Context: an optimization exercise on an open-source flow, tuned for small area. The choices shown serve that exercise and are no tape-out recipe. The RTL was checked by simulation tests, not by an equivalence proof against the original design. Some runs may be left out. An edit can pass the tests and still lose a function that they never use. No driver is modelled on the clock port, so clock power and skew are understated where the tree is cut down; a real chip needs a root buffer or a tree.

$ cat flow/config.mk
export PLATFORM = sky130hd
export DESIGN_NAME = lcd_top
export DESIGN_NICKNAME = lcd_top
export VERILOG_FILES = /design/flow/design.v
export SDC_FILE = /design/flow/constraint.sdc
export NUM_CORES = 4
export LEC_CHECK = 0
export CAP_MARGIN = 20
export CORE_MARGIN = 2
export CORE_UTILIZATION = 40
export SLEW_MARGIN = 20
$ cat flow/constraint.sdc
create_clock -name core_clock -period 10.0 [get_ports {clk}]
set_input_delay 2.0000 -clock core_clock [delete_from_list [all_inputs] [get_ports {clk}]]
set_output_delay 2.0000 -clock core_clock [all_outputs]
set_load 0.01 [all_outputs]
$ cat flow/design.v
`timescale 1ns / 1ps
module lcd_init (
    input clk,
    input nrst,
    input sw0,
    input btn0,
    input btn1,
    input btn2,
    input btn3,
    output reg [3:0] data,
    output reg rs,
    output wire rw,
    output reg en
);
    localparam 
        FS_8bit1            = 5'd0,
        FS_8bit2            = 5'd1,
        FS_8bit3            = 5'd2,
        FS_4bit             = 5'd3,
        FS_NF               = 5'd4,
        DISPLAY_OFF         = 5'd5,
        CLEAR_DISPLAY       = 5'd6,
        ENTRY_MODE          = 5'd7,
        DISPLAY_ON          = 5'd8,
        FN_DELAY            = 5'd9,
        FIRST_NAME          = 5'd10,
        NEXT_LINE_DELAY     = 5'd11,
        NEXT_LINE           = 5'd12,
        LN_DELAY            = 5'd13,
        LAST_NAME           = 5'd14,
        CLEAR_NAME_DELAY    = 5'd15,
        CLEAR_NAME          = 5'd16,  
        ENABLE              = 5'd17,
        DONE                = 5'd18,
        TYPE_MODE           = 5'd19,
        BROWSE              = 5'd20;
    reg [5:0]   state;
    reg [5:0]   next_state;
    reg [31:0]  delay_counter;
    reg         flag;
    reg         next_flag;
    reg [31:0]  first_row;
    reg [39:0]  second_row;
    reg [2:0]   char_index;
    reg [6:0]   curr_addr;
    reg         btn0_pressed;
    reg         btn2_pressed;
    reg         btn3_pressed;
    reg         pressed;
    parameter S2    =   1994000;
    parameter M30   =     30000;
    parameter M6    =      6000;
    parameter M1    =      1000;
    parameter U400  =       400;
    assign rw = 1'b0;
    task handle_state;
        input [3:0] upper;
        input [3:0] lower;
        input [5:0] next;
        begin
            if (delay_counter == U400) begin
                data <= (flag) ? upper : lower;
                next_state <= (flag) ? state : next;
                state <= ENABLE;
                next_flag <= ~flag;
                flag <= 1;
                delay_counter <= 0;
            end else begin
                delay_counter <= delay_counter + 1;
            end
        end
    endtask
    always @(posedge clk or negedge nrst) begin
        if (!nrst) begin
            first_row  = {8'b01001101, 8'b01000001, 8'b01010010, 8'b01001011};
            second_row = {8'b01000011, 8'b01000001, 8'b01000111, 8'b01000001, 8'b01010011};
            state           <= FS_8bit1;
            next_state      <= FS_8bit2;
            delay_counter   <= 0;
            data            <= 4'b0000;
            rs              <= 0;
            en              <= 0;
            flag            <= 1;
            next_flag       <= 1;
            char_index      <= 0;
            curr_addr       <= 7'h0;
            btn0_pressed    <= 0;
            btn2_pressed    <= 0;
            btn3_pressed    <= 0;
            pressed         <= 0;
        end else begin
            case (state)
                ENABLE: begin
                    if (flag) begin  
                        if (delay_counter == U400) begin
                            en <= 1'b1;
                            delay_counter <= 0;
                            flag <= 0;  
                        end else begin
                            delay_counter <= delay_counter + 1;
                        end
                    end else begin  
                        if (delay_counter == M1) begin
                            en <= 1'b0;
                            state <= next_state;
                            delay_counter <= 0;
                            flag <= next_flag;  
                        end else begin
                            delay_counter <= delay_counter + 1;
                        end
                    end
                end
                FS_8bit1, FS_8bit2, FS_8bit3, FS_4bit: begin
                    if (delay_counter == (state == FS_8bit1 ? M30 : (state == FS_8bit2 ? M6 : U400))) begin
                        data <= (state == FS_4bit) ? 4'b0010 : 4'b0011;  
                        next_state <= state + 1;
                        state <= ENABLE;
                        flag <= 1;
                        next_flag <= 1;
                        delay_counter <= 0;
                    end else begin
                        delay_counter <= delay_counter + 1;
                    end
                end
                FS_NF: handle_state(4'b0010, 4'b1000, DISPLAY_OFF);
                DISPLAY_OFF: handle_state(4'b0000, 4'b1000, CLEAR_DISPLAY);
                CLEAR_DISPLAY: handle_state(4'b0000, 4'b0001, ENTRY_MODE);
                ENTRY_MODE: handle_state(4'b0000, 4'b0110, DISPLAY_ON);
                DISPLAY_ON: handle_state(4'b0000, 4'b1111, FN_DELAY);
                FN_DELAY, LN_DELAY: begin  
                    if (delay_counter == U400) begin
                        rs <= 1'b1;
                        state <= (state == FN_DELAY) ? FIRST_NAME : LAST_NAME;
                        next_state <= (state == FN_DELAY) ? FIRST_NAME : LAST_NAME;
                        flag <= 1;
                        delay_counter <= 0;
                    end else begin
                        delay_counter <= delay_counter + 1;
                    end
                end
                FIRST_NAME: begin
                    if (delay_counter == U400) begin
                        if (flag == 1) begin             
                            case (char_index)
                                0: data <= first_row[31:28];  
                                1: data <= first_row[23:20];  
                                2: data <= first_row[15:12];  
                                3: data <= first_row[7:4];    
                            endcase
                            flag <= 1;
                            next_flag <= 0; 
                        end else begin
                            case (char_index)
                                0: data <= first_row[27:24];  
                                1: data <= first_row[19:16];  
                                2: data <= first_row[11:8];   
                                3: data <= first_row[3:0];    
                            endcase
                            flag <= 1;
                            next_flag <= 1;
                            char_index <= char_index + 1; 
                        end
                        state <= ENABLE;
                        delay_counter <= 0;
                        if (char_index == 4 && flag == 1) begin
                            char_index <= 0;
                            state <= NEXT_LINE_DELAY;
                        end
                    end else begin
                        delay_counter <= delay_counter + 1;
                    end
                end
                NEXT_LINE_DELAY: begin
                    if (delay_counter == U400) begin
                        rs <= 1'b0;
                        state <= NEXT_LINE;
                        flag <= 1;
                        delay_counter <= 0;
                    end else begin
                        delay_counter <= delay_counter + 1;
                    end
                end
                NEXT_LINE: handle_state(4'b1100, 4'b0000, LN_DELAY);
                LAST_NAME: begin
                    if (delay_counter == U400) begin
                        if (flag == 1) begin             
                            case (char_index)
                                0: data <= second_row[39:36];  
                                1: data <= second_row[31:28];  
                                2: data <= second_row[23:20];  
                                3: data <= second_row[15:12];  
                                4: data <= second_row[7:4];    
                            endcase
                            flag <= 1;
                            next_flag <= 0; 
                        end else begin
                            case (char_index)
                                0: data <= second_row[35:32];  
                                1: data <= second_row[27:24];  
                                2: data <= second_row[19:16];  
                                3: data <= second_row[11:8];   
                                4: data <= second_row[3:0];    
                            endcase
                            flag <= 1;
                            next_flag <= 1;
                            char_index <= char_index + 1; 
                        end
                        state <= ENABLE;
                        delay_counter <= 0;
                        if (char_index == 5 && flag == 1) begin
                            char_index <= 0;
                            state <= CLEAR_NAME_DELAY;
                        end
                    end else begin
                        delay_counter <= delay_counter + 1;
                    end
                end
                CLEAR_NAME_DELAY: begin
                    if (delay_counter == S2) begin
                        rs <= 1'b0;
                        state <= CLEAR_NAME;
                        flag <= 1;
                        delay_counter <= 0;
                    end else begin
                        delay_counter <= delay_counter + 1;
                    end
                end
                CLEAR_NAME: handle_state(4'b0000, 4'b0001, DONE);
                DONE: begin
                    if (delay_counter == U400) begin
                        data <= 4'b0000;
                        state <= ENABLE;
                        next_state <= TYPE_MODE;
                        next_flag <= 1;
                        flag <= 1;
                        delay_counter <= 0;
                    end else begin
                        delay_counter <= delay_counter + 1;
                    end
                end
                TYPE_MODE: begin
                    if (sw0) begin  
                        if (btn0) begin
                            btn0_pressed <= 1;
                        end else if (btn2) begin
                            btn2_pressed <= 1;
                        end else if (btn3) begin
                            btn3_pressed <= 1;
                        end
                        if (!btn2 && btn2_pressed) begin  
                            if (curr_addr == 7'h27) begin
                                curr_addr <= 7'h40;
                            end else if (curr_addr == 7'h67) begin
                                curr_addr <= 7'h0;
                            end else begin
                                curr_addr <= curr_addr + 7'h1;
                            end 
                            state <= BROWSE;
                            flag <= 1;
                            next_flag <= 1;
                            delay_counter <= 0;
                            btn2_pressed <= 0;
                            rs <= 0;
                        end else if (!btn3 && btn3_pressed) begin  
                            if (curr_addr == 7'h0) begin
                                curr_addr <= 7'h67;
                            end else if (curr_addr == 7'h40) begin
                                curr_addr <= 7'h27;
                            end else begin
                                curr_addr = curr_addr - 7'h1;
                            end 
                            state <= BROWSE;
                            flag <= 1;
                            next_flag <= 1;
                            delay_counter <= 0;
                            btn3_pressed <= 0;
                            rs <= 0;
                        end else if (!btn0 && btn0_pressed) begin
                            if (curr_addr < 7'h28) begin
                                curr_addr <= curr_addr + 7'h40;
                            end else begin
                                curr_addr <= curr_addr - 7'h40;
                            end
                            state <= BROWSE;
                            flag <= 1;
                            next_flag <= 1;
                            delay_counter <= 0;
                            btn0_pressed <= 0;
                            rs <= 0;
                        end
                    end
                end
                BROWSE: handle_state(curr_addr[3:0], {1'b1, curr_addr[6:4]}, TYPE_MODE);
            endcase
        end
    end
endmodule
`timescale 1ns / 1ps
module lcd_top(
    input clk,
    input nrst,
    input sw0,
    input btn0,
    input btn1,
    input btn2,
    input btn3,
    output [3:0] data,   
    output rs,
    output rw,
    output en   
);
    wire [3:0] data_internal;
    wire rs_internal;
    wire rw_internal;
    wire en_internal;
    lcd_init init (
        .clk(clk),
        .nrst(nrst),
        .sw0(sw0),
        .btn0(btn0),
        .btn1(btn1),
        .btn2(btn2),
        .btn3(btn3),
        .data(data_internal),   
        .rs(rs_internal),      
        .rw(rw_internal),      
        .en(en_internal)       
    );
    assign data = data_internal;
    assign rs   = rs_internal;
    assign rw   = rw_internal;
    assign en   = en_internal;
endmodule
$ cat flow/run.sh
#!/bin/bash
# synth_recipe.tcl (not shown) runs the flow's synth.tcl, then flattens the netlist and writes it again
# the make line also repeats each setting of config.mk as NAME=value (left out here)
make -C /OpenROAD-flow-scripts/flow DESIGN_CONFIG=/design/flow/config.mk WORK_HOME=/design/flow/orfs CLKGATE_MAP_FILE= SYNTH_SCRIPT=/design/flow/synth_recipe.tcl finish
Run 1, signal wires on met1:
(4 px per um) Cells faint in the background.
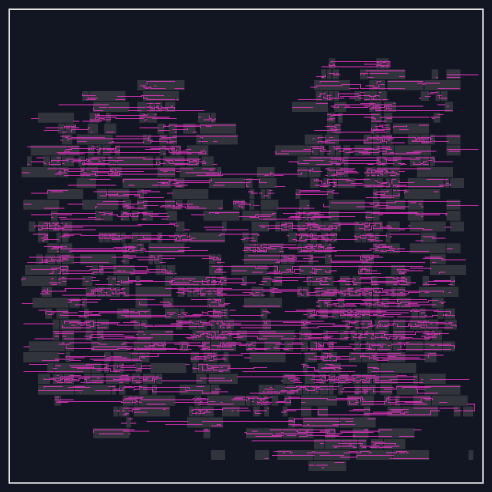
share of all routed wire = 47%
wire length on this layer = 6,500 um
nets with wire on the layer = 581
main direction = horizontal

Run 1, port wiring:
(6 px per um)
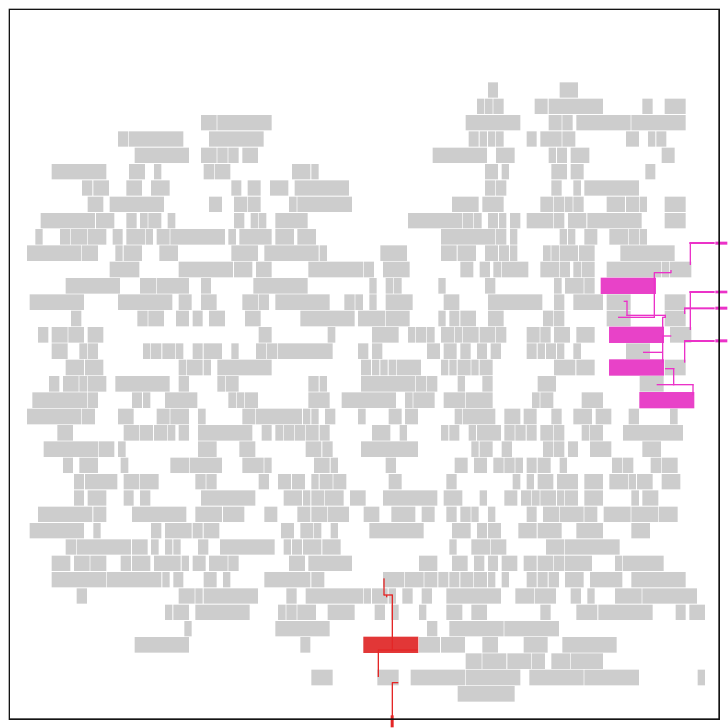
red -> `rs`  # bits 1, direction output, end cells 1, buffers 1, wire 31.0 um
magenta -> `data`  # bits 4, direction output, end cells 4, buffers 4, wire 81.2 um
number of port buffers: 11
# IOs: 14

Run 1, CTS result over the die:
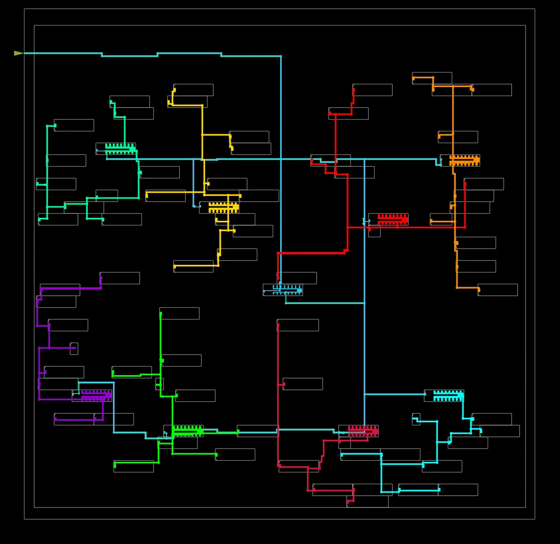
TritonCTS Buffers: 9
Seq Cell Count: 65

==> results_dict.tcl, run 1 <==
set metrics [dict create \
    crit_end "init.delay_counter[4]$_DFFE_PN0P_" \
    buf_share_pct 2.78 \
    synth_top_cell_area_share_pct 29.8 \
    clock_buffers 11 \
    r2r_cells 10 \
    num-nets-final 628 \
    chipHeight_um 118 \
    critPathSlowestCell "a21o_1" \
    synth-main-ff-cell "dfrtp_1" \
    synth_simple_gate_area_share_pct 28.5 \
    regArea_um2 1630 \
    max_freq_mhz 215 \
    min_to "init.btn0_pressed$_DFFE_PN0P_" \
    h-tree-depth 3 \
    cts_hold_buf 0 \
    grt_pass1_vias 4623 \
    core_region_area_um2 12700 \
    nNonClkInverters 29 \
    placed_cell_area_um2 5380 \
    grt_usage_pct 21.1 \
    drt_wl_total_mm 14.0 \
    ant_nets 0 \
    tap_cells 172 \
    hold_class "flop to flop" \
    path_delay_family "compound AO/OA/AOI/OAI gates" \
    tightest_slew_ps 999 \
    multi_input_area_um2 3270 \
    synth_area_leaders "dfrtp_1, a21oi_1, nand2_1" \
    largest_class "multi-input combinational cells" \
    final_cell_mix "dfrtp_1, nand2_1, nor2_1" \
    status "complete, no violations" \
    clk_share_pct 4.99 \
    first_pass_iters 5 \
    grt_pass1_wl_mm 23.8 \
    period_share_pct 46.4 \
    drive_above_1_share_pct 11.4 \
    period_needed_ps 4640 \
    post_cts_buffers 0 \
    synthMuxAreaShare_pct 4.33 \
    multi_input_area_share_pct 57.7 \
    cp-end-kind "flop" \
    crit_cells 8 \
    finalSetupViolCount 0 \
    cts-resized-gates 0 \
    utilization_pct 44.7 \
    yosys.area.top_type "dfrtp_1" \
    design.die.area_um2 13900 \
    clock_latency_ps 350 \
    top_register "init.delay_counter" \
    synth_edf_count 0 \
    cp_num_buf_inv 2 \
    cts.clk_slew.worst_paths_ps 60 \
    antenna_found_initial 0 \
    cap_violations 0 \
    r2r_start "init.state[0]$_DFFE_PN0P_" \
    critical_path_class "input port to flop" \
    r2r_end "init.delay_counter[9]$_DFFE_PN0P_" \
    hold_path_depth 2 \
    syn_inst 618 \
    cts.sinks 65 \
    start_util_pct 41.1 \
    cts_root_buffer "clkbuf_16" \
    buffers 18 \
    finalHoldViolCount 0 \
    worstHoldStart "init.btn0_pressed$_DFFE_PN0P_" \
    cp-start-kind "input port" \
    fillCellCount 1303 \
    synth-warning-count 1 \
    areaGrowthSynthToFinish_pct 8.90 \
    synthArstFlopShare_pct 100 \
    grt_overflow 0 \
    drc 0 \
    r2r_slack_ps 5920 \
    sh_seq_area_pct 28.8 \
    fp-row-count 41 \
    multi_input_gates 484 \
]
[run 1: stage by stage]
| stage | worst slack (ps) | std cells | hold WS, ps |
|---|---|---|---|
| floorplan | 6350 | 618 | 449 |
| global placement | 5010 | 768 | 472 |
| detailed placement | 4960 | 768 | 474 |
| CTS | 5300 | 784 | 489 |
| global route | 5080 | 784 | 525 |
| finish | 5360 | 784 | 486 |
[run 1: layer usage]
metal,global-route usage [%],wire [um],vias to the layer above,share of wire [%]
li1,-,-,2294,-
met1,28.6,6500,2346,47
met2,32.3,6410,163,46
met3,5.67,822,22,5.9
met4,7.45,247,0,1.8
met5,0,0,-,0
[run 1: synth_stat cells, drive strengths merged (5+ instances only)]
master	instances
a2111oi	11
a211oi	9
a21oi	41
a31oi	8
and2	7
and3	15
and3b	5
buf	20
clkbuf	20
dfrtp	62
ha	14
inv	29
mux2	14
mux2i	6
nand2	52
nand2b	6
nand3	32
nand4	15
nor2	43
nor3	31
nor4	12
o211ai	5
o21ai	33
o22ai	5
o31ai	17
or4	13
xnor2	19
Run 1, signal wires on met2:
(4 px per um)
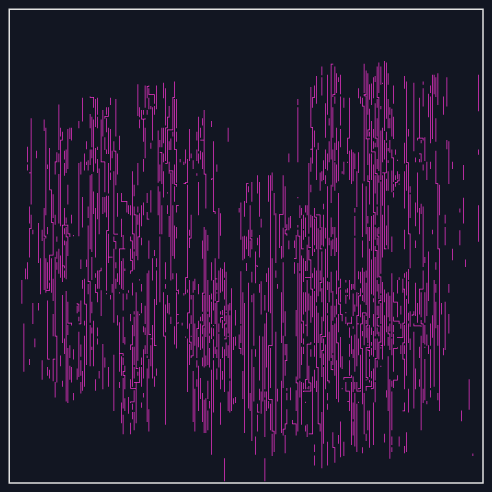

## Run 2: files that changed since run 1, shown whole
==> flow/design.v <==
`timescale 1ns / 1ps
module lcd_init (
    input clk,
    input nrst,
    input sw0,
    input btn0,
    input btn1,
    input btn2,
    input btn3,
    output reg [3:0] data,
    output reg rs,
    output wire rw,
    output wire en
);
    localparam W = 21;
    localparam [W-1:0] M_L = 21'h1404d, V_L = 21'h8;
    localparam [W-1:0] M_H = 21'h200bb, V_H = 21'ha8;
    localparam [W-1:0] M_P0 = 21'h12ed8e, V_P0 = 21'h2a90a;
    localparam [W-1:0] M_P1 = 21'h20d7f, V_P1 = 21'h2;
    localparam [W-1:0] M_XNL = 21'h12469, V_XNL = 21'h10420;
    localparam [W-1:0] M_XS2 = 21'h1fffff, V_XS2 = 21'h13ec51;
    localparam [1:0] PH_X = 2'd0, PH_L = 2'd1, PH_H = 2'd2, PH_P = 2'd3;
    localparam [5:0] K_DONE = 6'd37,
                     K_BR1  = 6'd38,    
                     K_BR2  = 6'd39,    
                     K_PR0  = 6'd40,    
                     K_PL0  = 6'd41,
                     K_PT0  = 6'd42,
                     K_PR1  = 6'd44,    
                     K_PL1  = 6'd45,
                     K_PT1  = 6'd46;
    reg [5:0]   k;
    reg [1:0]   ph;
    reg [W-1:0] cnt;
    reg [6:0]   addr;
    reg         b0p, b2p, b3p;
    assign rw = 1'b0;
    assign en = (ph == PH_H);
    function hit(input [W-1:0] m, input [W-1:0] v);
        hit = ((cnt & m) == v);
    endfunction
    wire idle = (ph == PH_X) && (k == K_DONE || k == K_BR2);
    wire mv_r = !btn2 && b2p;
    wire mv_l = !btn3 && b3p;
    wire mv_t = !btn0 && b0p;
    wire mv   = sw0 && (mv_r || mv_l || mv_t);
    reg adv;
    always @* begin
        case (ph)
            PH_L: adv = hit(M_L, V_L);
            PH_H: adv = hit(M_H, V_H);
            PH_P: adv = (k == 6'd0) ? hit(M_P0, V_P0) : (k == 6'd1) ? hit(M_P1, V_P1) : hit(M_L, V_L);
            default: case (k)
                6'd0:          adv = 1'b1;
                6'd22:         adv = hit(M_XNL, V_XNL);
                6'd34:         adv = hit(M_XS2, V_XS2);
                K_DONE, K_BR2: adv = mv;
                default:       adv = hit(M_L, V_L);
            endcase
        endcase
    end
    wire has_x = (k == 6'd14) || (k == 6'd22) || (k == 6'd24) || (k == 6'd34) ||
                 (k == K_DONE) || (k == K_BR2);
    wire [5:0] col = {addr[5:0]};
    wire       col_last = (addr[5:0] == 6'd39);
    wire       col_first = (addr[5:0] == 6'd0);
    always @(posedge clk or negedge nrst) begin
        if (!nrst) begin
            k   <= 6'd0;
            ph  <= PH_X;
            addr <= 7'd0;
            b0p <= 1'b0;
            b2p <= 1'b0;
            b3p <= 1'b0;
        end else begin
            if (idle && sw0) begin
                if (btn0)      b0p <= 1'b1;
                else if (btn2) b2p <= 1'b1;
                else if (btn3) b3p <= 1'b1;
                if (mv_r)      b2p <= 1'b0;
                else if (mv_l) b3p <= 1'b0;
                else if (mv_t) b0p <= 1'b0;
            end
            if (adv) begin
                case (ph)
                    PH_L: ph <= PH_H;
                    PH_H: ph <= has_x ? PH_X : PH_P;
                    PH_X: begin
                        ph <= PH_P;
                        if (idle)
                            k <= {3'b101, k == K_BR2, mv_r ? 2'd0 : mv_l ? 2'd1 : 2'd2};
                    end
                    default: begin
                        ph <= PH_L;
                        if (k[5:3] == 3'b101) begin
                            k <= K_BR1;
                            case (k[1:0])
                                2'd0: addr <= col_last ? {~addr[6], 6'd0} : addr + 7'd1;
                                2'd1: addr <= col_first ? {~addr[6], 6'd39} : addr - 7'd1;
                                default: addr <= {~addr[6], addr[5:0]};
                            endcase
                        end else begin
                            k <= k + 6'd1;
                        end
                    end
                endcase
            end
        end
    end
    always @(posedge clk) begin
        if (adv || idle) cnt <= {W{1'b0}};
        else             cnt <= {cnt[W-2:0], ~(cnt[20] ^ cnt[18])};
    end
    always @* begin
        if (k >= 6'd15 && k <= 6'd22)      rs = !(k == 6'd22 && ph == PH_P);
        else if (k >= 6'd25 && k <= 6'd34) rs = !(k == 6'd34 && ph == PH_P);
        else                               rs = (k == 6'd14 || k == 6'd24) && ph == PH_P;
    end
    always @* begin
        case (k)
            6'd1, 6'd2, 6'd3:  data = 4'h3;
            6'd4, 6'd5:        data = 4'h2;
            6'd6, 6'd8:        data = 4'h8;
            6'd12:             data = 4'h6;
            6'd10, 6'd36:      data = 4'h1;
            6'd14:             data = 4'hF;
            6'd15, 6'd17, 6'd21, 6'd25, 6'd27, 6'd29, 6'd31: data = 4'h4;
            6'd16:             data = 4'hD;
            6'd18, 6'd28, 6'd32: data = 4'h1;
            6'd19, 6'd33:      data = 4'h5;
            6'd20:             data = 4'h2;
            6'd22:             data = 4'hB;
            6'd23:             data = 4'hC;
            6'd26, 6'd34:      data = 4'h3;
            6'd30:             data = 4'h7;
            K_BR1:             data = addr[3:0];
            K_BR2, K_PR1, K_PL1, K_PT1: data = {1'b1, addr[6:4]};
            default:           data = 4'h0;
        endcase
    end
endmodule
`timescale 1ns / 1ps
module lcd_top(
    input clk,
    input nrst,
    input sw0,
    input btn0,
    input btn1,
    input btn2,
    input btn3,
    output [3:0] data,   
    output rs,
    output rw,
    output en   
);
    wire [3:0] data_internal;
    wire rs_internal;
    wire rw_internal;
    wire en_internal;
    lcd_init init (
        .clk(clk),
        .nrst(nrst),
        .sw0(sw0),
        .btn0(btn0),
        .btn1(btn1),
        .btn2(btn2),
        .btn3(btn3),
        .data(data_internal),   
        .rs(rs_internal),      
        .rw(rw_internal),      
        .en(en_internal)       
    );
    assign data = data_internal;
    assign rs   = rs_internal;
    assign rw   = rw_internal;
    assign en   = en_internal;
endmodule
Run 2, signal wires on met2:
(6 px per um)
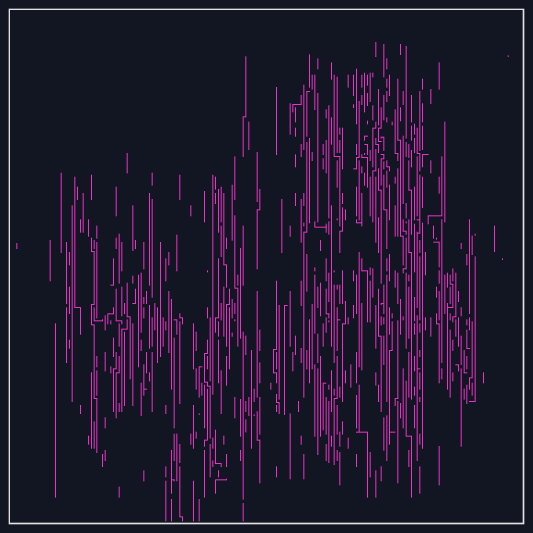
wire length on this layer = 2,980 um
share of all routed wire = 46%
longest straight run = 37.6 um
main direction = vertical
nets with wire on the layer = 265
wirelength, routed: 6.45 mm
via count: 2,393
M2 GR Usage: 29.6%

Run 2, local utilization:
(4 px per um) 9 x 9 tiles, from dark purple (low) to yellow (high), 0 to 100% covered.
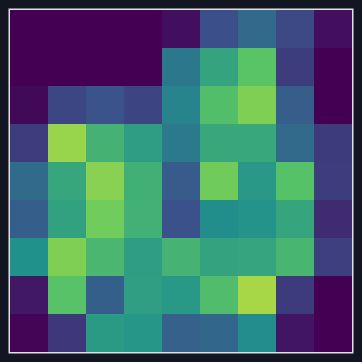
tiles over 75% full = 8.6%
emptiest ninth of the die = top left
mean over tiles = 38%
Starting Density: 41.6%
Core ar.: 6390 um2
Final Util: 45.0%

==> results_dict.tcl, run 2 <==
set metrics [dict create \
    min_to "init.cnt[10]$_SDFF_PP0_" \
    fp-row-count 29 \
    r2r_start "init.k[3]$_DFFE_PN0P_" \
    ant_nets 0 \
    first_pass_iters 5 \
    grt_pass1_wl_mm 11.1 \
    synth-warning-count 1 \
    crit_end "data[0]" \
    tightest_slew_ps 1050 \
    grt_usage_pct 18.9 \
    drive_above_1_share_pct 5.52 \
    worstHoldStart "init.cnt[9]$_SDFF_PP0_" \
    grt_max_degree 29 \
    syn_inst 329 \
    period_share_pct 51.2 \
    max_freq_mhz 195 \
    period_needed_ps 5120 \
    cts.clk_slew.worst_paths_ps 80 \
    drt_iter0_drc 130 \
    crit_cells 7 \
    num_io_pins 14 \
    finalSetupViolCount 0 \
    cap_violations 0 \
    synth_commonest_cells "nand2_1, o21ai_0, and2_1, nor2_1, dfxtp_1" \
    cp-end-kind "output pin" \
    cp.required_ps 8000 \
    hold_class "flop to flop" \
    design.die.area_um2 7310 \
    critPathLaunch "init.k[3]$_DFFE_PN0P_" \
    largest_reg_flops 21 \
    cts-resized-gates 0 \
    cts.sinks 39 \
    finalHoldViolCount 0 \
    cp-start-kind "flop" \
    r2r_slack_ps 5970 \
    hold_path_depth 1 \
    slowest_delay_ps 740 \
    reg_top3 "init.cnt: 21 flops, init.addr: 7 flops, init.k: 6 flops" \
    synth_area_um2 2660 \
    cp_num_buf_inv 1 \
    synthArstFlopShare_pct 46.2 \
    grt_pass1_vias 2253 \
    critical_path_class "flop to output pin" \
    chipHeight_um 85.5 \
    post_cts_buffers 0 \
    synth_edf_count 0 \
    timing.critical_path.arrival_ps 3120 \
    cts_tree "built" \
    timing.final.ws_setup_ps 4880 \
    place.gp.congestion 0.863 \
    dpl_worst_slack_ps 5100 \
    path_delay_family "simple AND/OR/NAND/NOR gates" \
    clock_latency_ps 290 \
    antenna_found_initial 0 \
    r2r_end "init.cnt[17]$_SDFF_PP0_" \
    maxSlewViolCount 0 \
    fin_skew_ps 9.76 \
    slew_headroom_pct 29.8 \
    cts_hold_buf 0 \
    critPathSlowestCell "nor4_1" \
    cts-buffers-inserted 5 \
    placement.io_buffers 11 \
    areaGrowthSynthToFinish_pct 8.15 \
    viasPerCell 5.94 \
    final_cell_mix "nand2_1, o21ai_0, nor2_1, and2_1, dfxtp_1" \
    synth_area_leaders "dfrtp_1, dfxtp_1, ha_1" \
    h-tree-depth 2 \
    status "complete, no violations" \
    antenna_cells 0 \
    synth-main-ff-cell "dfxtp_1" \
    synth_top_cell_area_share_pct 17.0 \
    layout_commonest_cell "nand2_1" \
    fillCellCount 641 \
    die_w_um 85.5 \
    yosysMostFrequentCell "nand2_1" \
    num-nets-final 344 \
    grt_overflow 0 \
    ys_seq_area_share_pct 32.8 \
    cts_root_buffer "clkbuf_8" \
    r2r_cells 7 \
    yosys.area.top_type "dfrtp_1" \
    drc 0 \
    top_register "init.cnt" \
    syn_area_per_cell_um2 8.07 \
]
Run 2, signal wires on met1:
(6 px per um) Cells faint in the background.
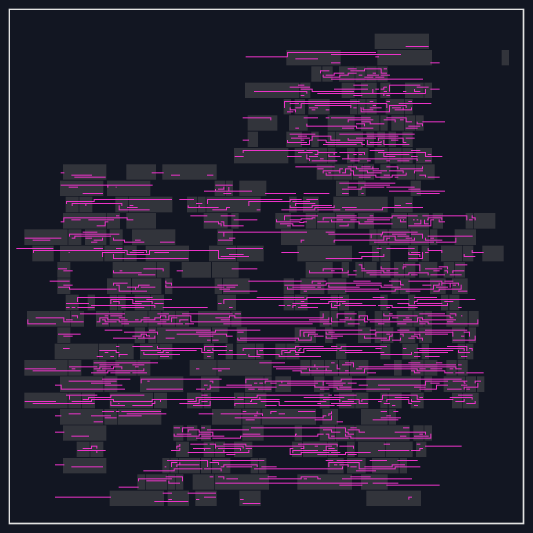
share of all routed wire = 48%
main direction = horizontal
nets with wire on the layer = 319
wire length on this layer = 3,080 um
longest straight run = 25.3 um

Run 2, port wiring:
(8 px per um)
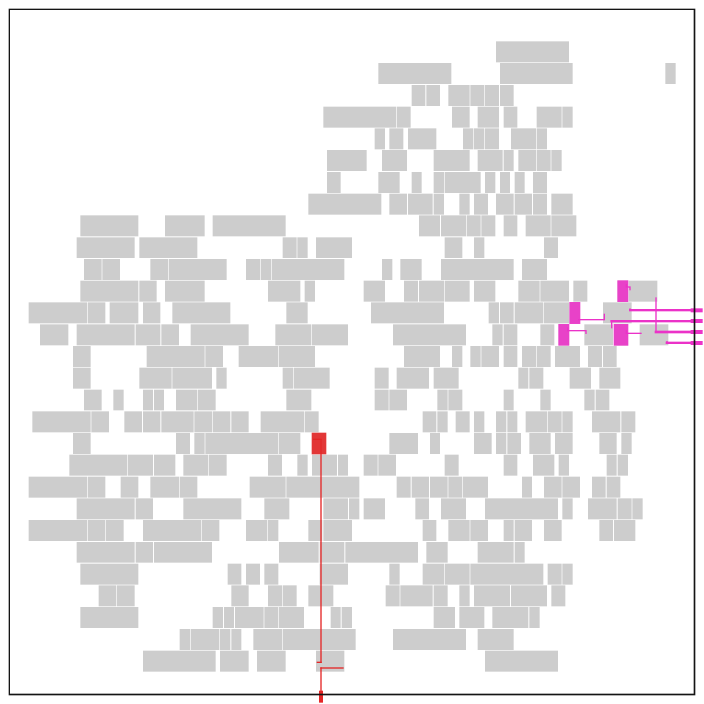
red -> `rs`  # bits 1, direction output, end cells 1, buffers 1, wire 34.9 um
magenta -> `data`  # bits 4, direction output, end cells 4, buffers 4, wire 40.5 um

-- run 2: cell families after synthesis --
group	after synthesis	share of synthesized area, %
xor+xnor	3	0.990
simple gates	132	26.9
buf+inv	38	6.13
flops	39	32.8
compound gates	97	24.4
fa+ha+maj	12	5.65
other cells	1	0.141
mux	7	2.97
-- run 2: final cells by class --
class                   instances  area (um2)  share of cell area [%]
multi-input cells             252        1620                    56.5
repair buffers                 11         110                    3.83
well taps                      77        96.3                    3.36
clock buffers                   7         108                    3.75
inverters                      16        60.1                    2.09
clock inverters                 1        5.00                   0.174
flip-flops and latches         39         871                    30.3
-- run 2: worst register-to-register path, cell delays in order (launching register included) --
cell and delay [ps]:
dfrtp_1 640, or2_2 420, nor4_1 740, a21o_1 190, o32ai_1 110, o22ai_2 690, a21boi_1 940, and2_1 240
-- run 2: per-layer routing --
layer	routed length [um]	GRT usage [%]
met5	0	0
met4	93	6.35
met3	290	2.82
met2	2980	29.6
met1	3080	26.6
-- run 2: metrics by stage --
step	instances	hold slack [ps]	area (um2)	util [%]
final	403	451	2870	45.0
after global placement	395	434	2760	43.2
after CTS	403	455	2870	45.0
after detailed placement	395	439	2760	43.2
after floorplan	329	421	2660	-
after global routing	403	486	2870	45.0
Run 2, CTS result over the die:
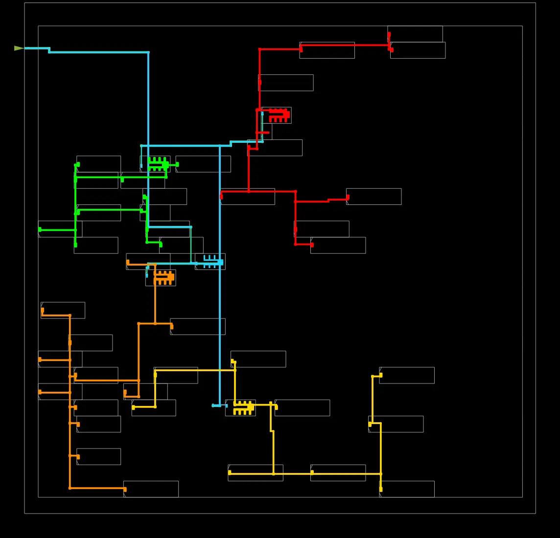

## Run 3: files that changed since run 2, shown whole
removed: flow/run.sh
==> flow/design.v <==
`timescale 1ns / 1ps
module lcd_init (
    input clk,
    input nrst,
    input sw0,
    input btn0,
    input btn1,
    input btn2,
    input btn3,
    output reg [3:0] data,
    output reg rs,
    output wire rw,
    output wire en
);
    localparam [9:0]  M_U4  = 10'h38f, V_U4  = 10'h089;
    localparam [9:0]  M_M1  = 10'h3ff, V_M1  = 10'h247;
    localparam [9:0]  M_NL  = 10'h3dd, V_NL  = 10'h044;
    localparam [20:0] M_M6  = 21'h0043ff, V_M6  = 21'h0043cd;
    localparam [20:0] M_M30 = 21'h0307f7, V_M30 = 21'h010336;
    localparam [20:0] M_S2  = 21'h1ffffd, V_S2  = 21'h1dac59;
    localparam [5:0] K_START = 6'd11;
    localparam [1:0] PH_X = 2'd0, PH_L = 2'd1, PH_H = 2'd2, PH_P = 2'd3;
    reg [5:0]  k;
    reg [1:0]  ph;
    reg [9:0]  lo;
    reg [10:0] hi;
    assign rw = 1'b0;
    assign en = (ph == PH_H);
    wire tm   = k[5] & k[4];
    wire pend = tm & k[2];
    wire idle = tm & (ph == PH_X);
    wire [6:0] addr = hi[6:0];
    wire b0p = hi[7];
    wire b2p = hi[8];
    wire b3p = hi[9];
    wire mv_r = !btn2 && b2p;
    wire mv_l = !btn3 && b3p;
    wire mv_t = !btn0 && b0p;
    wire mv   = sw0 && (mv_r || mv_l || mv_t);
    wire hit_u4  = ((lo & M_U4) == V_U4);
    wire hit_m1  = ((lo & M_M1) == V_M1);
    wire hit_nl  = ((lo & M_NL) == V_NL);
    wire hit_m6  = (({hi, lo} & M_M6) == V_M6);
    wire hit_m30 = (({hi, lo} & M_M30) == V_M30);
    wire hit_s2  = (({hi, lo} & M_S2) == V_S2);
    reg adv;
    always @* begin
        case (ph)
            PH_L: adv = hit_u4;
            PH_H: adv = hit_m1;
            PH_P: adv = (k == 6'd11) ? hit_m30 : (k == 6'd12) ? hit_m6 : hit_u4;
            default: begin
                if (tm)                adv = mv;
                else if (k == 6'd11) adv = 1'b1;
                else if (k == 6'd33) adv = hit_nl;
                else if (k == 6'd45) adv = hit_s2;
                else                   adv = hit_u4;
            end
        endcase
    end
    wire has_x = (tm & ~k[2] & ~k[0]) | (k == 6'd25) | (k == 6'd33) | (k == 6'd35) | (k == 6'd45);
    wire [5:0] kinc;
    assign kinc[0] = ~k[0];
    assign kinc[1] = k[1] ^ k[0];
    assign kinc[2] = k[2] ^ (k[1] & k[0]);
    assign kinc[3] = k[3] ^ (k[2] & k[1] & k[0]);
    assign kinc[4] = k[4] ^ (k[3] & k[2] & k[1] & k[0]);
    assign kinc[5] = k[5] ^ (k[4] & k[3] & k[2] & k[1] & k[0]);
    always @(posedge clk or negedge nrst) begin
        if (!nrst) begin
            k  <= 6'd11;
            ph <= PH_X;
            rs <= 1'b0;
        end else if (adv) begin
            case (ph)
                PH_L: ph <= PH_H;
                PH_H: ph <= has_x ? PH_X : PH_P;
                PH_X: begin
                    ph <= PH_P;
                    if (tm)
                        k <= {2'b11, k[3], 1'b1, mv_r ? 2'd0 : mv_l ? 2'd1 : 2'd2};
                    else if (k != K_START)
                        rs <= ~rs;
                end
                default: begin
                    ph <= PH_L;
                    if (pend)
                        k <= 6'b111001;
                    else if (tm)
                        k <= 6'b111000;
                    else
                        k <= kinc;
                end
            endcase
        end
    end
    wire clr = adv | idle | hit_m1;
    always @(posedge clk) begin
        lo[0] <= ~(clr | (lo[9] ^ ~lo[6]));
        lo[9:1] <= ~(lo[8:0] | {9{clr}});
    end
    wire dec = k[0];
    wire tog = k[1];
    wire [5:0] col = addr[5:0];
    wire [5:0] y = col ^ {6{dec}};
    wire [5:0] t;
    assign t[0] = 1'b1;
    assign t[1] = y[0];
    assign t[2] = y[0] & y[1];
    assign t[3] = y[0] & y[1] & y[2];
    assign t[4] = y[0] & y[1] & y[2] & y[3];
    assign t[5] = y[0] & y[1] & y[2] & y[3] & y[4];
    wire wrap = dec ? (t[5] & y[5]) : (col == 6'd39);
    wire [5:0] col_n = tog ? col : wrap ? (dec ? 6'd39 : 6'd0) : (col ^ t);
    wire line_n = addr[6] ^ (tog | wrap);
    always @(posedge clk) begin
        if (tm) begin
            if (idle && sw0) begin
                if (btn0)      hi[7] <= 1'b1;
                else if (btn2) hi[8] <= 1'b1;
                else if (btn3) hi[9] <= 1'b1;
                if (mv_r)      hi[8] <= 1'b0;
                else if (mv_l) hi[9] <= 1'b0;
                else if (mv_t) hi[7] <= 1'b0;
            end
            if (adv && ph == PH_P && pend)
                hi[6:0] <= {line_n, col_n};
        end else if (adv) begin
            hi <= 11'd0;
        end else if (hit_m1) begin
            hi <= {hi[9:0], ~(hi[10] ^ hi[8])};
        end
    end
    always @* begin
        if (tm)
            data = ~k[3] ? 4'h0 : (k[2:0] == 3'b001) ? addr[3:0] : {1'b1, addr[6:4]};
        else
            case (k)
                6'd21, 6'd29, 6'd39, 6'd43, 6'd47: data = 4'h1;
                6'd15, 6'd16, 6'd31: data = 4'h2;
                6'd12, 6'd13, 6'd14, 6'd37, 6'd45: data = 4'h3;
                6'd26, 6'd28, 6'd32, 6'd36, 6'd38, 6'd40, 6'd42: data = 4'h4;
                6'd30, 6'd44: data = 4'h5;
                6'd23: data = 4'h6;
                6'd41: data = 4'h7;
                6'd17, 6'd19: data = 4'h8;
                6'd33: data = 4'hB;
                6'd34: data = 4'hC;
                6'd27: data = 4'hD;
                6'd25: data = 4'hF;
                default: data = 4'h0;
            endcase
    end
endmodule
`timescale 1ns / 1ps
module lcd_top(
    input clk,
    input nrst,
    input sw0,
    input btn0,
    input btn1,
    input btn2,
    input btn3,
    output [3:0] data,   
    output rs,
    output rw,
    output en   
);
    wire [3:0] data_internal;
    wire rs_internal;
    wire rw_internal;
    wire en_internal;
    lcd_init init (
        .clk(clk),
        .nrst(nrst),
        .sw0(sw0),
        .btn0(btn0),
        .btn1(btn1),
        .btn2(btn2),
        .btn3(btn3),
        .data(data_internal),   
        .rs(rs_internal),      
        .rw(rw_internal),      
        .en(en_internal)       
    );
    assign data = data_internal;
    assign rs   = rs_internal;
    assign rw   = rw_internal;
    assign en   = en_internal;
endmodule
==> flow/flow/run.sh <==
#!/bin/bash
# The standard layout (standard.sh), with one change: Yosys's ABC
# mapping step uses an area-oriented script (flow/area.abc) instead of ORFS's
# speed script. Everything else, registers included, is the standard
# synthesis and flow.
set -euo pipefail
W=$PWD
{
  cat <<'TCL'
proc abc {args} {
  set i [lsearch -exact $args -script]
  if {$i >= 0} { lset args [expr {$i + 1}] $::env(AREA_ABC_SCRIPT) }
  yosys abc {*}$args
}
TCL
  cat "$W/synth_recipe.tcl"
} > "$W/area_synth.tcl"
sed -E "s#SYNTH_SCRIPT=[^ ]*synth_recipe\.tcl'?#SYNTH_SCRIPT=$W/area_synth.tcl#" "$W/standard.sh" > "$W/area_standard.sh"
grep -q "SYNTH_SCRIPT=$W/area_synth.tcl" "$W/area_standard.sh"
export AREA_ABC_SCRIPT="$W/flow/area.abc"
bash "$W/area_standard.sh" finish > "$W/flow.log" 2>&1
==> flow/flow/area.abc <==
strash
balance -l; resub -K 6 -l; rewrite -l; resub -K 6 -N 2 -l; refactor -l; resub -K 8 -l; balance -l; resub -K 8 -N 2 -l; rewrite -l; resub -K 10 -l; rewrite -z -l; resub -K 10 -N 2 -l; balance -l; resub -K 12 -l; refactor -z -l; resub -K 12 -N 2 -l; rewrite -z -l; balance -l
dch -f
amap -m
topo
==> flow/standard.sh <==
#!/bin/bash
# synth_recipe.tcl (not shown) runs the flow's synth.tcl, then flattens the netlist and writes it again
# the make line also repeats each setting of config.mk as NAME=value (left out here)
make -C /OpenROAD-flow-scripts/flow DESIGN_CONFIG=/design/flow/config.mk WORK_HOME=/design/flow/orfs CLKGATE_MAP_FILE= SYNTH_SCRIPT=/design/flow/synth_recipe.tcl "${@:-finish}"
Run 3, CTS result over the die:
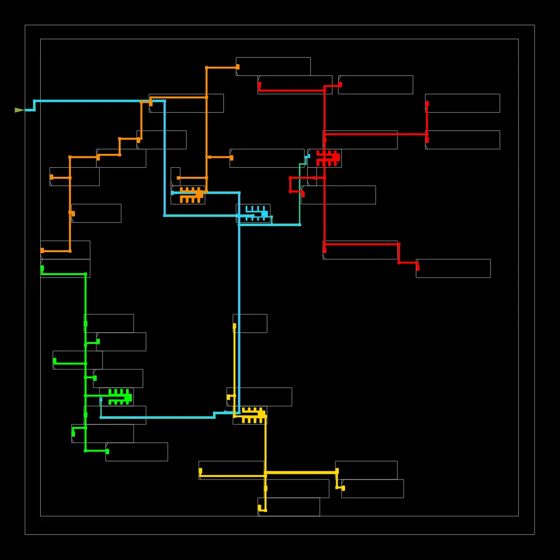
# H-tree levels: 2
Seq Cell Count: 30
CTS Root Buffer Type: clkbuf_8

Run 3, signal wires on met2:
(8 px per um)
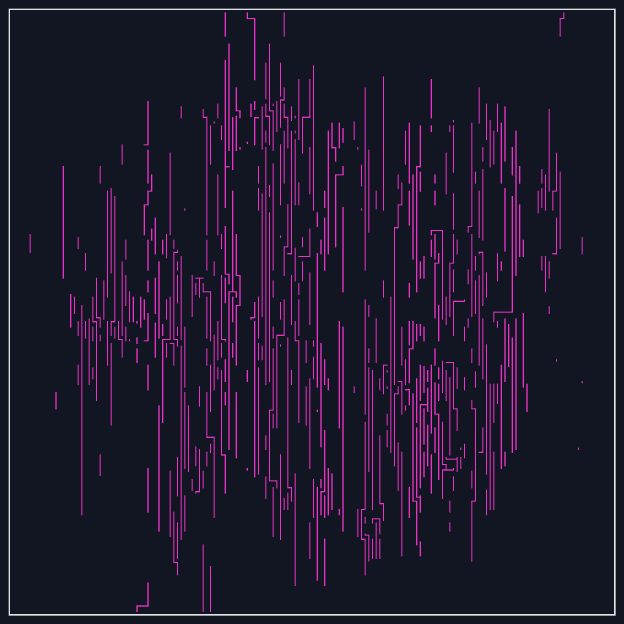
main direction = vertical
wire length on this layer = 2,330 um
wirelength, routed: 5.28 mm
via count: 1,993
M2 GR Usage: 31.3%

==> results_dict.tcl, run 3 <==
set metrics [dict create \
    ys_seq_elements 30 \
    min_to "init.lo[9]$_DFF_P_" \
    viasPerCell 5.65 \
    multi_input_gates 189 \
    placed_cells 344 \
    cp-end-kind "output pin" \
    drc 0 \
    syn_inst 263 \
    layout_commonest_cell "nor2_1" \
    grt.busiest_layer "met2" \
    finalHoldViolCount 0 \
    grt_pass1_vias 1818 \
    tightest_slew_ps 694 \
    hold_path_depth 1 \
    synth_area_um2 2050 \
    synth.net_count 282 \
    antenna_found_initial 0 \
    period_share_pct 51.6 \
    r2r_end "init.hi[3]$_DFFE_PP_" \
    grt_usage_pct 20.4 \
    r2r_cells 15 \
    fillCellCount 517 \
    yosysMostFrequentCell "nor2_1" \
    status "complete, no violations" \
    worstHoldStart "init.lo[8]$_DFF_P_" \
    cp-start-kind "flop" \
    synth_edf_count 11 \
    slew_headroom_pct 53.3 \
    first_pass_iters 4 \
    cts-resized-gates 0 \
    timing.final.ws_setup_ps 4840 \
    wl_met1_mm 2.49 \
    placed_cell_area_um2 2240 \
    synth_area_leaders "edfxtp_1, dfxtp_1, nor2_1" \
    areaGrowthSynthToFinish_pct 14.3 \
    sh_seq_area_pct 32.5 \
    largest_class "multi-input combinational cells" \
    top_register "init.hi" \
    grt_use_met1_pct 28.1 \
    clock_latency_ps 290 \
    cp.required_ps 8000 \
    met2RoutedLength_mm 2.33 \
    hpwl_mm 3.98 \
    num-nets-final 301 \
    fin_skew_ps 11.6 \
    maxSlewViolCount 0 \
    fin_tns_setup_ps 0 \
    drt_iter0_drc 156 \
    synth_top_cell_area_share_pct 16.1 \
    worst_hold_slack_ps 448 \
    post_cts_buffers 0 \
    synth-warning-count 1 \
    chipHeight_um 75.5 \
    hold_class "flop to flop" \
    largest_reg_flops 11 \
    r2r_start "init.k[0]$_DFFE_PN1P_" \
    period_needed_ps 5160 \
    die_w_um 75.5 \
    rsz0062_at_grt "no" \
    drive_above_1_share_pct 3.89 \
    synth_cell_types 41 \
    post_drt_wl_per_cell_um 15.0 \
    multi_input_area_um2 1120 \
    met3_wirelength_um 354 \
    finalSetupViolCount 0 \
    placement.io_buffers 11 \
    cap_violations 0 \
    grt_pass1_wl_mm 8.67 \
    core_region_area_um2 5010 \
    design_area_um2 2340 \
    grt_overflow 0 \
    clk_share_pct 3.85 \
    tap_cells 70 \
    top_layer "met4" \
    synth-main-ff-cell "edfxtp_1" \
    max-clock-path-buffers 2 \
    buf_share_pct 5.24 \
    syn_area_per_cell_um2 7.78 \
    cts_tree "built" \
    grt_max_degree 16 \
    critical_path_class "flop to output pin" \
    buffers 13 \
    max_freq_mhz 194 \
    ant_nets 0 \
    clock_buffers 8 \
    cts.clk_slew.worst_paths_ps 60 \
    design.die.area_um2 5700 \
    dpl_worst_slack_ps 4990 \
    regArea_um2 759 \
    place.gp.congestion 0.871 \
    cp_max_fo 15 \
    reg_top3 "init.hi: 11 flops, init.lo: 10 flops, init.k: 6 flops" \
    met3_usage_pct 4.10 \
    final_cell_mix "nor2_1, clkinv_1, nand2_1" \
    cts_hold_buf 0 \
    cts.sinks 30 \
    ys_seq_area_share_pct 37.1 \
    r2r_slack_ps 5770 \
    final_cells 353 \
    cts-buffers-inserted 5 \
    synth_commonest_cells "nor2_1, clkinv_1, nand2_1" \
    nNonClkInverters 43 \
    yosys.area.top_type "edfxtp_1" \
    critPathLaunch "init.k[4]$_DFFE_PN0P_" \
    synthArstFlopShare_pct 30.0 \
    fp-row-count 26 \
    antenna_cells 0 \
    num_io_pins 14 \
    timing.critical_path.arrival_ps 3160 \
    multi_input_area_share_pct 47.8 \
]
Run 3, signal wires on met1:
(6 px per um) Cells faint in the background.
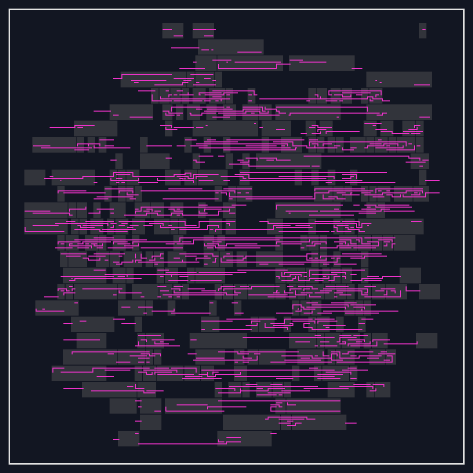
main direction = horizontal
longest straight run = 30.4 um

Run 3, local utilization:
(4 px per um) 8 x 8 tiles, from dark purple (low) to yellow (high), 0 to 100% covered.
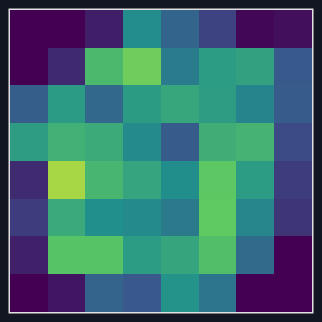
emptiest ninth of the die = top left
fullest tile = 87%
tiles over 75% full = 4.7%
mean over tiles = 40%
Starting Density: 40.8%
Final Util: 46.7%

run 3: cell count changes after synthesis, sizes merged, moves of 15 or more:
cell    delta
and2      -22
clkbuf    -15
clkinv    +42
inv       -15
nor2      +23
run 3: cells by family after synthesis:
group | after synthesis | share of synthesized area, %
xor gates and xnor gates | 1 | 0.428
DFF | 30 | 37.1
and+or+nand+nor | 96 | 21.0
adders and majority gates | 12 | 7.34
other | 1 | 0.183
AOI/OAI and AO/OA | 79 | 25.7
buffers and inverters | 44 | 8.26
run 3: critical path: stages (launching register included):
cell             delay [ps]
dfrtp_1                 440
clkinv_1                260
nor2_1                  150
buf_4                   230
clkinv_1                440
nor2_1                  380
o21ai_0                 140
a21oi_1                 140
nor2_1                   50
o21ai_0                  80
clkdlybuf4s50_1         560
run 3: worst max-delay path by stage:
stage	cells after the start	end
2_1_floorplan	8	data[1]
3_3_place_gp	9	init.hi[4]$_DFFE_PP_
3_5_place_dp	9	init.hi[3]$_DFFE_PP_
4_1_cts	10	data[1]
5_1_grt	10	data[1]
6_report	10	data[1]
Run 3, port wiring:
(10 px per um)
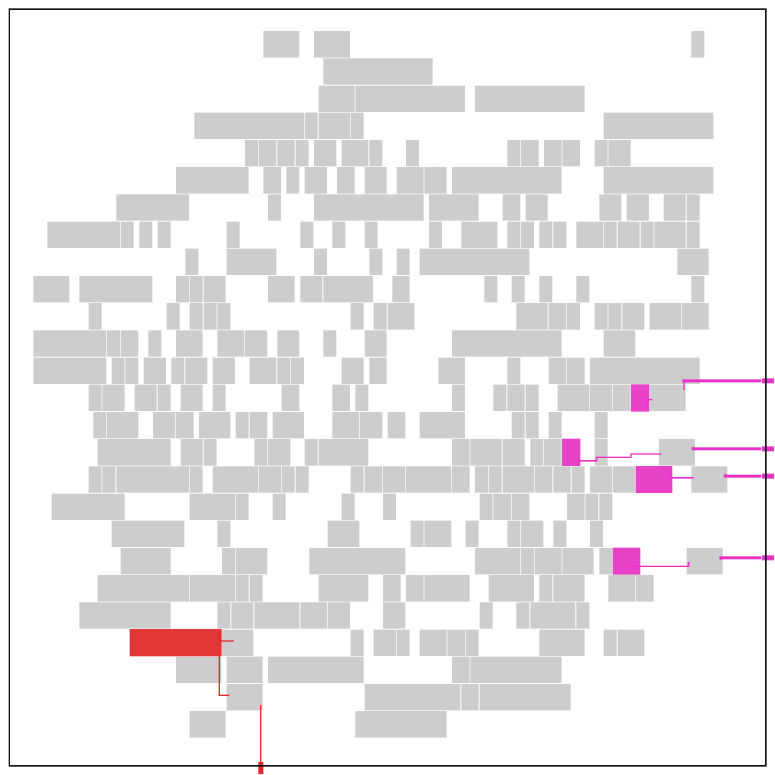

==> run 3 -> run 4 <==
==> flow/run.sh (new file) <==
#!/bin/bash
# synth_recipe.tcl (not shown) runs the flow's synth.tcl, then flattens the netlist and writes it again
# the make line also repeats each setting of config.mk as NAME=value (left out here)
make -C /OpenROAD-flow-scripts/flow DESIGN_CONFIG=/design/flow/config.mk WORK_HOME=/design/flow/orfs CLKGATE_MAP_FILE= SYNTH_SCRIPT=/design/flow/synth_recipe.tcl finish
removed: flow/flow/run.sh
removed: flow/flow/area.abc
removed: flow/standard.sh
Run 4, port wiring:
(8 px per um)
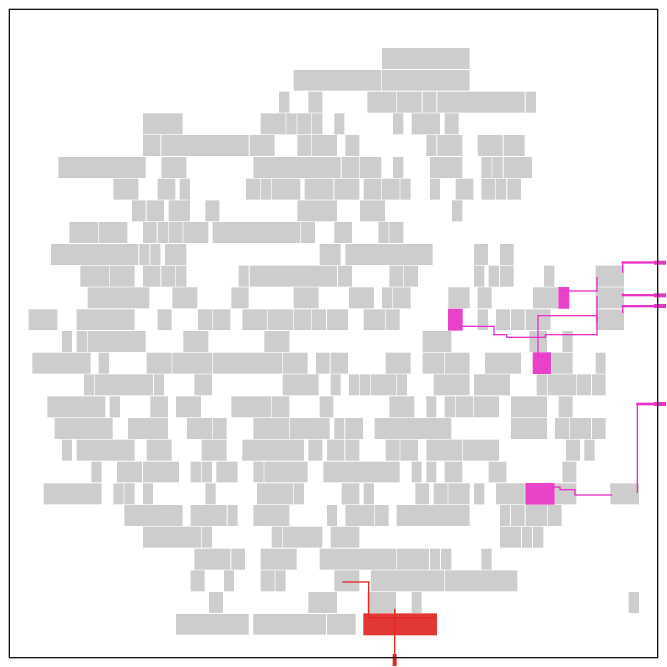
magenta -> `data`  # bits 4, direction output, end cells 4, buffers 4, wire 78.4 um
red -> `rs`  # bits 1, direction output, end cells 1, buffers 1, wire 21.5 um

Run 4, signal wires on met1:
(6 px per um) Cells faint in the background.
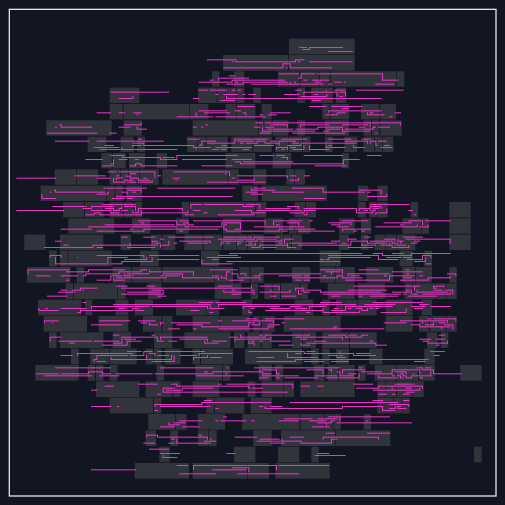
nets with wire on the layer = 268
longest straight run = 25.8 um
wire length on this layer = 2,890 um
share of all routed wire = 49%

Run 4, signal wires on met2:
(8 px per um)
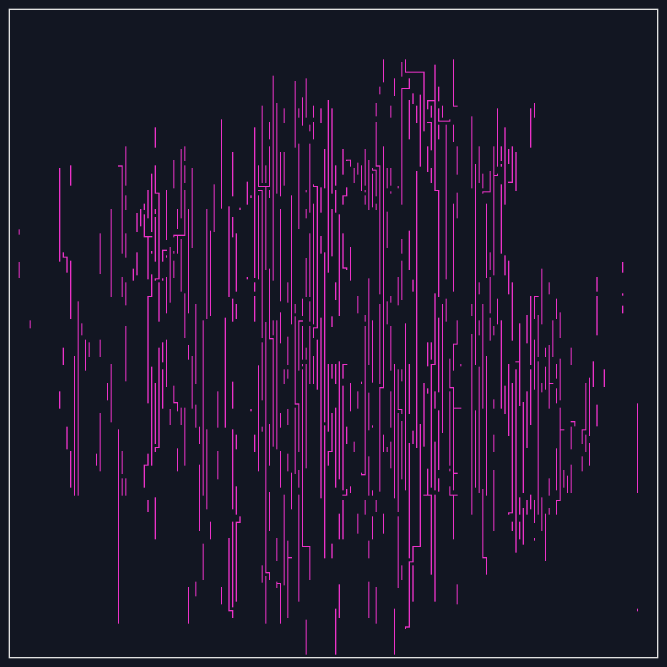
wire length on this layer = 2,640 um
longest straight run = 34.5 um
share of all routed wire = 45%
via count: 2,120
M2 GR Usage: 29.6%
wirelength, routed: 5.87 mm

Run 4, local utilization:
(4 px per um) 8 x 8 tiles, from dark purple (low) to yellow (high), 0 to 100% covered.
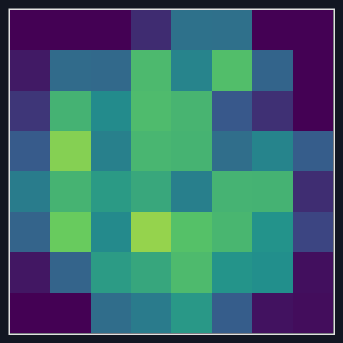
fullest tile = 84%
nearly empty tiles = 14%
mean over tiles = 38%
tiles over 75% full = 4.7%

==> results_dict.tcl, run 4 <==
set metrics [dict create \
    rsz0062_at_grt "no" \
    worst_hold_slack_ps 465 \
    utilization_pct 45.9 \
    synth_edf_count 11 \
    regArea_um2 759 \
    timing.final.ws_setup_ps 5150 \
    status "complete, no violations" \
    yosys.area.top_type "edfxtp_1" \
    hpwl_mm 4.24 \
    post_drt_wl_per_cell_um 16.6 \
    critPathLaunch "init.k[2]$_DFFE_PN0P_" \
    maxSlewViolCount 0 \
    clock_latency_ps 280 \
    num-nets-final 299 \
    design_area_um2 2570 \
    num_io_pins 14 \
    grt_pass1_vias 1888 \
    met2RoutedLength_mm 2.64 \
    final_cells 353 \
    chipHeight_um 80.9 \
    largest_reg_flops 11 \
    fp-row-count 27 \
    cp-end-kind "output pin" \
    ys_seq_elements 30 \
    cp.required_ps 8000 \
    critPathSlowestCell "dfrtp_1" \
    min_to "init.lo[6]$_DFF_P_" \
    synth_area_um2 2360 \
    wl_met1_mm 2.89 \
    r2r_cells 9 \
    slew_headroom_pct 38.0 \
    cts_tree "built" \
    top_register "init.hi" \
    synth_simple_gate_area_share_pct 25.8 \
    synth_compound_area_share_pct 24.6 \
    cts-resized-gates 0 \
    viasPerCell 6.01 \
    r2r_end "init.hi[2]$_DFFE_PP_" \
    synthMuxAreaShare_pct 2.22 \
    drive_above_1_share_pct 10.7 \
    cts.sinks 30 \
    antenna_found_initial 0 \
    worstHoldStart "init.lo[5]$_DFF_P_" \
    r2r_start "init.k[0]$_DFFE_PN1P_" \
    met3_wirelength_um 287 \
    grt_max_degree 27 \
    hold_class "flop to flop" \
    syn_area_per_cell_um2 8.41 \
    finalHoldViolCount 0 \
    cp_max_fo 22 \
    synth_top_cell_area_share_pct 14.0 \
    path_cells "clkinv_1, nand2_1, nor2_1, a21oi_1, o32ai_1, a221o_1, clkdlybuf4s50_1" \
    placed_cells 345 \
    period_share_pct 48.5 \
    dpl_worst_slack_ps 5450 \
    post_cts_buffers 0 \
    place.gp.congestion 0.796 \
    first_pass_iters 4 \
    syn_inst 281 \
]
run 4: cell type report:
| type | instances | area share (%) |
|---|---|---|
| flip-flops and latches | 30 | 29.5 |
| clock inverters | 2 | 0.438 |
| clock buffers | 6 | 3.21 |
| multi-input cells | 216 | 56.7 |
| repair buffers | 11 | 4.28 |
| inverters | 16 | 2.33 |
| well taps | 72 | 3.50 |
run 4: layer usage:
| layer | vias up | global-route usage (%) |
|---|---|---|
| li1 | 1040 | - |
| met1 | 996 | 28.0 |
| met2 | 80 | 29.6 |
| met3 | 4 | 3.89 |
| met4 | 0 | 6.78 |
| met5 | - | 0 |
run 4: worst reg2reg max path, delay by kind of cell (launching register included):
| family | cells | cell delay (ps) |
|---|---|---|
| fa+ha+maj | 1 | 340 |
| compound gates | 3 | 720 |
| simple gates | 4 | 820 |
| flops | 1 | 760 |
| buf+inv | 1 | 270 |
==> run 4 -> run 5 <==
--- a/flow/design.v
+++ b/flow/design.v
@@ -19,7 +19,7 @@
     localparam [20:0] M_M30 = 21'h0307f7, V_M30 = 21'h010336;
     localparam [20:0] M_S2  = 21'h1ffffd, V_S2  = 21'h1dac59;
     localparam [5:0] K_START = 6'd11;
-    localparam [1:0] PH_X = 2'd0, PH_L = 2'd1, PH_H = 2'd2, PH_P = 2'd3;
+    localparam [1:0] PH_L = 2'b00, PH_H = 2'b01, PH_X = 2'b11, PH_P = 2'b10;
     reg [5:0]  k;
     reg [1:0]  ph;
     reg [9:0]  lo;
@@ -72,18 +72,17 @@
             ph <= PH_X;
             rs <= 1'b0;
         end else if (adv) begin
+            ph[1] <= ph[0];
+            ph[0] <= ~ph[1] & (~ph[0] | has_x);
             case (ph)
-                PH_L: ph <= PH_H;
-                PH_H: ph <= has_x ? PH_X : PH_P;
+                PH_L, PH_H: ;
                 PH_X: begin
-                    ph <= PH_P;
                     if (tm)
                         k <= {2'b11, k[3], 1'b1, mv_r ? 2'd0 : mv_l ? 2'd1 : 2'd2};
                     else if (k != K_START)
                         rs <= ~rs;
                 end
                 default: begin
-                    ph <= PH_L;
                     if (pend)
                         k <= 6'b111001;
                     else if (tm)
@@ -116,14 +115,11 @@
     always @(posedge clk) begin
         if (tm) begin
             if (idle && sw0) begin
-                if (btn0)      hi[7] <= 1'b1;
-                else if (btn2) hi[8] <= 1'b1;
-                else if (btn3) hi[9] <= 1'b1;
-                if (mv_r)      hi[8] <= 1'b0;
-                else if (mv_l) hi[9] <= 1'b0;
-                else if (mv_t) hi[7] <= 1'b0;
+                hi[7] <= btn0 | (b0p & (mv_r | mv_l));
+                hi[8] <= btn2 & (b2p | ~btn0);
+                hi[9] <= b3p ? (btn3 | mv_r) : (btn3 & ~btn0 & ~btn2);
             end
-            if (adv && ph == PH_P && pend)
+            if (adv && pend)
                 hi[6:0] <= {line_n, col_n};
         end else if (adv) begin
             hi <= 11'd0;
==> flow/flow/run.sh (new file) <==
#!/bin/bash
# The standard layout (standard.sh) with three changes:
#  - Yosys's ABC mapping step uses an area-oriented script (flow/area.abc)
#    instead of ORFS's speed script; the rest of the synthesis, registers
#    included, is the standard synthesis (synth_recipe.tcl);
#  - ports are buffered with buf_1;
#  - clock tree synthesis uses clkbuf_4 and no dummy loads.
# make's output goes to flow.log; each step's log is under orfs/logs/.
set -euo pipefail
W=$PWD
{
  cat <<'TCL'
proc abc {args} {
  set i [lsearch -exact $args -script]
  if {$i >= 0} { lset args [expr {$i + 1}] $::env(AREA_ABC_SCRIPT) }
  yosys abc {*}$args
}
TCL
  cat "$W/synth_recipe.tcl"
} > "$W/area_synth.tcl"
sed -E "s#SYNTH_SCRIPT=[^ ]*synth_recipe\.tcl'?#SYNTH_SCRIPT=$W/area_synth.tcl#" "$W/standard.sh" > "$W/area_standard.sh"
grep -q "SYNTH_SCRIPT=$W/area_synth.tcl" "$W/area_standard.sh"
export AREA_ABC_SCRIPT="$W/flow/area.abc"
bash "$W/area_standard.sh" \
  "BUFFER_PORTS_ARGS=-buffer_cell sky130_fd_sc_hd__buf_1" \
  "CTS_ARGS=-sink_clustering_enable -repair_clock_nets -dont_use_dummy_load -buf_list sky130_fd_sc_hd__clkbuf_4" \
  finish > "$W/flow.log" 2>&1
==> flow/flow/area.abc (new file) <==
strash
balance -l; resub -K 6 -l; rewrite -l; resub -K 6 -N 2 -l; refactor -l; resub -K 8 -l; balance -l; resub -K 8 -N 2 -l; rewrite -l; resub -K 10 -l; rewrite -z -l; resub -K 10 -N 2 -l; balance -l; resub -K 12 -l; refactor -z -l; resub -K 12 -N 2 -l; rewrite -z -l; balance -l
dch -f
amap -m
topo
==> flow/standard.sh (new file) <==
#!/bin/bash
# synth_recipe.tcl (not shown) runs the flow's synth.tcl, then flattens the netlist and writes it again
# the make line also repeats each setting of config.mk as NAME=value (left out here)
make -C /OpenROAD-flow-scripts/flow DESIGN_CONFIG=/design/flow/config.mk WORK_HOME=/design/flow/orfs CLKGATE_MAP_FILE= SYNTH_SCRIPT=/design/flow/synth_recipe.tcl "${@:-finish}"
removed: flow/run.sh
Run 5, port wiring:
(10 px per um)
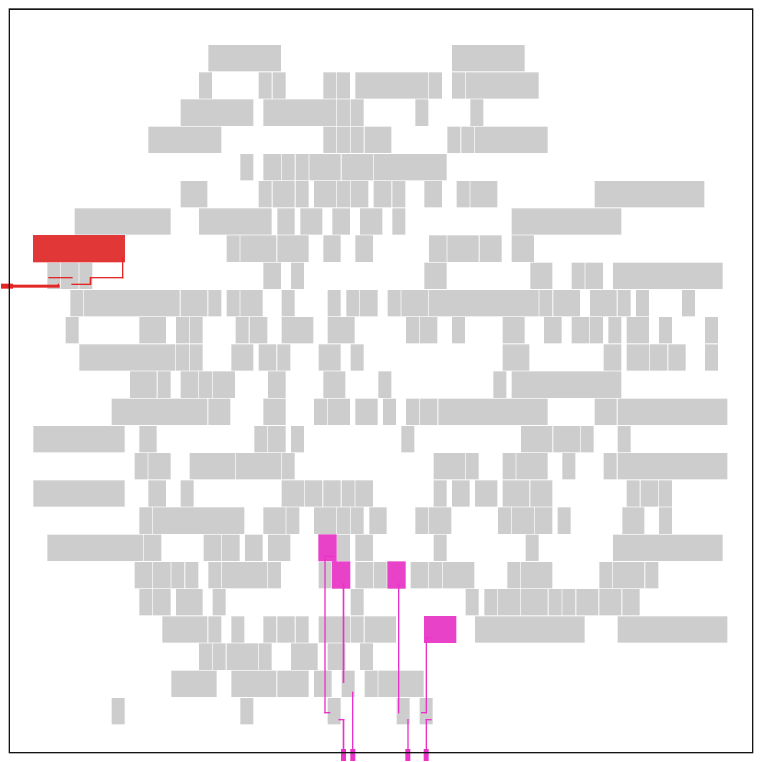
magenta -> `data`  # bits 4, direction output, end cells 4, buffers 4, wire 63.4 um
red -> `rs`  # bits 1, direction output, end cells 1, buffers 1, wire 14.6 um

Run 5, signal wires on met2:
(8 px per um)
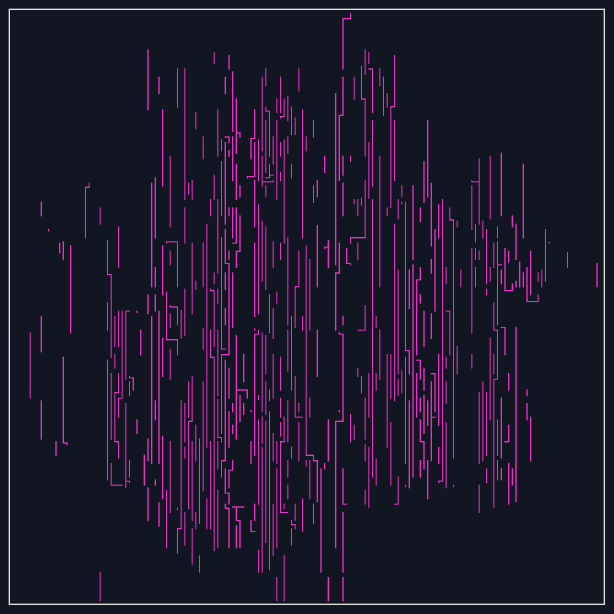
nets with wire on the layer = 236
main direction = vertical
longest straight run = 35.2 um
wire length on this layer = 2,280 um
share of all routed wire = 45%
wirelength, routed: 5.04 mm
M2 GR Usage: 30.9%
via count: 1,926

Run 5, CTS result over the die:
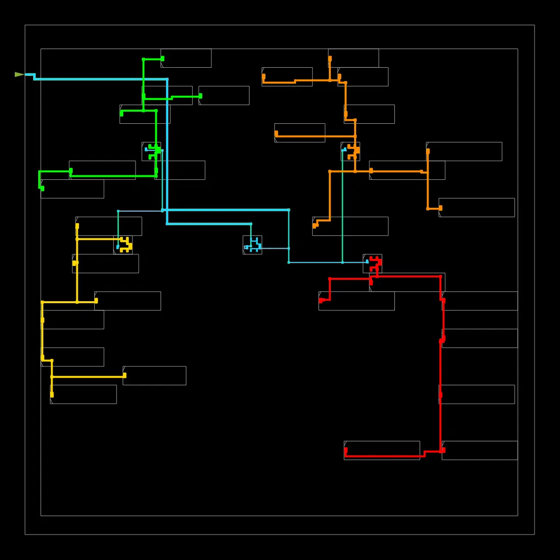
TritonCTS Buffers: 5
Clock Sinks: 30
CTS Root Buffer Type: clkbuf_4

Run 5, signal wires on met1:
(6 px per um) Cells faint in the background.
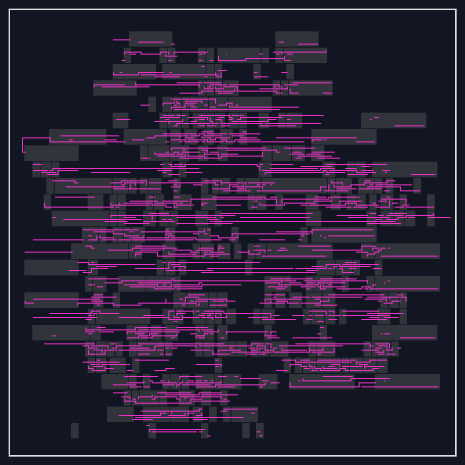
longest straight run = 30.8 um
share of all routed wire = 50%
main direction = horizontal
wire length on this layer = 2,540 um
nets with wire on the layer = 273

==> results_dict.tcl, run 5 <==
set metrics [dict create \
    status "complete, no violations" \
    placement.io_buffers 11 \
    r2r_start "init.k[2]$_DFFE_PN0P_" \
    synth_top_cell_area_share_pct 16.8 \
    synth_commonest_cells "nor2_1, clkinv_1, nand2_1" \
    slew_headroom_pct 41.3 \
    first_pass_iters 4 \
    drc 0 \
    cap_violations 0 \
    clock_latency_ps 320 \
    post_drt_wl_per_cell_um 14.6 \
    period_needed_ps 4580 \
    worstHoldStart "init.lo[8]$_DFF_P_" \
    tightest_slew_ps 871 \
    maxSlewViolCount 0 \
    fp-row-count 25 \
    antenna_found_initial 0 \
    ys_seq_elements 30 \
    r2r_end "init.hi[5]$_DFFE_PP_" \
    core_region_area_um2 4720 \
    yosys.area.top_type "edfxtp_1" \
    num_io_pins 14 \
    areaGrowthSynthToFinish_pct 8.25 \
    fillCellCount 489 \
    cts_tree "built" \
    synth_simple_gate_area_share_pct 23.4 \
    syn_inst 262 \
    largest_reg_flops 11 \
    chipHeight_um 74.2 \
    synth_cell_types 40 \
    max_freq_mhz 219 \
    antenna_cells 0 \
    path_delay_family "flip-flops" \
    min_to "init.lo[9]$_DFF_P_" \
    synth_top_family_by_area "compound AO/OA/AOI/OAI gates" \
    final_cells 345 \
    synth.net_count 276 \
    synth_area_leaders "edfxtp_1, dfxtp_1, nor2_1" \
    synthArstFlopShare_pct 30.0 \
    ant_nets 0 \
    placed_cells 340 \
    finalHoldViolCount 0 \
    period_share_pct 45.8 \
    grt_overflow 0 \
    fin_skew_ps 18.5 \
    grt_pass1_vias 1862 \
    reg_top3 "init.hi: 11 flops, init.lo: 10 flops, init.k: 6 flops" \
    top_register "init.hi" \
    drive_above_1_share_pct 3.96 \
    hold_class "flop to flop" \
    h-tree-depth 2 \
    design.die.area_um2 5500 \
    synth-main-ff-cell "edfxtp_1" \
    synth-xor-area-share_pct 0 \
    cts_hold_buf 0 \
    num-nets-final 294 \
    cp_num_buf_inv 2 \
    worst_hold_slack_ps 446 \
    place.gp.congestion 0.883 \
    grt_pass1_wl_mm 9.05 \
    synthAdderAreaFrac_pct 4.44 \
    timing.final.ws_setup_ps 5420 \
    finalSetupViolCount 0 \
    yosysMostFrequentCell "nor2_1" \
    fin_tns_setup_ps 0 \
    drt_iter0_drc 162 \
    viasPerCell 5.58 \
    synth_compound_area_share_pct 25.1 \
    post_cts_buffers 0 \
    hpwl_mm 3.84 \
    utilization_pct 45.2 \
    placed_cell_area_um2 2100 \
    slowest_delay_ps 640 \
    grt_max_degree 16 \
    r2r_cells 11 \
    cp_max_fo 11 \
    start_util_pct 41.7 \
    cp-end-kind "output pin" \
    dpl_worst_slack_ps 5660 \
    critPathSlowestCell "dfstp_2" \
    die_w_um 74.2 \
    synth_edf_count 11 \
    cts-resized-gates 0 \
    synthMuxAreaShare_pct 0 \
    critical_path_class "flop to output pin" \
    ys_seq_area_share_pct 38.7 \
    layout_commonest_cell "nor2_1" \
    max-clock-path-buffers 2 \
    final_cell_mix "nor2_1, clkinv_1, nand2_1" \
    r2r_slack_ps 6060 \
    cp-start-kind "flop" \
    design_area_um2 2130 \
    synth_area_um2 1970 \
    syn_area_per_cell_um2 7.52 \
    cp.required_ps 8000 \
    path_cells "clkinv_1, ha_1, o21ai_0, a21oi_1, a31oi_1, nor2_1, a31oi_1, o21ai_0, buf_1" \
    grt_usage_pct 21.3 \
    synth-warning-count 1 \
    hold_path_depth 1 \
    rsz0062_at_grt "no" \
    timing.critical_path.arrival_ps 2580 \
    cts.clk_slew.worst_paths_ps 80 \
]
[run 5: how the worst max path moves through the flow]
stage,from,cells past startpoint,slack [ps],end
after floorplan,init.k[4]$_DFFE_PN0P_,8,5870,data[0]
after CTS,init.k[0]$_DFFE_PN1P_,9,5410,data[0]
final,init.k[0]$_DFFE_PN1P_,9,5420,data[0]
after global routing,init.k[4]$_DFFE_PN0P_,9,5110,data[0]
after detailed placement,btn2,8,5660,init.hi[3]$_DFFE_PP_
after global placement,btn2,8,5590,init.hi[2]$_DFFE_PP_
[run 5: routing by layer]
metal  GRT usage [%]  vias to the layer above  part of all wire [%]
li1                -                      985                     -
met1            31.3                      896                    50
met2            30.9                       41                    45
met3            6.37                        4                   4.1
met4            5.05                        0                  0.44
met5               0                        -                     0
[run 5: area by class of cell]
type | count | area (um2) | share of cell area, %
Clock buffer | 5 | 37.5 | 1.76
Inverter | 41 | 154 | 7.21
Multi-Input combinational cell | 190 | 1050 | 49.1
Sequential cell | 30 | 762 | 35.7
Tap cell | 67 | 83.8 | 3.93
Timing Repair Buffer | 12 | 48.8 | 2.29
Run 5, local utilization:
(4 px per um) 7 x 7 tiles, from dark purple (low) to yellow (high), 0 to 100% covered.
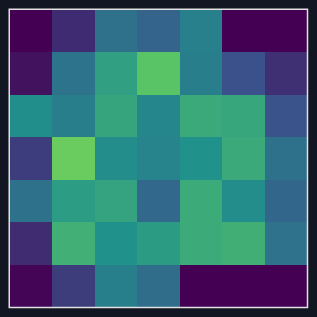

## Run 6: files that changed since run 5, shown whole
==> flow/design.v <==
`timescale 1ns / 1ps
module lcd_init (
    input clk,
    input nrst,
    input sw0,
    input btn0,
    input btn1,
    input btn2,
    input btn3,
    output reg [3:0] data,
    output reg rs,
    output wire rw,
    output wire en
);
    localparam [9:0]  M_U4  = 10'h38f, V_U4  = 10'h089;
    localparam [9:0]  M_M1  = 10'h3ff, V_M1  = 10'h247;
    localparam [9:0]  M_NL  = 10'h3dd, V_NL  = 10'h044;
    localparam [20:0] M_M6  = 21'h0043ff, V_M6  = 21'h0043cd;
    localparam [20:0] M_M30 = 21'h0307f7, V_M30 = 21'h010336;
    localparam [20:0] M_S2  = 21'h1ffffd, V_S2  = 21'h1dac59;
    localparam [5:0] K_START = 6'd6, K_S1 = 6'd7, K_NL = 6'd28, K_S2 = 6'd40;
    localparam [5:0] K_X14 = 6'd20, K_X24 = 6'd30;
    localparam [5:0] K_DONE = 6'd43, K_BR1 = 6'd54, K_PR = 6'd49, K_PL = 6'd52, K_PT = 6'd57;
    localparam [1:0] PH_L = 2'b00, PH_H = 2'b01, PH_X = 2'b11, PH_P = 2'b10;
    reg [5:0]  k;
    reg [1:0]  ph;
    reg [9:0]  lo;
    reg [10:0] hi;
    assign rw = 1'b0;
    assign en = (ph == PH_H);
    wire [3:0] rom;
    assign rom[0] = (k[4] & ~k[3] & k[2] & ~k[0]) | (k[4] & ~k[1] & ~k[0]) | (k[5] & ~k[0]) | (~k[5] & k[3] & ~k[2] & ~k[1]) | (~k[4] & ~k[3] & k[2] & k[1] & k[0]);
    assign rom[1] = (~k[5] & ~k[4] & ~k[3] & k[0]) | (~k[5] & ~k[4] & ~k[2]) | (k[4] & k[2] & ~k[1] & ~k[0]) | (k[5] & ~k[1] & ~k[0]) | (k[4] & ~k[2] & k[1] & ~k[0]);
    assign rom[2] = (k[4] & k[3] & k[0]) | (~k[3] & k[2] & ~k[1]) | (k[5] & ~k[3] & k[0]) | (k[4] & ~k[3] & k[2]) | (k[4] & ~k[3] & k[1] & ~k[0]);
    assign rom[3] = (k[4] & k[3] & k[2] & ~k[1]) | (k[4] & ~k[3] & k[2] & ~k[0]) | (~k[4] & k[3] & k[2] & ~k[0]);
    wire tm = (k[5] & k[4]) | (k[5] & k[3] & k[1] & k[0]);
    wire pend_t = (~k[1]);
    wire br1_t = (k[2] & k[1]);
    wire dec_p = (k[2]);
    wire tog_p = (k[3]);
    wire has_x = (k[5] & k[3] & ~k[1] & ~k[0]) | (k[5] & k[3] & k[1] & k[0]) | (k[4] & k[3] & k[2] & ~k[0]) | (k[4] & k[2] & ~k[1] & ~k[0]);
    wire start_p = (~k[5] & ~k[4] & ~k[3] & ~k[0]);
    wire s1_p = (~k[5] & ~k[4] & ~k[3] & k[0]);
    wire x_start = (~k[4] & ~k[3]);
    wire x_nl = (k[4] & k[3] & ~k[1]);
    wire x_s2 = (k[5]);
    wire pend = tm & pend_t;
    wire idle = tm & (ph == PH_X);
    wire [6:0] addr = hi[6:0];
    wire b0p = hi[7];
    wire b2p = hi[8];
    wire b3p = hi[9];
    wire shown = hi[10];
    wire mv_r = !btn2 && b2p;
    wire mv_l = !btn3 && b3p;
    wire mv_t = !btn0 && b0p;
    wire mv   = sw0 && (mv_r || mv_l || mv_t);
    wire hit_u4  = ((lo & M_U4) == V_U4);
    wire hit_m1  = ((lo & M_M1) == V_M1);
    wire hit_nl  = ((lo & M_NL) == V_NL);
    wire hit_m6  = (({hi, lo} & M_M6) == V_M6);
    wire hit_m30 = (({hi, lo} & M_M30) == V_M30);
    wire hit_s2  = (({hi, lo} & M_S2) == V_S2);
    reg adv;
    always @* begin
        case (ph)
            PH_L: adv = hit_u4;
            PH_H: adv = hit_m1;
            PH_P: adv = start_p ? hit_m30 : s1_p ? hit_m6 : hit_u4;
            default: begin
                if (tm)           adv = mv;
                else if (x_start) adv = 1'b1;
                else if (x_nl)    adv = hit_nl;
                else if (x_s2)    adv = hit_s2;
                else              adv = hit_u4;
            end
        endcase
    end
    wire [5:0] kstep;
    assign kstep[0] = ~k[0];
    assign kstep[1] = k[1] ^ k[0];
    assign kstep[2] = k[2] ^ (k[1] & k[0]);
    assign kstep[3] = k[3] ^ (k[2] & k[1] & k[0]);
    assign kstep[4] = k[4] ^ (k[3] & k[2] & k[1] & k[0]);
    assign kstep[5] = k[5] ^ (k[4] & k[3] & k[2] & k[1] & k[0]);
    always @(posedge clk or negedge nrst) begin
        if (!nrst) begin
            k  <= K_START;
            ph <= PH_X;
            rs <= 1'b0;
        end else if (adv) begin
            ph[1] <= ph[0];
            ph[0] <= ~ph[1] & (~ph[0] | has_x);
            case (ph)
                PH_L, PH_H: ;
                PH_X: begin
                    if (tm)
                        k <= mv_r ? K_PR : mv_l ? K_PL : K_PT;
                    else if (!x_start)
                        rs <= ~rs;
                end
                default: begin
                    if (tm)
                        k <= pend_t ? K_BR1 : K_DONE;
                    else
                        k <= kstep;
                end
            endcase
        end
    end
    wire clr = adv | idle | hit_m1;
    always @(posedge clk) begin
        lo[0] <= ~(clr | (lo[9] ^ ~lo[6]));
        lo[9:1] <= ~(lo[8:0] | {9{clr}});
    end
    wire dec = dec_p;
    wire tog = tog_p;
    wire [5:0] col = addr[5:0];
    wire [5:0] y = col ^ {6{dec}};
    wire [5:0] t;
    assign t[0] = 1'b1;
    assign t[1] = y[0];
    assign t[2] = y[0] & y[1];
    assign t[3] = y[0] & y[1] & y[2];
    assign t[4] = y[0] & y[1] & y[2] & y[3];
    assign t[5] = y[0] & y[1] & y[2] & y[3] & y[4];
    wire wrap = dec ? (t[5] & y[5]) : (col == 6'd39);
    wire [5:0] col_n = tog ? col : wrap ? (dec ? 6'd39 : 6'd0) : (col ^ t);
    wire line_n = addr[6] ^ (tog | wrap);
    always @(posedge clk) begin
        if (tm) begin
            if (idle && sw0) begin
                hi[7] <= btn0 | (b0p & (mv_r | mv_l));
                hi[8] <= btn2 & (b2p | ~btn0);
                hi[9] <= b3p ? (btn3 | mv_r) : (btn3 & ~btn0 & ~btn2);
            end
            if (adv && pend) begin
                hi[6:0] <= {line_n, col_n};
                hi[10] <= 1'b1;
            end
        end else if (adv) begin
            hi <= 11'd0;
        end else if (hit_m1) begin
            hi <= {hi[9:0], ~(hi[10] ^ hi[8])};
        end
    end
    always @* begin
        if (tm)
            data = br1_t ? addr[3:0] : shown ? {1'b1, addr[6:4]} : 4'h0;
        else
            data = rom;
    end
endmodule
`timescale 1ns / 1ps
module lcd_top(
    input clk,
    input nrst,
    input sw0,
    input btn0,
    input btn1,
    input btn2,
    input btn3,
    output [3:0] data,   
    output rs,
    output rw,
    output en   
);
    wire [3:0] data_internal;
    wire rs_internal;
    wire rw_internal;
    wire en_internal;
    lcd_init init (
        .clk(clk),
        .nrst(nrst),
        .sw0(sw0),
        .btn0(btn0),
        .btn1(btn1),
        .btn2(btn2),
        .btn3(btn3),
        .data(data_internal),   
        .rs(rs_internal),      
        .rw(rw_internal),      
        .en(en_internal)       
    );
    assign data = data_internal;
    assign rs   = rs_internal;
    assign rw   = rw_internal;
    assign en   = en_internal;
endmodule
Run 6, local utilization:
(6 px per um) 7 x 7 tiles, from dark purple (low) to yellow (high), 0 to 100% covered.
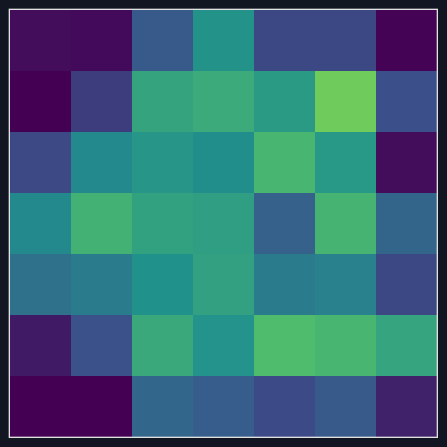
fullest tile = 78%
mean over tiles = 37%
emptiest ninth of the die = top left
tiles over 75% full = 2.0%
nearly empty tiles = 8.2%
Final Util: 44.7%
Core ar.: 4350 um2
Starting Density: 41.4%

Run 6, port wiring:
(10 px per um)
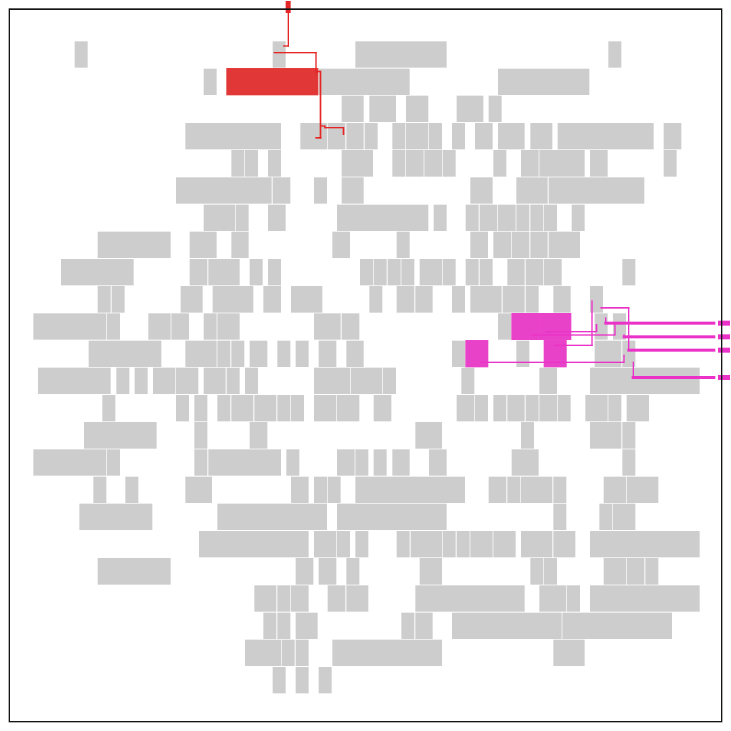
red -> `rs`  # bits 1, direction output, end cells 1, buffers 1, wire 20.7 um
magenta -> `data`  # bits 4, direction output, end cells 4, buffers 4, wire 83.6 um

Run 6, signal wires on met1:
(6 px per um) Cells faint in the background.
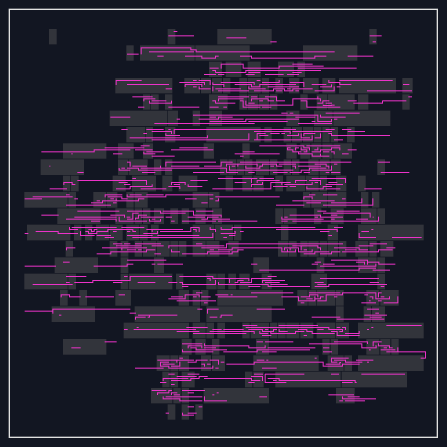
nets with wire on the layer = 243
longest straight run = 23.0 um
wire length on this layer = 2,160 um
main direction = horizontal
met1 global-route usage: 27.6%
via count: 1,792
wirelength, routed: 4.69 mm

Run 6, signal wires on met2:
(8 px per um)
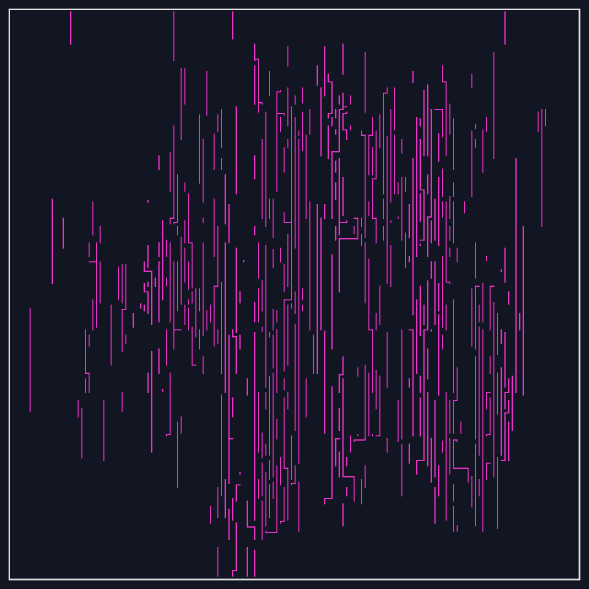
main direction = vertical
wire length on this layer = 2,140 um
share of all routed wire = 46%
longest straight run = 40.5 um
nets with wire on the layer = 215

==> results_dict.tcl, run 6 <==
set metrics [dict create \
    top_register "init.hi" \
    grt_usage_pct 20.3 \
    grt_pass1_vias 1729 \
    antenna_cells 0 \
    post_drt_wl_per_cell_um 15.6 \
    synth_top_cell_area_share_pct 18.3 \
    cp_max_fo 19 \
    layout_commonest_cell "clkinv_1" \
    placed_cell_area_um2 1910 \
    synth-warning-count 1 \
    r2r_cells 10 \
    ys_seq_area_share_pct 42.3 \
    antenna_found_initial 0 \
    drc 0 \
    areaGrowthSynthToFinish_pct 7.99 \
    finalSetupViolCount 0 \
    status "complete, no violations" \
    grt_overflow 0 \
    grt_max_degree 20 \
    syn_area_per_cell_um2 7.73 \
    hold_path_depth 1 \
    synth_compound_area_share_pct 27.2 \
    period_needed_ps 4460 \
    grt_pass1_wl_mm 8.05 \
    seq_cells 30 \
    synth-xor-area-share_pct 0 \
    largest_reg_flops 11 \
    cts-resized-gates 0 \
    critical_path_class "flop to output pin" \
    h-tree-depth 2 \
    cts_hold_buf 0 \
    timing.final.ws_setup_ps 5540 \
    synth.net_count 241 \
    cts_tree "built" \
    drt_iter0_drc 153 \
    yosys.area.top_type "edfxtp_1" \
    min_to "init.lo[2]$_DFF_P_" \
    r2r_start "init.k[3]$_DFFE_PN0P_" \
    post_cts_buffers 0 \
    synth_commonest_cells "clkinv_1, nor2_1, nand2_1" \
    design_area_um2 1940 \
    chipHeight_um 71.1 \
    cts_root_buffer "clkbuf_4" \
    slew_headroom_pct 40.2 \
    hpwl_mm 3.55 \
    synthMuxAreaShare_pct 0 \
    final_cells 301 \
    timing.critical_path.arrival_ps 2460 \
    reg_top3 "init.hi: 11 flops, init.lo: 10 flops, init.k: 6 flops" \
    finalHoldViolCount 0 \
    synth_cell_types 34 \
    critPathLaunch "init.k[3]$_DFFE_PN0P_" \
    tap_cells 52 \
    viasPerCell 5.95 \
    multi_input_area_um2 890 \
    syn_inst 233 \
    regArea_um2 761 \
    clk_share_pct 1.93 \
    cp-start-kind "flop" \
    fin_skew_ps 30.5 \
    synthAdderAreaFrac_pct 0.695 \
    fillCellCount 440 \
    cp-end-kind "output pin" \
    tightest_slew_ps 888 \
    fp-row-count 24 \
    place.gp.congestion 0.896 \
    synth_top_family_by_area "compound AO/OA/AOI/OAI gates" \
    worstHoldStart "init.lo[1]$_DFF_P_" \
    yosysMostFrequentCell "clkinv_1" \
    placed_cells 296 \
    maxSlewViolCount 0 \
    synth_area_um2 1800 \
    multi_input_gates 164 \
    drive_above_1_share_pct 4.02 \
    synth-main-ff-cell "edfxtp_1" \
    cap_violations 0 \
    rsz0062_at_grt "no" \
    period_share_pct 44.6 \
    synth_simple_gate_area_share_pct 21.3 \
    first_pass_iters 4 \
    die_w_um 71.1 \
    buf_share_pct 2.51 \
    multi_input_area_share_pct 45.8 \
    r2r_slack_ps 6330 \
    max-clock-path-buffers 2 \
    cts.clk_slew.worst_paths_ps 80 \
    sh_seq_area_pct 39.1 \
    placement.io_buffers 11 \
    num-nets-final 259 \
    synthArstFlopShare_pct 30.0 \
    cts.sinks 30 \
    buffers 12 \
    cp.required_ps 8000 \
    clock_buffers 5 \
    largest_class "multi-input combinational cells" \
    dpl_worst_slack_ps 5510 \
    synth_area_leaders "edfxtp_1, dfxtp_1, clkinv_1" \
    cts-buffers-inserted 5 \
    final_cell_mix "clkinv_1, nor2_1, nand2_1" \
    design.die.area_um2 5050 \
    num_io_pins 14 \
    nNonClkInverters 38 \
    synth_edf_count 11 \
    r2r_end "init.hi[1]$_DFFE_PP_" \
    ant_nets 0 \
    clock_latency_ps 340 \
    hold_class "flop to flop" \
    max_freq_mhz 224 \
    ys_seq_elements 30 \
    fin_tns_setup_ps 0 \
]
## run 6: cell count changes after synthesis, moves of 3 or more
cell,previous run,this run
clkinv_1,41,38
nor3_1,11,7
o21a_1,3,0
nor2_1,47,35
o221ai_1,1,4
nor4_1,5,8
ha_1,7,1
## run 6: critical path: stages (launching register included)
cell	delay, ps
dfrtp_1	470
clkinv_1	290
nor4_1	440
a21oi_1	70
buf_4	220
clkinv_1	180
a2111oi_0	100
a31oi_1	190
buf_1	170
## run 6: metrics by stage
step	hold WS, ps
final	456
after detailed placement	446
after floorplan	417
after global placement	427
after CTS	462
after global routing	476
## run 6: worst max path at each step
stage                           endpoint  slack (ps)
floorplan                        data[0]        5740
global placement    init.hi[2]$_DFFE_PP_        5510
detailed placement  init.hi[2]$_DFFE_PP_        5510
CTS                              data[0]        5570
global route                     data[0]        5300
finish                           data[0]        5540
## run 6: per-layer routing
metal	track usage [%]	vias to the layer above	share of wire [%]
met3	3.42	11	5.7
li1	-	906	-
met5	0	-	0
met1	27.6	817	46
met4	9.22	0	2.5
met2	31.9	58	46
Run 6, CTS result over the die:
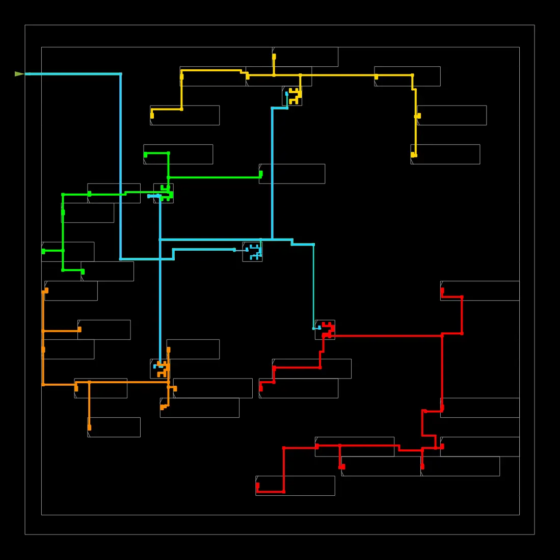

==> run 6 -> run 7 <==
--- a/flow/design.v
+++ b/flow/design.v
@@ -124,7 +124,7 @@
     assign t[3] = y[0] & y[1] & y[2];
     assign t[4] = y[0] & y[1] & y[2] & y[3];
     assign t[5] = y[0] & y[1] & y[2] & y[3] & y[4];
-    wire wrap = dec ? (t[5] & y[5]) : (col == 6'd39);
+    wire wrap = dec ? (t[5] & y[5]) : (col[5] & col[2] & col[1] & col[0]);
     wire [5:0] col_n = tog ? col : wrap ? (dec ? 6'd39 : 6'd0) : (col ^ t);
     wire line_n = addr[6] ^ (tog | wrap);
     always @(posedge clk) begin
@@ -146,7 +146,7 @@
     end
     always @* begin
         if (tm)
-            data = br1_t ? addr[3:0] : shown ? {1'b1, addr[6:4]} : 4'h0;
+            data = br1_t ? addr[3:0] : {shown, addr[6:4]};
         else
             data = rom;
     end
Run 7, CTS result over the die:
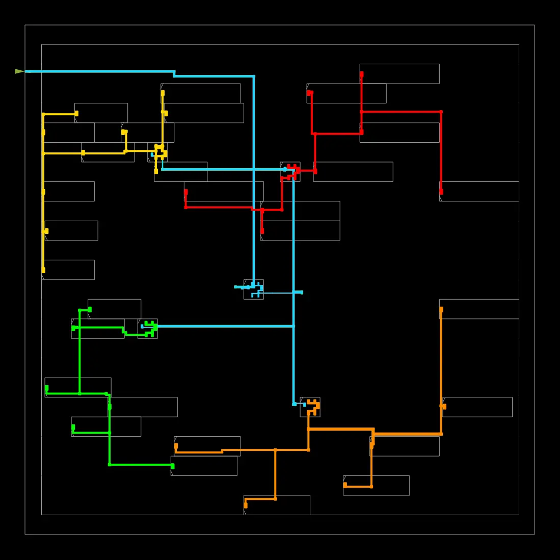

Run 7, signal wires on met2:
(8 px per um)
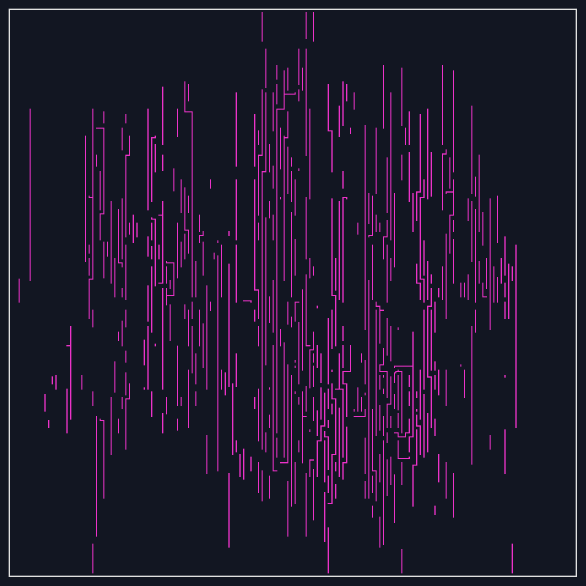
nets with wire on the layer = 200
longest straight run = 40.5 um
M2 GR Usage: 29.5%
wirelength, routed: 4.62 mm
via count: 1,772

==> results_dict.tcl, run 7 <==
set metrics [dict create \
    wl_met1_mm 2.18 \
    cp-end-kind "output pin" \
    timing.critical_path.arrival_ps 2630 \
    cts-buffers-inserted 5 \
    max_freq_mhz 216 \
    synth_top_family_by_area "compound AO/OA/AOI/OAI gates" \
    synth_simple_gate_area_share_pct 20.7 \
    synth_area_um2 1780 \
    grt.busiest_layer "met2" \
    r2r_cells 10 \
    tightest_slew_ps 995 \
    final_cells 291 \
    largest_reg_flops 11 \
    yosysMostFrequentCell "clkinv_1" \
    die_w_um 70.7 \
    synth_cell_types 33 \
    worst_hold_slack_ps 458 \
    critical_path_class "flop to output pin" \
    top_register "init.hi" \
    design.die.area_um2 5000 \
    num_io_pins 14 \
    ant_nets 0 \
    design_area_um2 1920 \
    cp.required_ps 8000 \
    placed_cell_area_um2 1890 \
    chipHeight_um 70.7 \
    areaGrowthSynthToFinish_pct 8.09 \
    h-tree-depth 2 \
    fp-row-count 24 \
    cts.clk_slew.worst_paths_ps 90 \
    drc 0 \
    dpl_worst_slack_ps 5500 \
    synth.net_count 231 \
    critPathLaunch "init.k[0]$_DFFE_PN0P_" \
    rsz0062_at_grt "no" \
    cts_root_buffer "clkbuf_4" \
    status "complete, no violations" \
    ys_seq_area_share_pct 42.8 \
    r2r_slack_ps 6000 \
    reg_top3 "init.hi: 11 flops, init.lo: 10 flops, init.k: 6 flops" \
    cp-start-kind "flop" \
    fin_tns_setup_ps 0 \
    cts.sinks 30 \
    cts-resized-gates 0 \
    grt_pass1_wl_mm 8.06 \
    met2RoutedLength_mm 2.06 \
    viasPerCell 6.09 \
    synth_area_leaders "edfxtp_1, dfxtp_1, clkinv_1" \
    timing.final.ws_setup_ps 5370 \
    fin_skew_ps 12.7 \
    placement.io_buffers 11 \
    grt_use_met1_pct 29.1 \
    syn_inst 223 \
    final_cell_mix "clkinv_1, nor2_1, o22ai_1" \
    met3_usage_pct 5.56 \
    post_drt_wl_per_cell_um 15.9 \
    layout_commonest_cell "clkinv_1" \
    synth-warning-count 1 \
    hold_path_depth 1 \
    grt_overflow 0 \
    syn_area_per_cell_um2 7.98 \
    drt_iter0_drc 215 \
    finalSetupViolCount 0 \
    synthMuxAreaShare_pct 0 \
    synth_compound_area_share_pct 27.6 \
    placed_cells 286 \
    synth_top_cell_area_share_pct 18.6 \
    cap_violations 0 \
    synthArstFlopShare_pct 30.0 \
    synth_commonest_cells "clkinv_1, nor2_1, o22ai_1" \
    r2r_end "init.hi[5]$_DFFE_PP_" \
    first_pass_iters 5 \
    post_cts_buffers 0 \
    num-nets-final 249 \
    synth_edf_count 11 \
    top_layer "met4" \
    finalHoldViolCount 0 \
    ys_seq_elements 30 \
    period_share_pct 46.3 \
    hold_class "flop to flop" \
    grt_usage_pct 20.3 \
    drive_above_1_share_pct 4.18 \
    synth-main-ff-cell "edfxtp_1" \
    maxSlewViolCount 0 \
    synth-xor-area-share_pct 0 \
    cts_tree "built" \
    cp_max_fo 12 \
    period_needed_ps 4630 \
    hpwl_mm 3.49 \
    grt_pass1_vias 1658 \
    worstHoldStart "init.lo[4]$_DFF_P_" \
    clock_latency_ps 320 \
    antenna_found_initial 0 \
    min_to "init.lo[5]$_DFF_P_" \
    grt_max_degree 14 \
    crit_end "data[3]" \
    synthAdderAreaFrac_pct 0.703 \
    r2r_start "init.k[0]$_DFFE_PN0P_" \
    antenna_cells 0 \
    place.gp.congestion 0.905 \
    fillCellCount 436 \
    slew_headroom_pct 33.0 \
    max-clock-path-buffers 2 \
    met3_wirelength_um 307 \
    yosys.area.top_type "edfxtp_1" \
    cts_hold_buf 0 \
]
Run 7, local utilization:
(6 px per um) 7 x 7 tiles, from dark purple (low) to yellow (high), 0 to 100% covered.
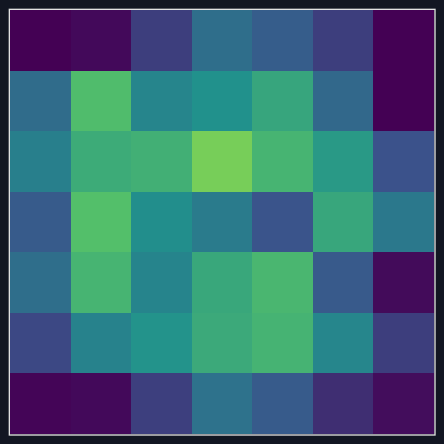
emptiest ninth of the die = top right
nearly empty tiles = 8.2%
tiles over 75% full = 2.0%
fullest tile = 79%
Starting Density: 41.1%
Core ar.: 4320 um2
Final Util: 44.5%

Run 7, port wiring:
(10 px per um)
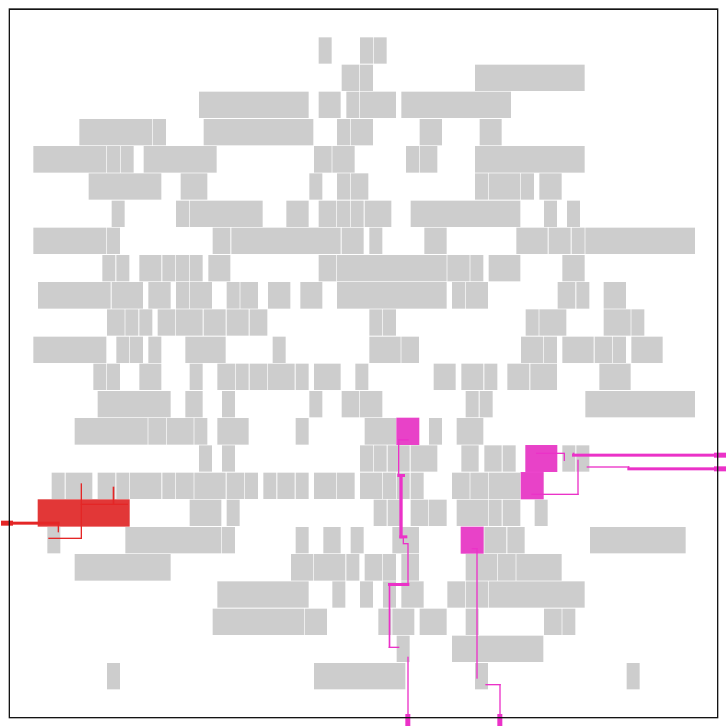
magenta -> `data`  # bits 4, direction output, end cells 4, buffers 4, wire 87.1 um
red -> `rs`  # bits 1, direction output, end cells 1, buffers 1, wire 20.2 um

==> run 7: cell count changes in the layout (fill, tap and decap cells not counted), moves of 2 or more <==
cell / before / now
o22ai_1: 16 / 21
a21oi_1: 15 / 11
nand3_1: 8 / 5
o32ai_1: 3 / 6
nor3_1: 7 / 10
clkinv_1: 38 / 36
nor2_1: 35 / 32
nand2_1: 21 / 16
a211oi_1: 1 / 3
o21ai_0: 18 / 12
==> run 7: area by class of cell <==
| cell class | instances | area [um2] | area share [%] |
|---|---|---|---|
| clock buffers | 5 | 37.5 | 1.95 |
| inverters | 36 | 135 | 7.03 |
| multi-input cells | 156 | 876 | 45.5 |
| flip-flops and latches | 30 | 761 | 39.6 |
| well taps | 52 | 65.1 | 3.38 |
| repair buffers | 12 | 48.8 | 2.54 |
==> run 7: worst max-delay path, stage by stage, from the launching register on <==
cell,delay (ps)
dfrtp_1,530
clkinv_1,190
nor4_1,80
a21oi_1,570
clkinv_1,420
o32ai_1,340
buf_1,190
==> run 7: logic make-up after synthesis <==
| family | after synthesis |
|---|---|
| DFF | 30 |
| and+or+nand+nor | 81 |
| other | 1 |
| adders and majority gates | 1 |
| AOI/OAI and AO/OA | 73 |
| buffers and inverters | 37 |
Run 7, signal wires on met1:
(6 px per um) Cells faint in the background.
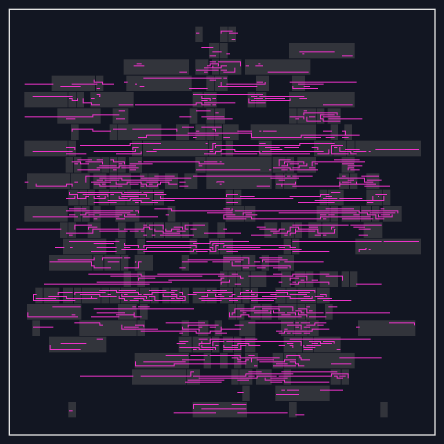

==> run 7 -> run 8 <==
==> flow/flow/run.sh (replaced) <==
#!/bin/bash
set -euo pipefail
W=$PWD
{
  cat <<'TCL'
proc abc {args} {
  set i [lsearch -exact $args -script]
  if {$i >= 0} { lset args [expr {$i + 1}] $::env(AREA_ABC_SCRIPT) }
  yosys abc {*}$args
}
TCL
  cat "$W/synth_recipe.tcl"
} > "$W/area_synth.tcl"
sed -E "s#SYNTH_SCRIPT=[^ ]*synth_recipe\.tcl'?#SYNTH_SCRIPT=$W/area_synth.tcl#" "$W/standard.sh" > "$W/area_standard.sh"
grep -q "SYNTH_SCRIPT=$W/area_synth.tcl" "$W/area_standard.sh"
export AREA_ABC_SCRIPT="$W/flow/area.abc"
bash "$W/area_standard.sh" \
  "BUFFER_PORTS_ARGS=-buffer_cell sky130_fd_sc_hd__buf_1" \
  "CTS_ARGS=-sink_clustering_enable -repair_clock_nets -dont_use_dummy_load -buf_list sky130_fd_sc_hd__clkbuf_4" \
  "POST_CTS_TCL=$W/flow/clock_leaves.tcl" \
  finish > "$W/flow.log" 2>&1
==> flow/flow/clock_leaves.tcl (new file) <==
set block [ord::get_db_block]
set clk_net [$block findNet clk]
set root ""
foreach it [$clk_net getITerms] {
  if {[$it isInputSignal]} { set root [$it getInst] }
}
if {$root eq ""} { error "no root buffer on clk" }
set root_out [[$root findITerm X] getNet]
set leaves {}
foreach it [$root_out getITerms] {
  if {[$it getInst] ne $root} { lappend leaves $it }
}
if {[llength $leaves] > 4} { error "root buffer drives [llength $leaves] pins" }
foreach it $leaves {
  $it disconnect
  $it connect $clk_net
}
odb::dbInst_destroy $root
odb::dbNet_destroy $root_out
puts "clock port now drives [llength $leaves] leaf buffers directly"
Run 8, signal wires on met1:
(6 px per um) Cells faint in the background.
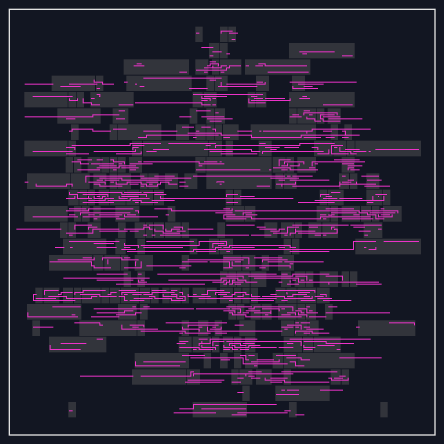
share of all routed wire = 48%
main direction = horizontal
wire length on this layer = 2,180 um
nets with wire on the layer = 238

Run 8, signal wires on met2:
(8 px per um)
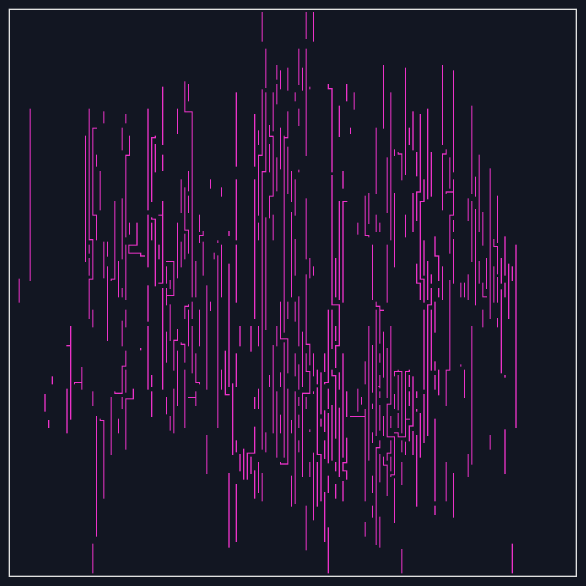
main direction = vertical
longest straight run = 34.7 um
share of all routed wire = 44%
nets with wire on the layer = 200
wire length on this layer = 2,010 um

==> results_dict.tcl, run 8 <==
set metrics [dict create \
    fp-row-count 24 \
    core_region_area_um2 4320 \
    cts.sinks 30 \
    cp_num_buf_inv 3 \
    num_vias 1755 \
    synth_edf_count 11 \
    synth_compound_area_share_pct 27.6 \
    num-nets-final 248 \
    yosys.area.top_type "edfxtp_1" \
    ys_seq_elements 30 \
    ys_seq_area_share_pct 42.8 \
    worst_hold_slack_ps 458 \
    die_w_um 70.7 \
    first_pass_iters 4 \
    cp-end-kind "output pin" \
    design.die.area_um2 5000 \
    final_cells 290 \
    chipHeight_um 70.7 \
    grt_overflow 0 \
    fillCellCount 436 \
    synthArstFlopShare_pct 30.0 \
    reg_top3 "init.hi: 11 flops, init.lo: 10 flops, init.k: 6 flops" \
    grt_use_met2_pct 28.9 \
    design_area_um2 1920 \
    utilization_pct 44.3 \
    synth_top_cell_area_share_pct 18.6 \
    hold_class "flop to flop" \
    post_drt_wl_per_cell_um 15.7 \
    clock_latency_ps 150 \
    synth_commonest_cells "clkinv_1, nor2_1, o22ai_1" \
    areaGrowthSynthToFinish_pct 7.67 \
    path_delay_family "compound AO/OA/AOI/OAI gates" \
    drt_wl_total_mm 4.54 \
    rsz0062_at_grt "no" \
    placed_cells 286 \
    slew_headroom_pct 33.9 \
    layout_commonest_cell "clkinv_1" \
    syn_inst 223 \
    path_common_cell "clkinv_1" \
    drive_above_1_share_pct 3.78 \
    period_share_pct 44.4 \
    tightest_slew_ps 982 \
    maxSlewViolCount 0 \
    cp-start-kind "flop" \
    grt_pass1_vias 1660 \
    fin_tns_setup_ps 0 \
    grt_use_met1_pct 29.0 \
    synth.net_count 231 \
    met3_usage_pct 4.84 \
    status "complete, no violations" \
    period_needed_ps 4440 \
    critPathSlowestCell "a21oi_1" \
    yosysMostFrequentCell "clkinv_1" \
    final_cell_mix "clkinv_1, nor2_1, o22ai_1" \
    num_io_pins 14 \
    synth_top_family_by_area "compound AO/OA/AOI/OAI gates" \
    synth-xor-area-share_pct 0 \
    synthMuxAreaShare_pct 0 \
    synth-warning-count 1 \
    antenna_found_initial 0 \
    finalHoldViolCount 0 \
    grt_pass1_wl_mm 8.02 \
    cap_violations 0 \
    synthAdderAreaFrac_pct 0.703 \
    top_register "init.hi" \
    synth-main-ff-cell "edfxtp_1" \
    slowest_delay_ps 560 \
    critical_path_class "flop to output pin" \
]
Run 8, local utilization:
(6 px per um) 7 x 7 tiles, from dark purple (low) to yellow (high), 0 to 100% covered.
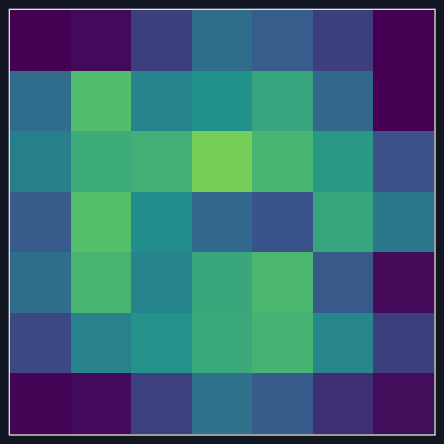
fullest tile = 79%
mean over tiles = 37%
tiles over 75% full = 2.0%
emptiest ninth of the die = top right
nearly empty tiles = 8.2%

Run 8, port wiring:
(10 px per um)
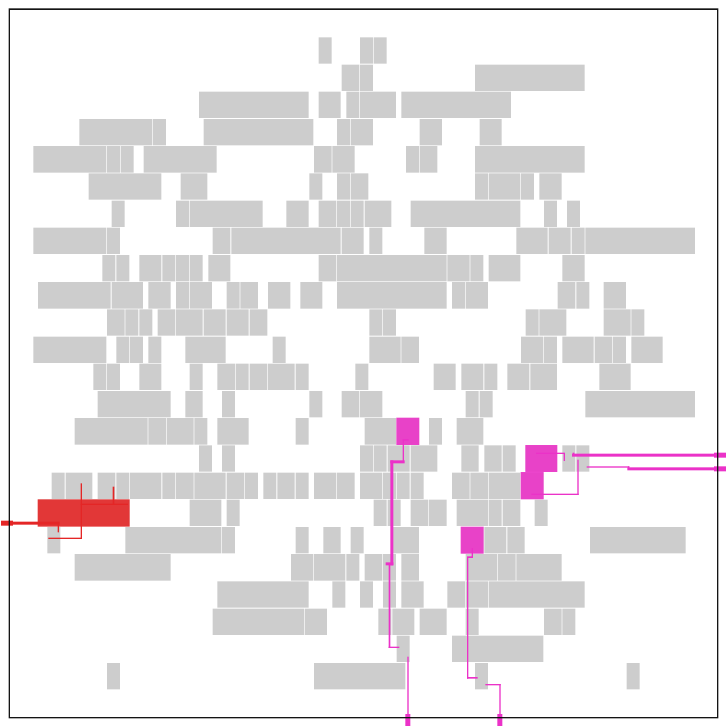
magenta -> `data`  # bits 4, direction output, end cells 4, buffers 4, wire 86.1 um
red -> `rs`  # bits 1, direction output, end cells 1, buffers 1, wire 20.2 um

==> run 8: final cells by class <==
type | count | area (um2) | area share [%]
multi-input combinational | 156 | 876 | 45.7
sequential | 30 | 761 | 39.7
inverter | 36 | 135 | 7.05
tap | 52 | 65.1 | 3.40
timing repair buffer | 12 | 48.8 | 2.55
clock buffer | 4 | 30.0 | 1.57
==> run 8: worst paths after layout <==
| check | start | to | slack [ps] | cells after the start |
|---|---|---|---|---|
| worst max-delay path | init.k[0]$_DFFE_PN0P_ | data[3] | 5560 | 6 |
| worst min-delay path | init.lo[4]$_DFF_P_ | init.lo[5]$_DFF_P_ | 460 | 1 |
| worst max register to register | init.k[0]$_DFFE_PN0P_ | init.hi[5]$_DFFE_PP_ | 6040 | 10 |
| worst min register to register | init.lo[4]$_DFF_P_ | init.lo[5]$_DFF_P_ | 460 | 1 |
| max in group asynchronous | nrst | init.ph[1]$_DFFE_PN1P_ | 7860 | 1 |
| min in group asynchronous | nrst | init.k[0]$_DFFE_PN0P_ | 1770 | 1 |
==> run 8: routing by layer <==
layer	vias up	wire, um	part of all wire (%)
li1	883	-	-
met3	10	252	5.5
met2	51	2010	44
met4	0	101	2.2
met5	-	0	0
met1	811	2180	48

## afterwards: timing with drivers on the ports
Ports are ideal in the flow. The routed layouts listed here were re-timed in OpenROAD. Step 1: set_driving_cell puts a clkbuf_16 on clk and a buf_2 on each other input, an assumption about the parent block. Step 2 moves the port delays by t, midway between the first and last clock arrival at a register: inputs arrive t later, outputs are due t later. That takes back most of the time a late clock gives input paths. Three values: ideal, step 1, step 2; two values: the first two.
run | t, ns | slack for setup (ns) | latest minus earliest clock arrival (ns) | worst register clock-pin slew, ns
run 1 | 0.388 | 5.357 / 5.367 / 4.979 | 0.006 / 0.006 | 0.06 / 0.06
run 2 | 0.314 | 4.878 / 4.853 / 5.054 | 0.010 / 0.009 | 0.08 / 0.08
run 3 | 0.305 | 4.835 / 4.811 / 5.015 | 0.011 / 0.012 | 0.07 / 0.07
run 4 | 0.309 | 5.146 / 5.115 / 5.425 | 0.007 / 0.007 | 0.07 / 0.07
run 5 | 0.337 | 5.425 / 5.401 / 5.647 | 0.019 / 0.019 | 0.10 / 0.10
run 6 | 0.353 | 5.536 / 5.513 / 5.588 | 0.031 / 0.031 | 0.11 / 0.11
run 7 | 0.343 | 5.371 / 5.345 / 5.555 | 0.013 / 0.012 | 0.09 / 0.09
run 8 | 0.188 | 5.557 / 5.514 / 5.586 | 0.013 / 0.013 | 0.09 / 0.09
After both steps every run listed still meets setup and hold. The setup slack of run 1, which loses most, moves by +0.010 ns with the drivers and by -0.378 ns with both steps.
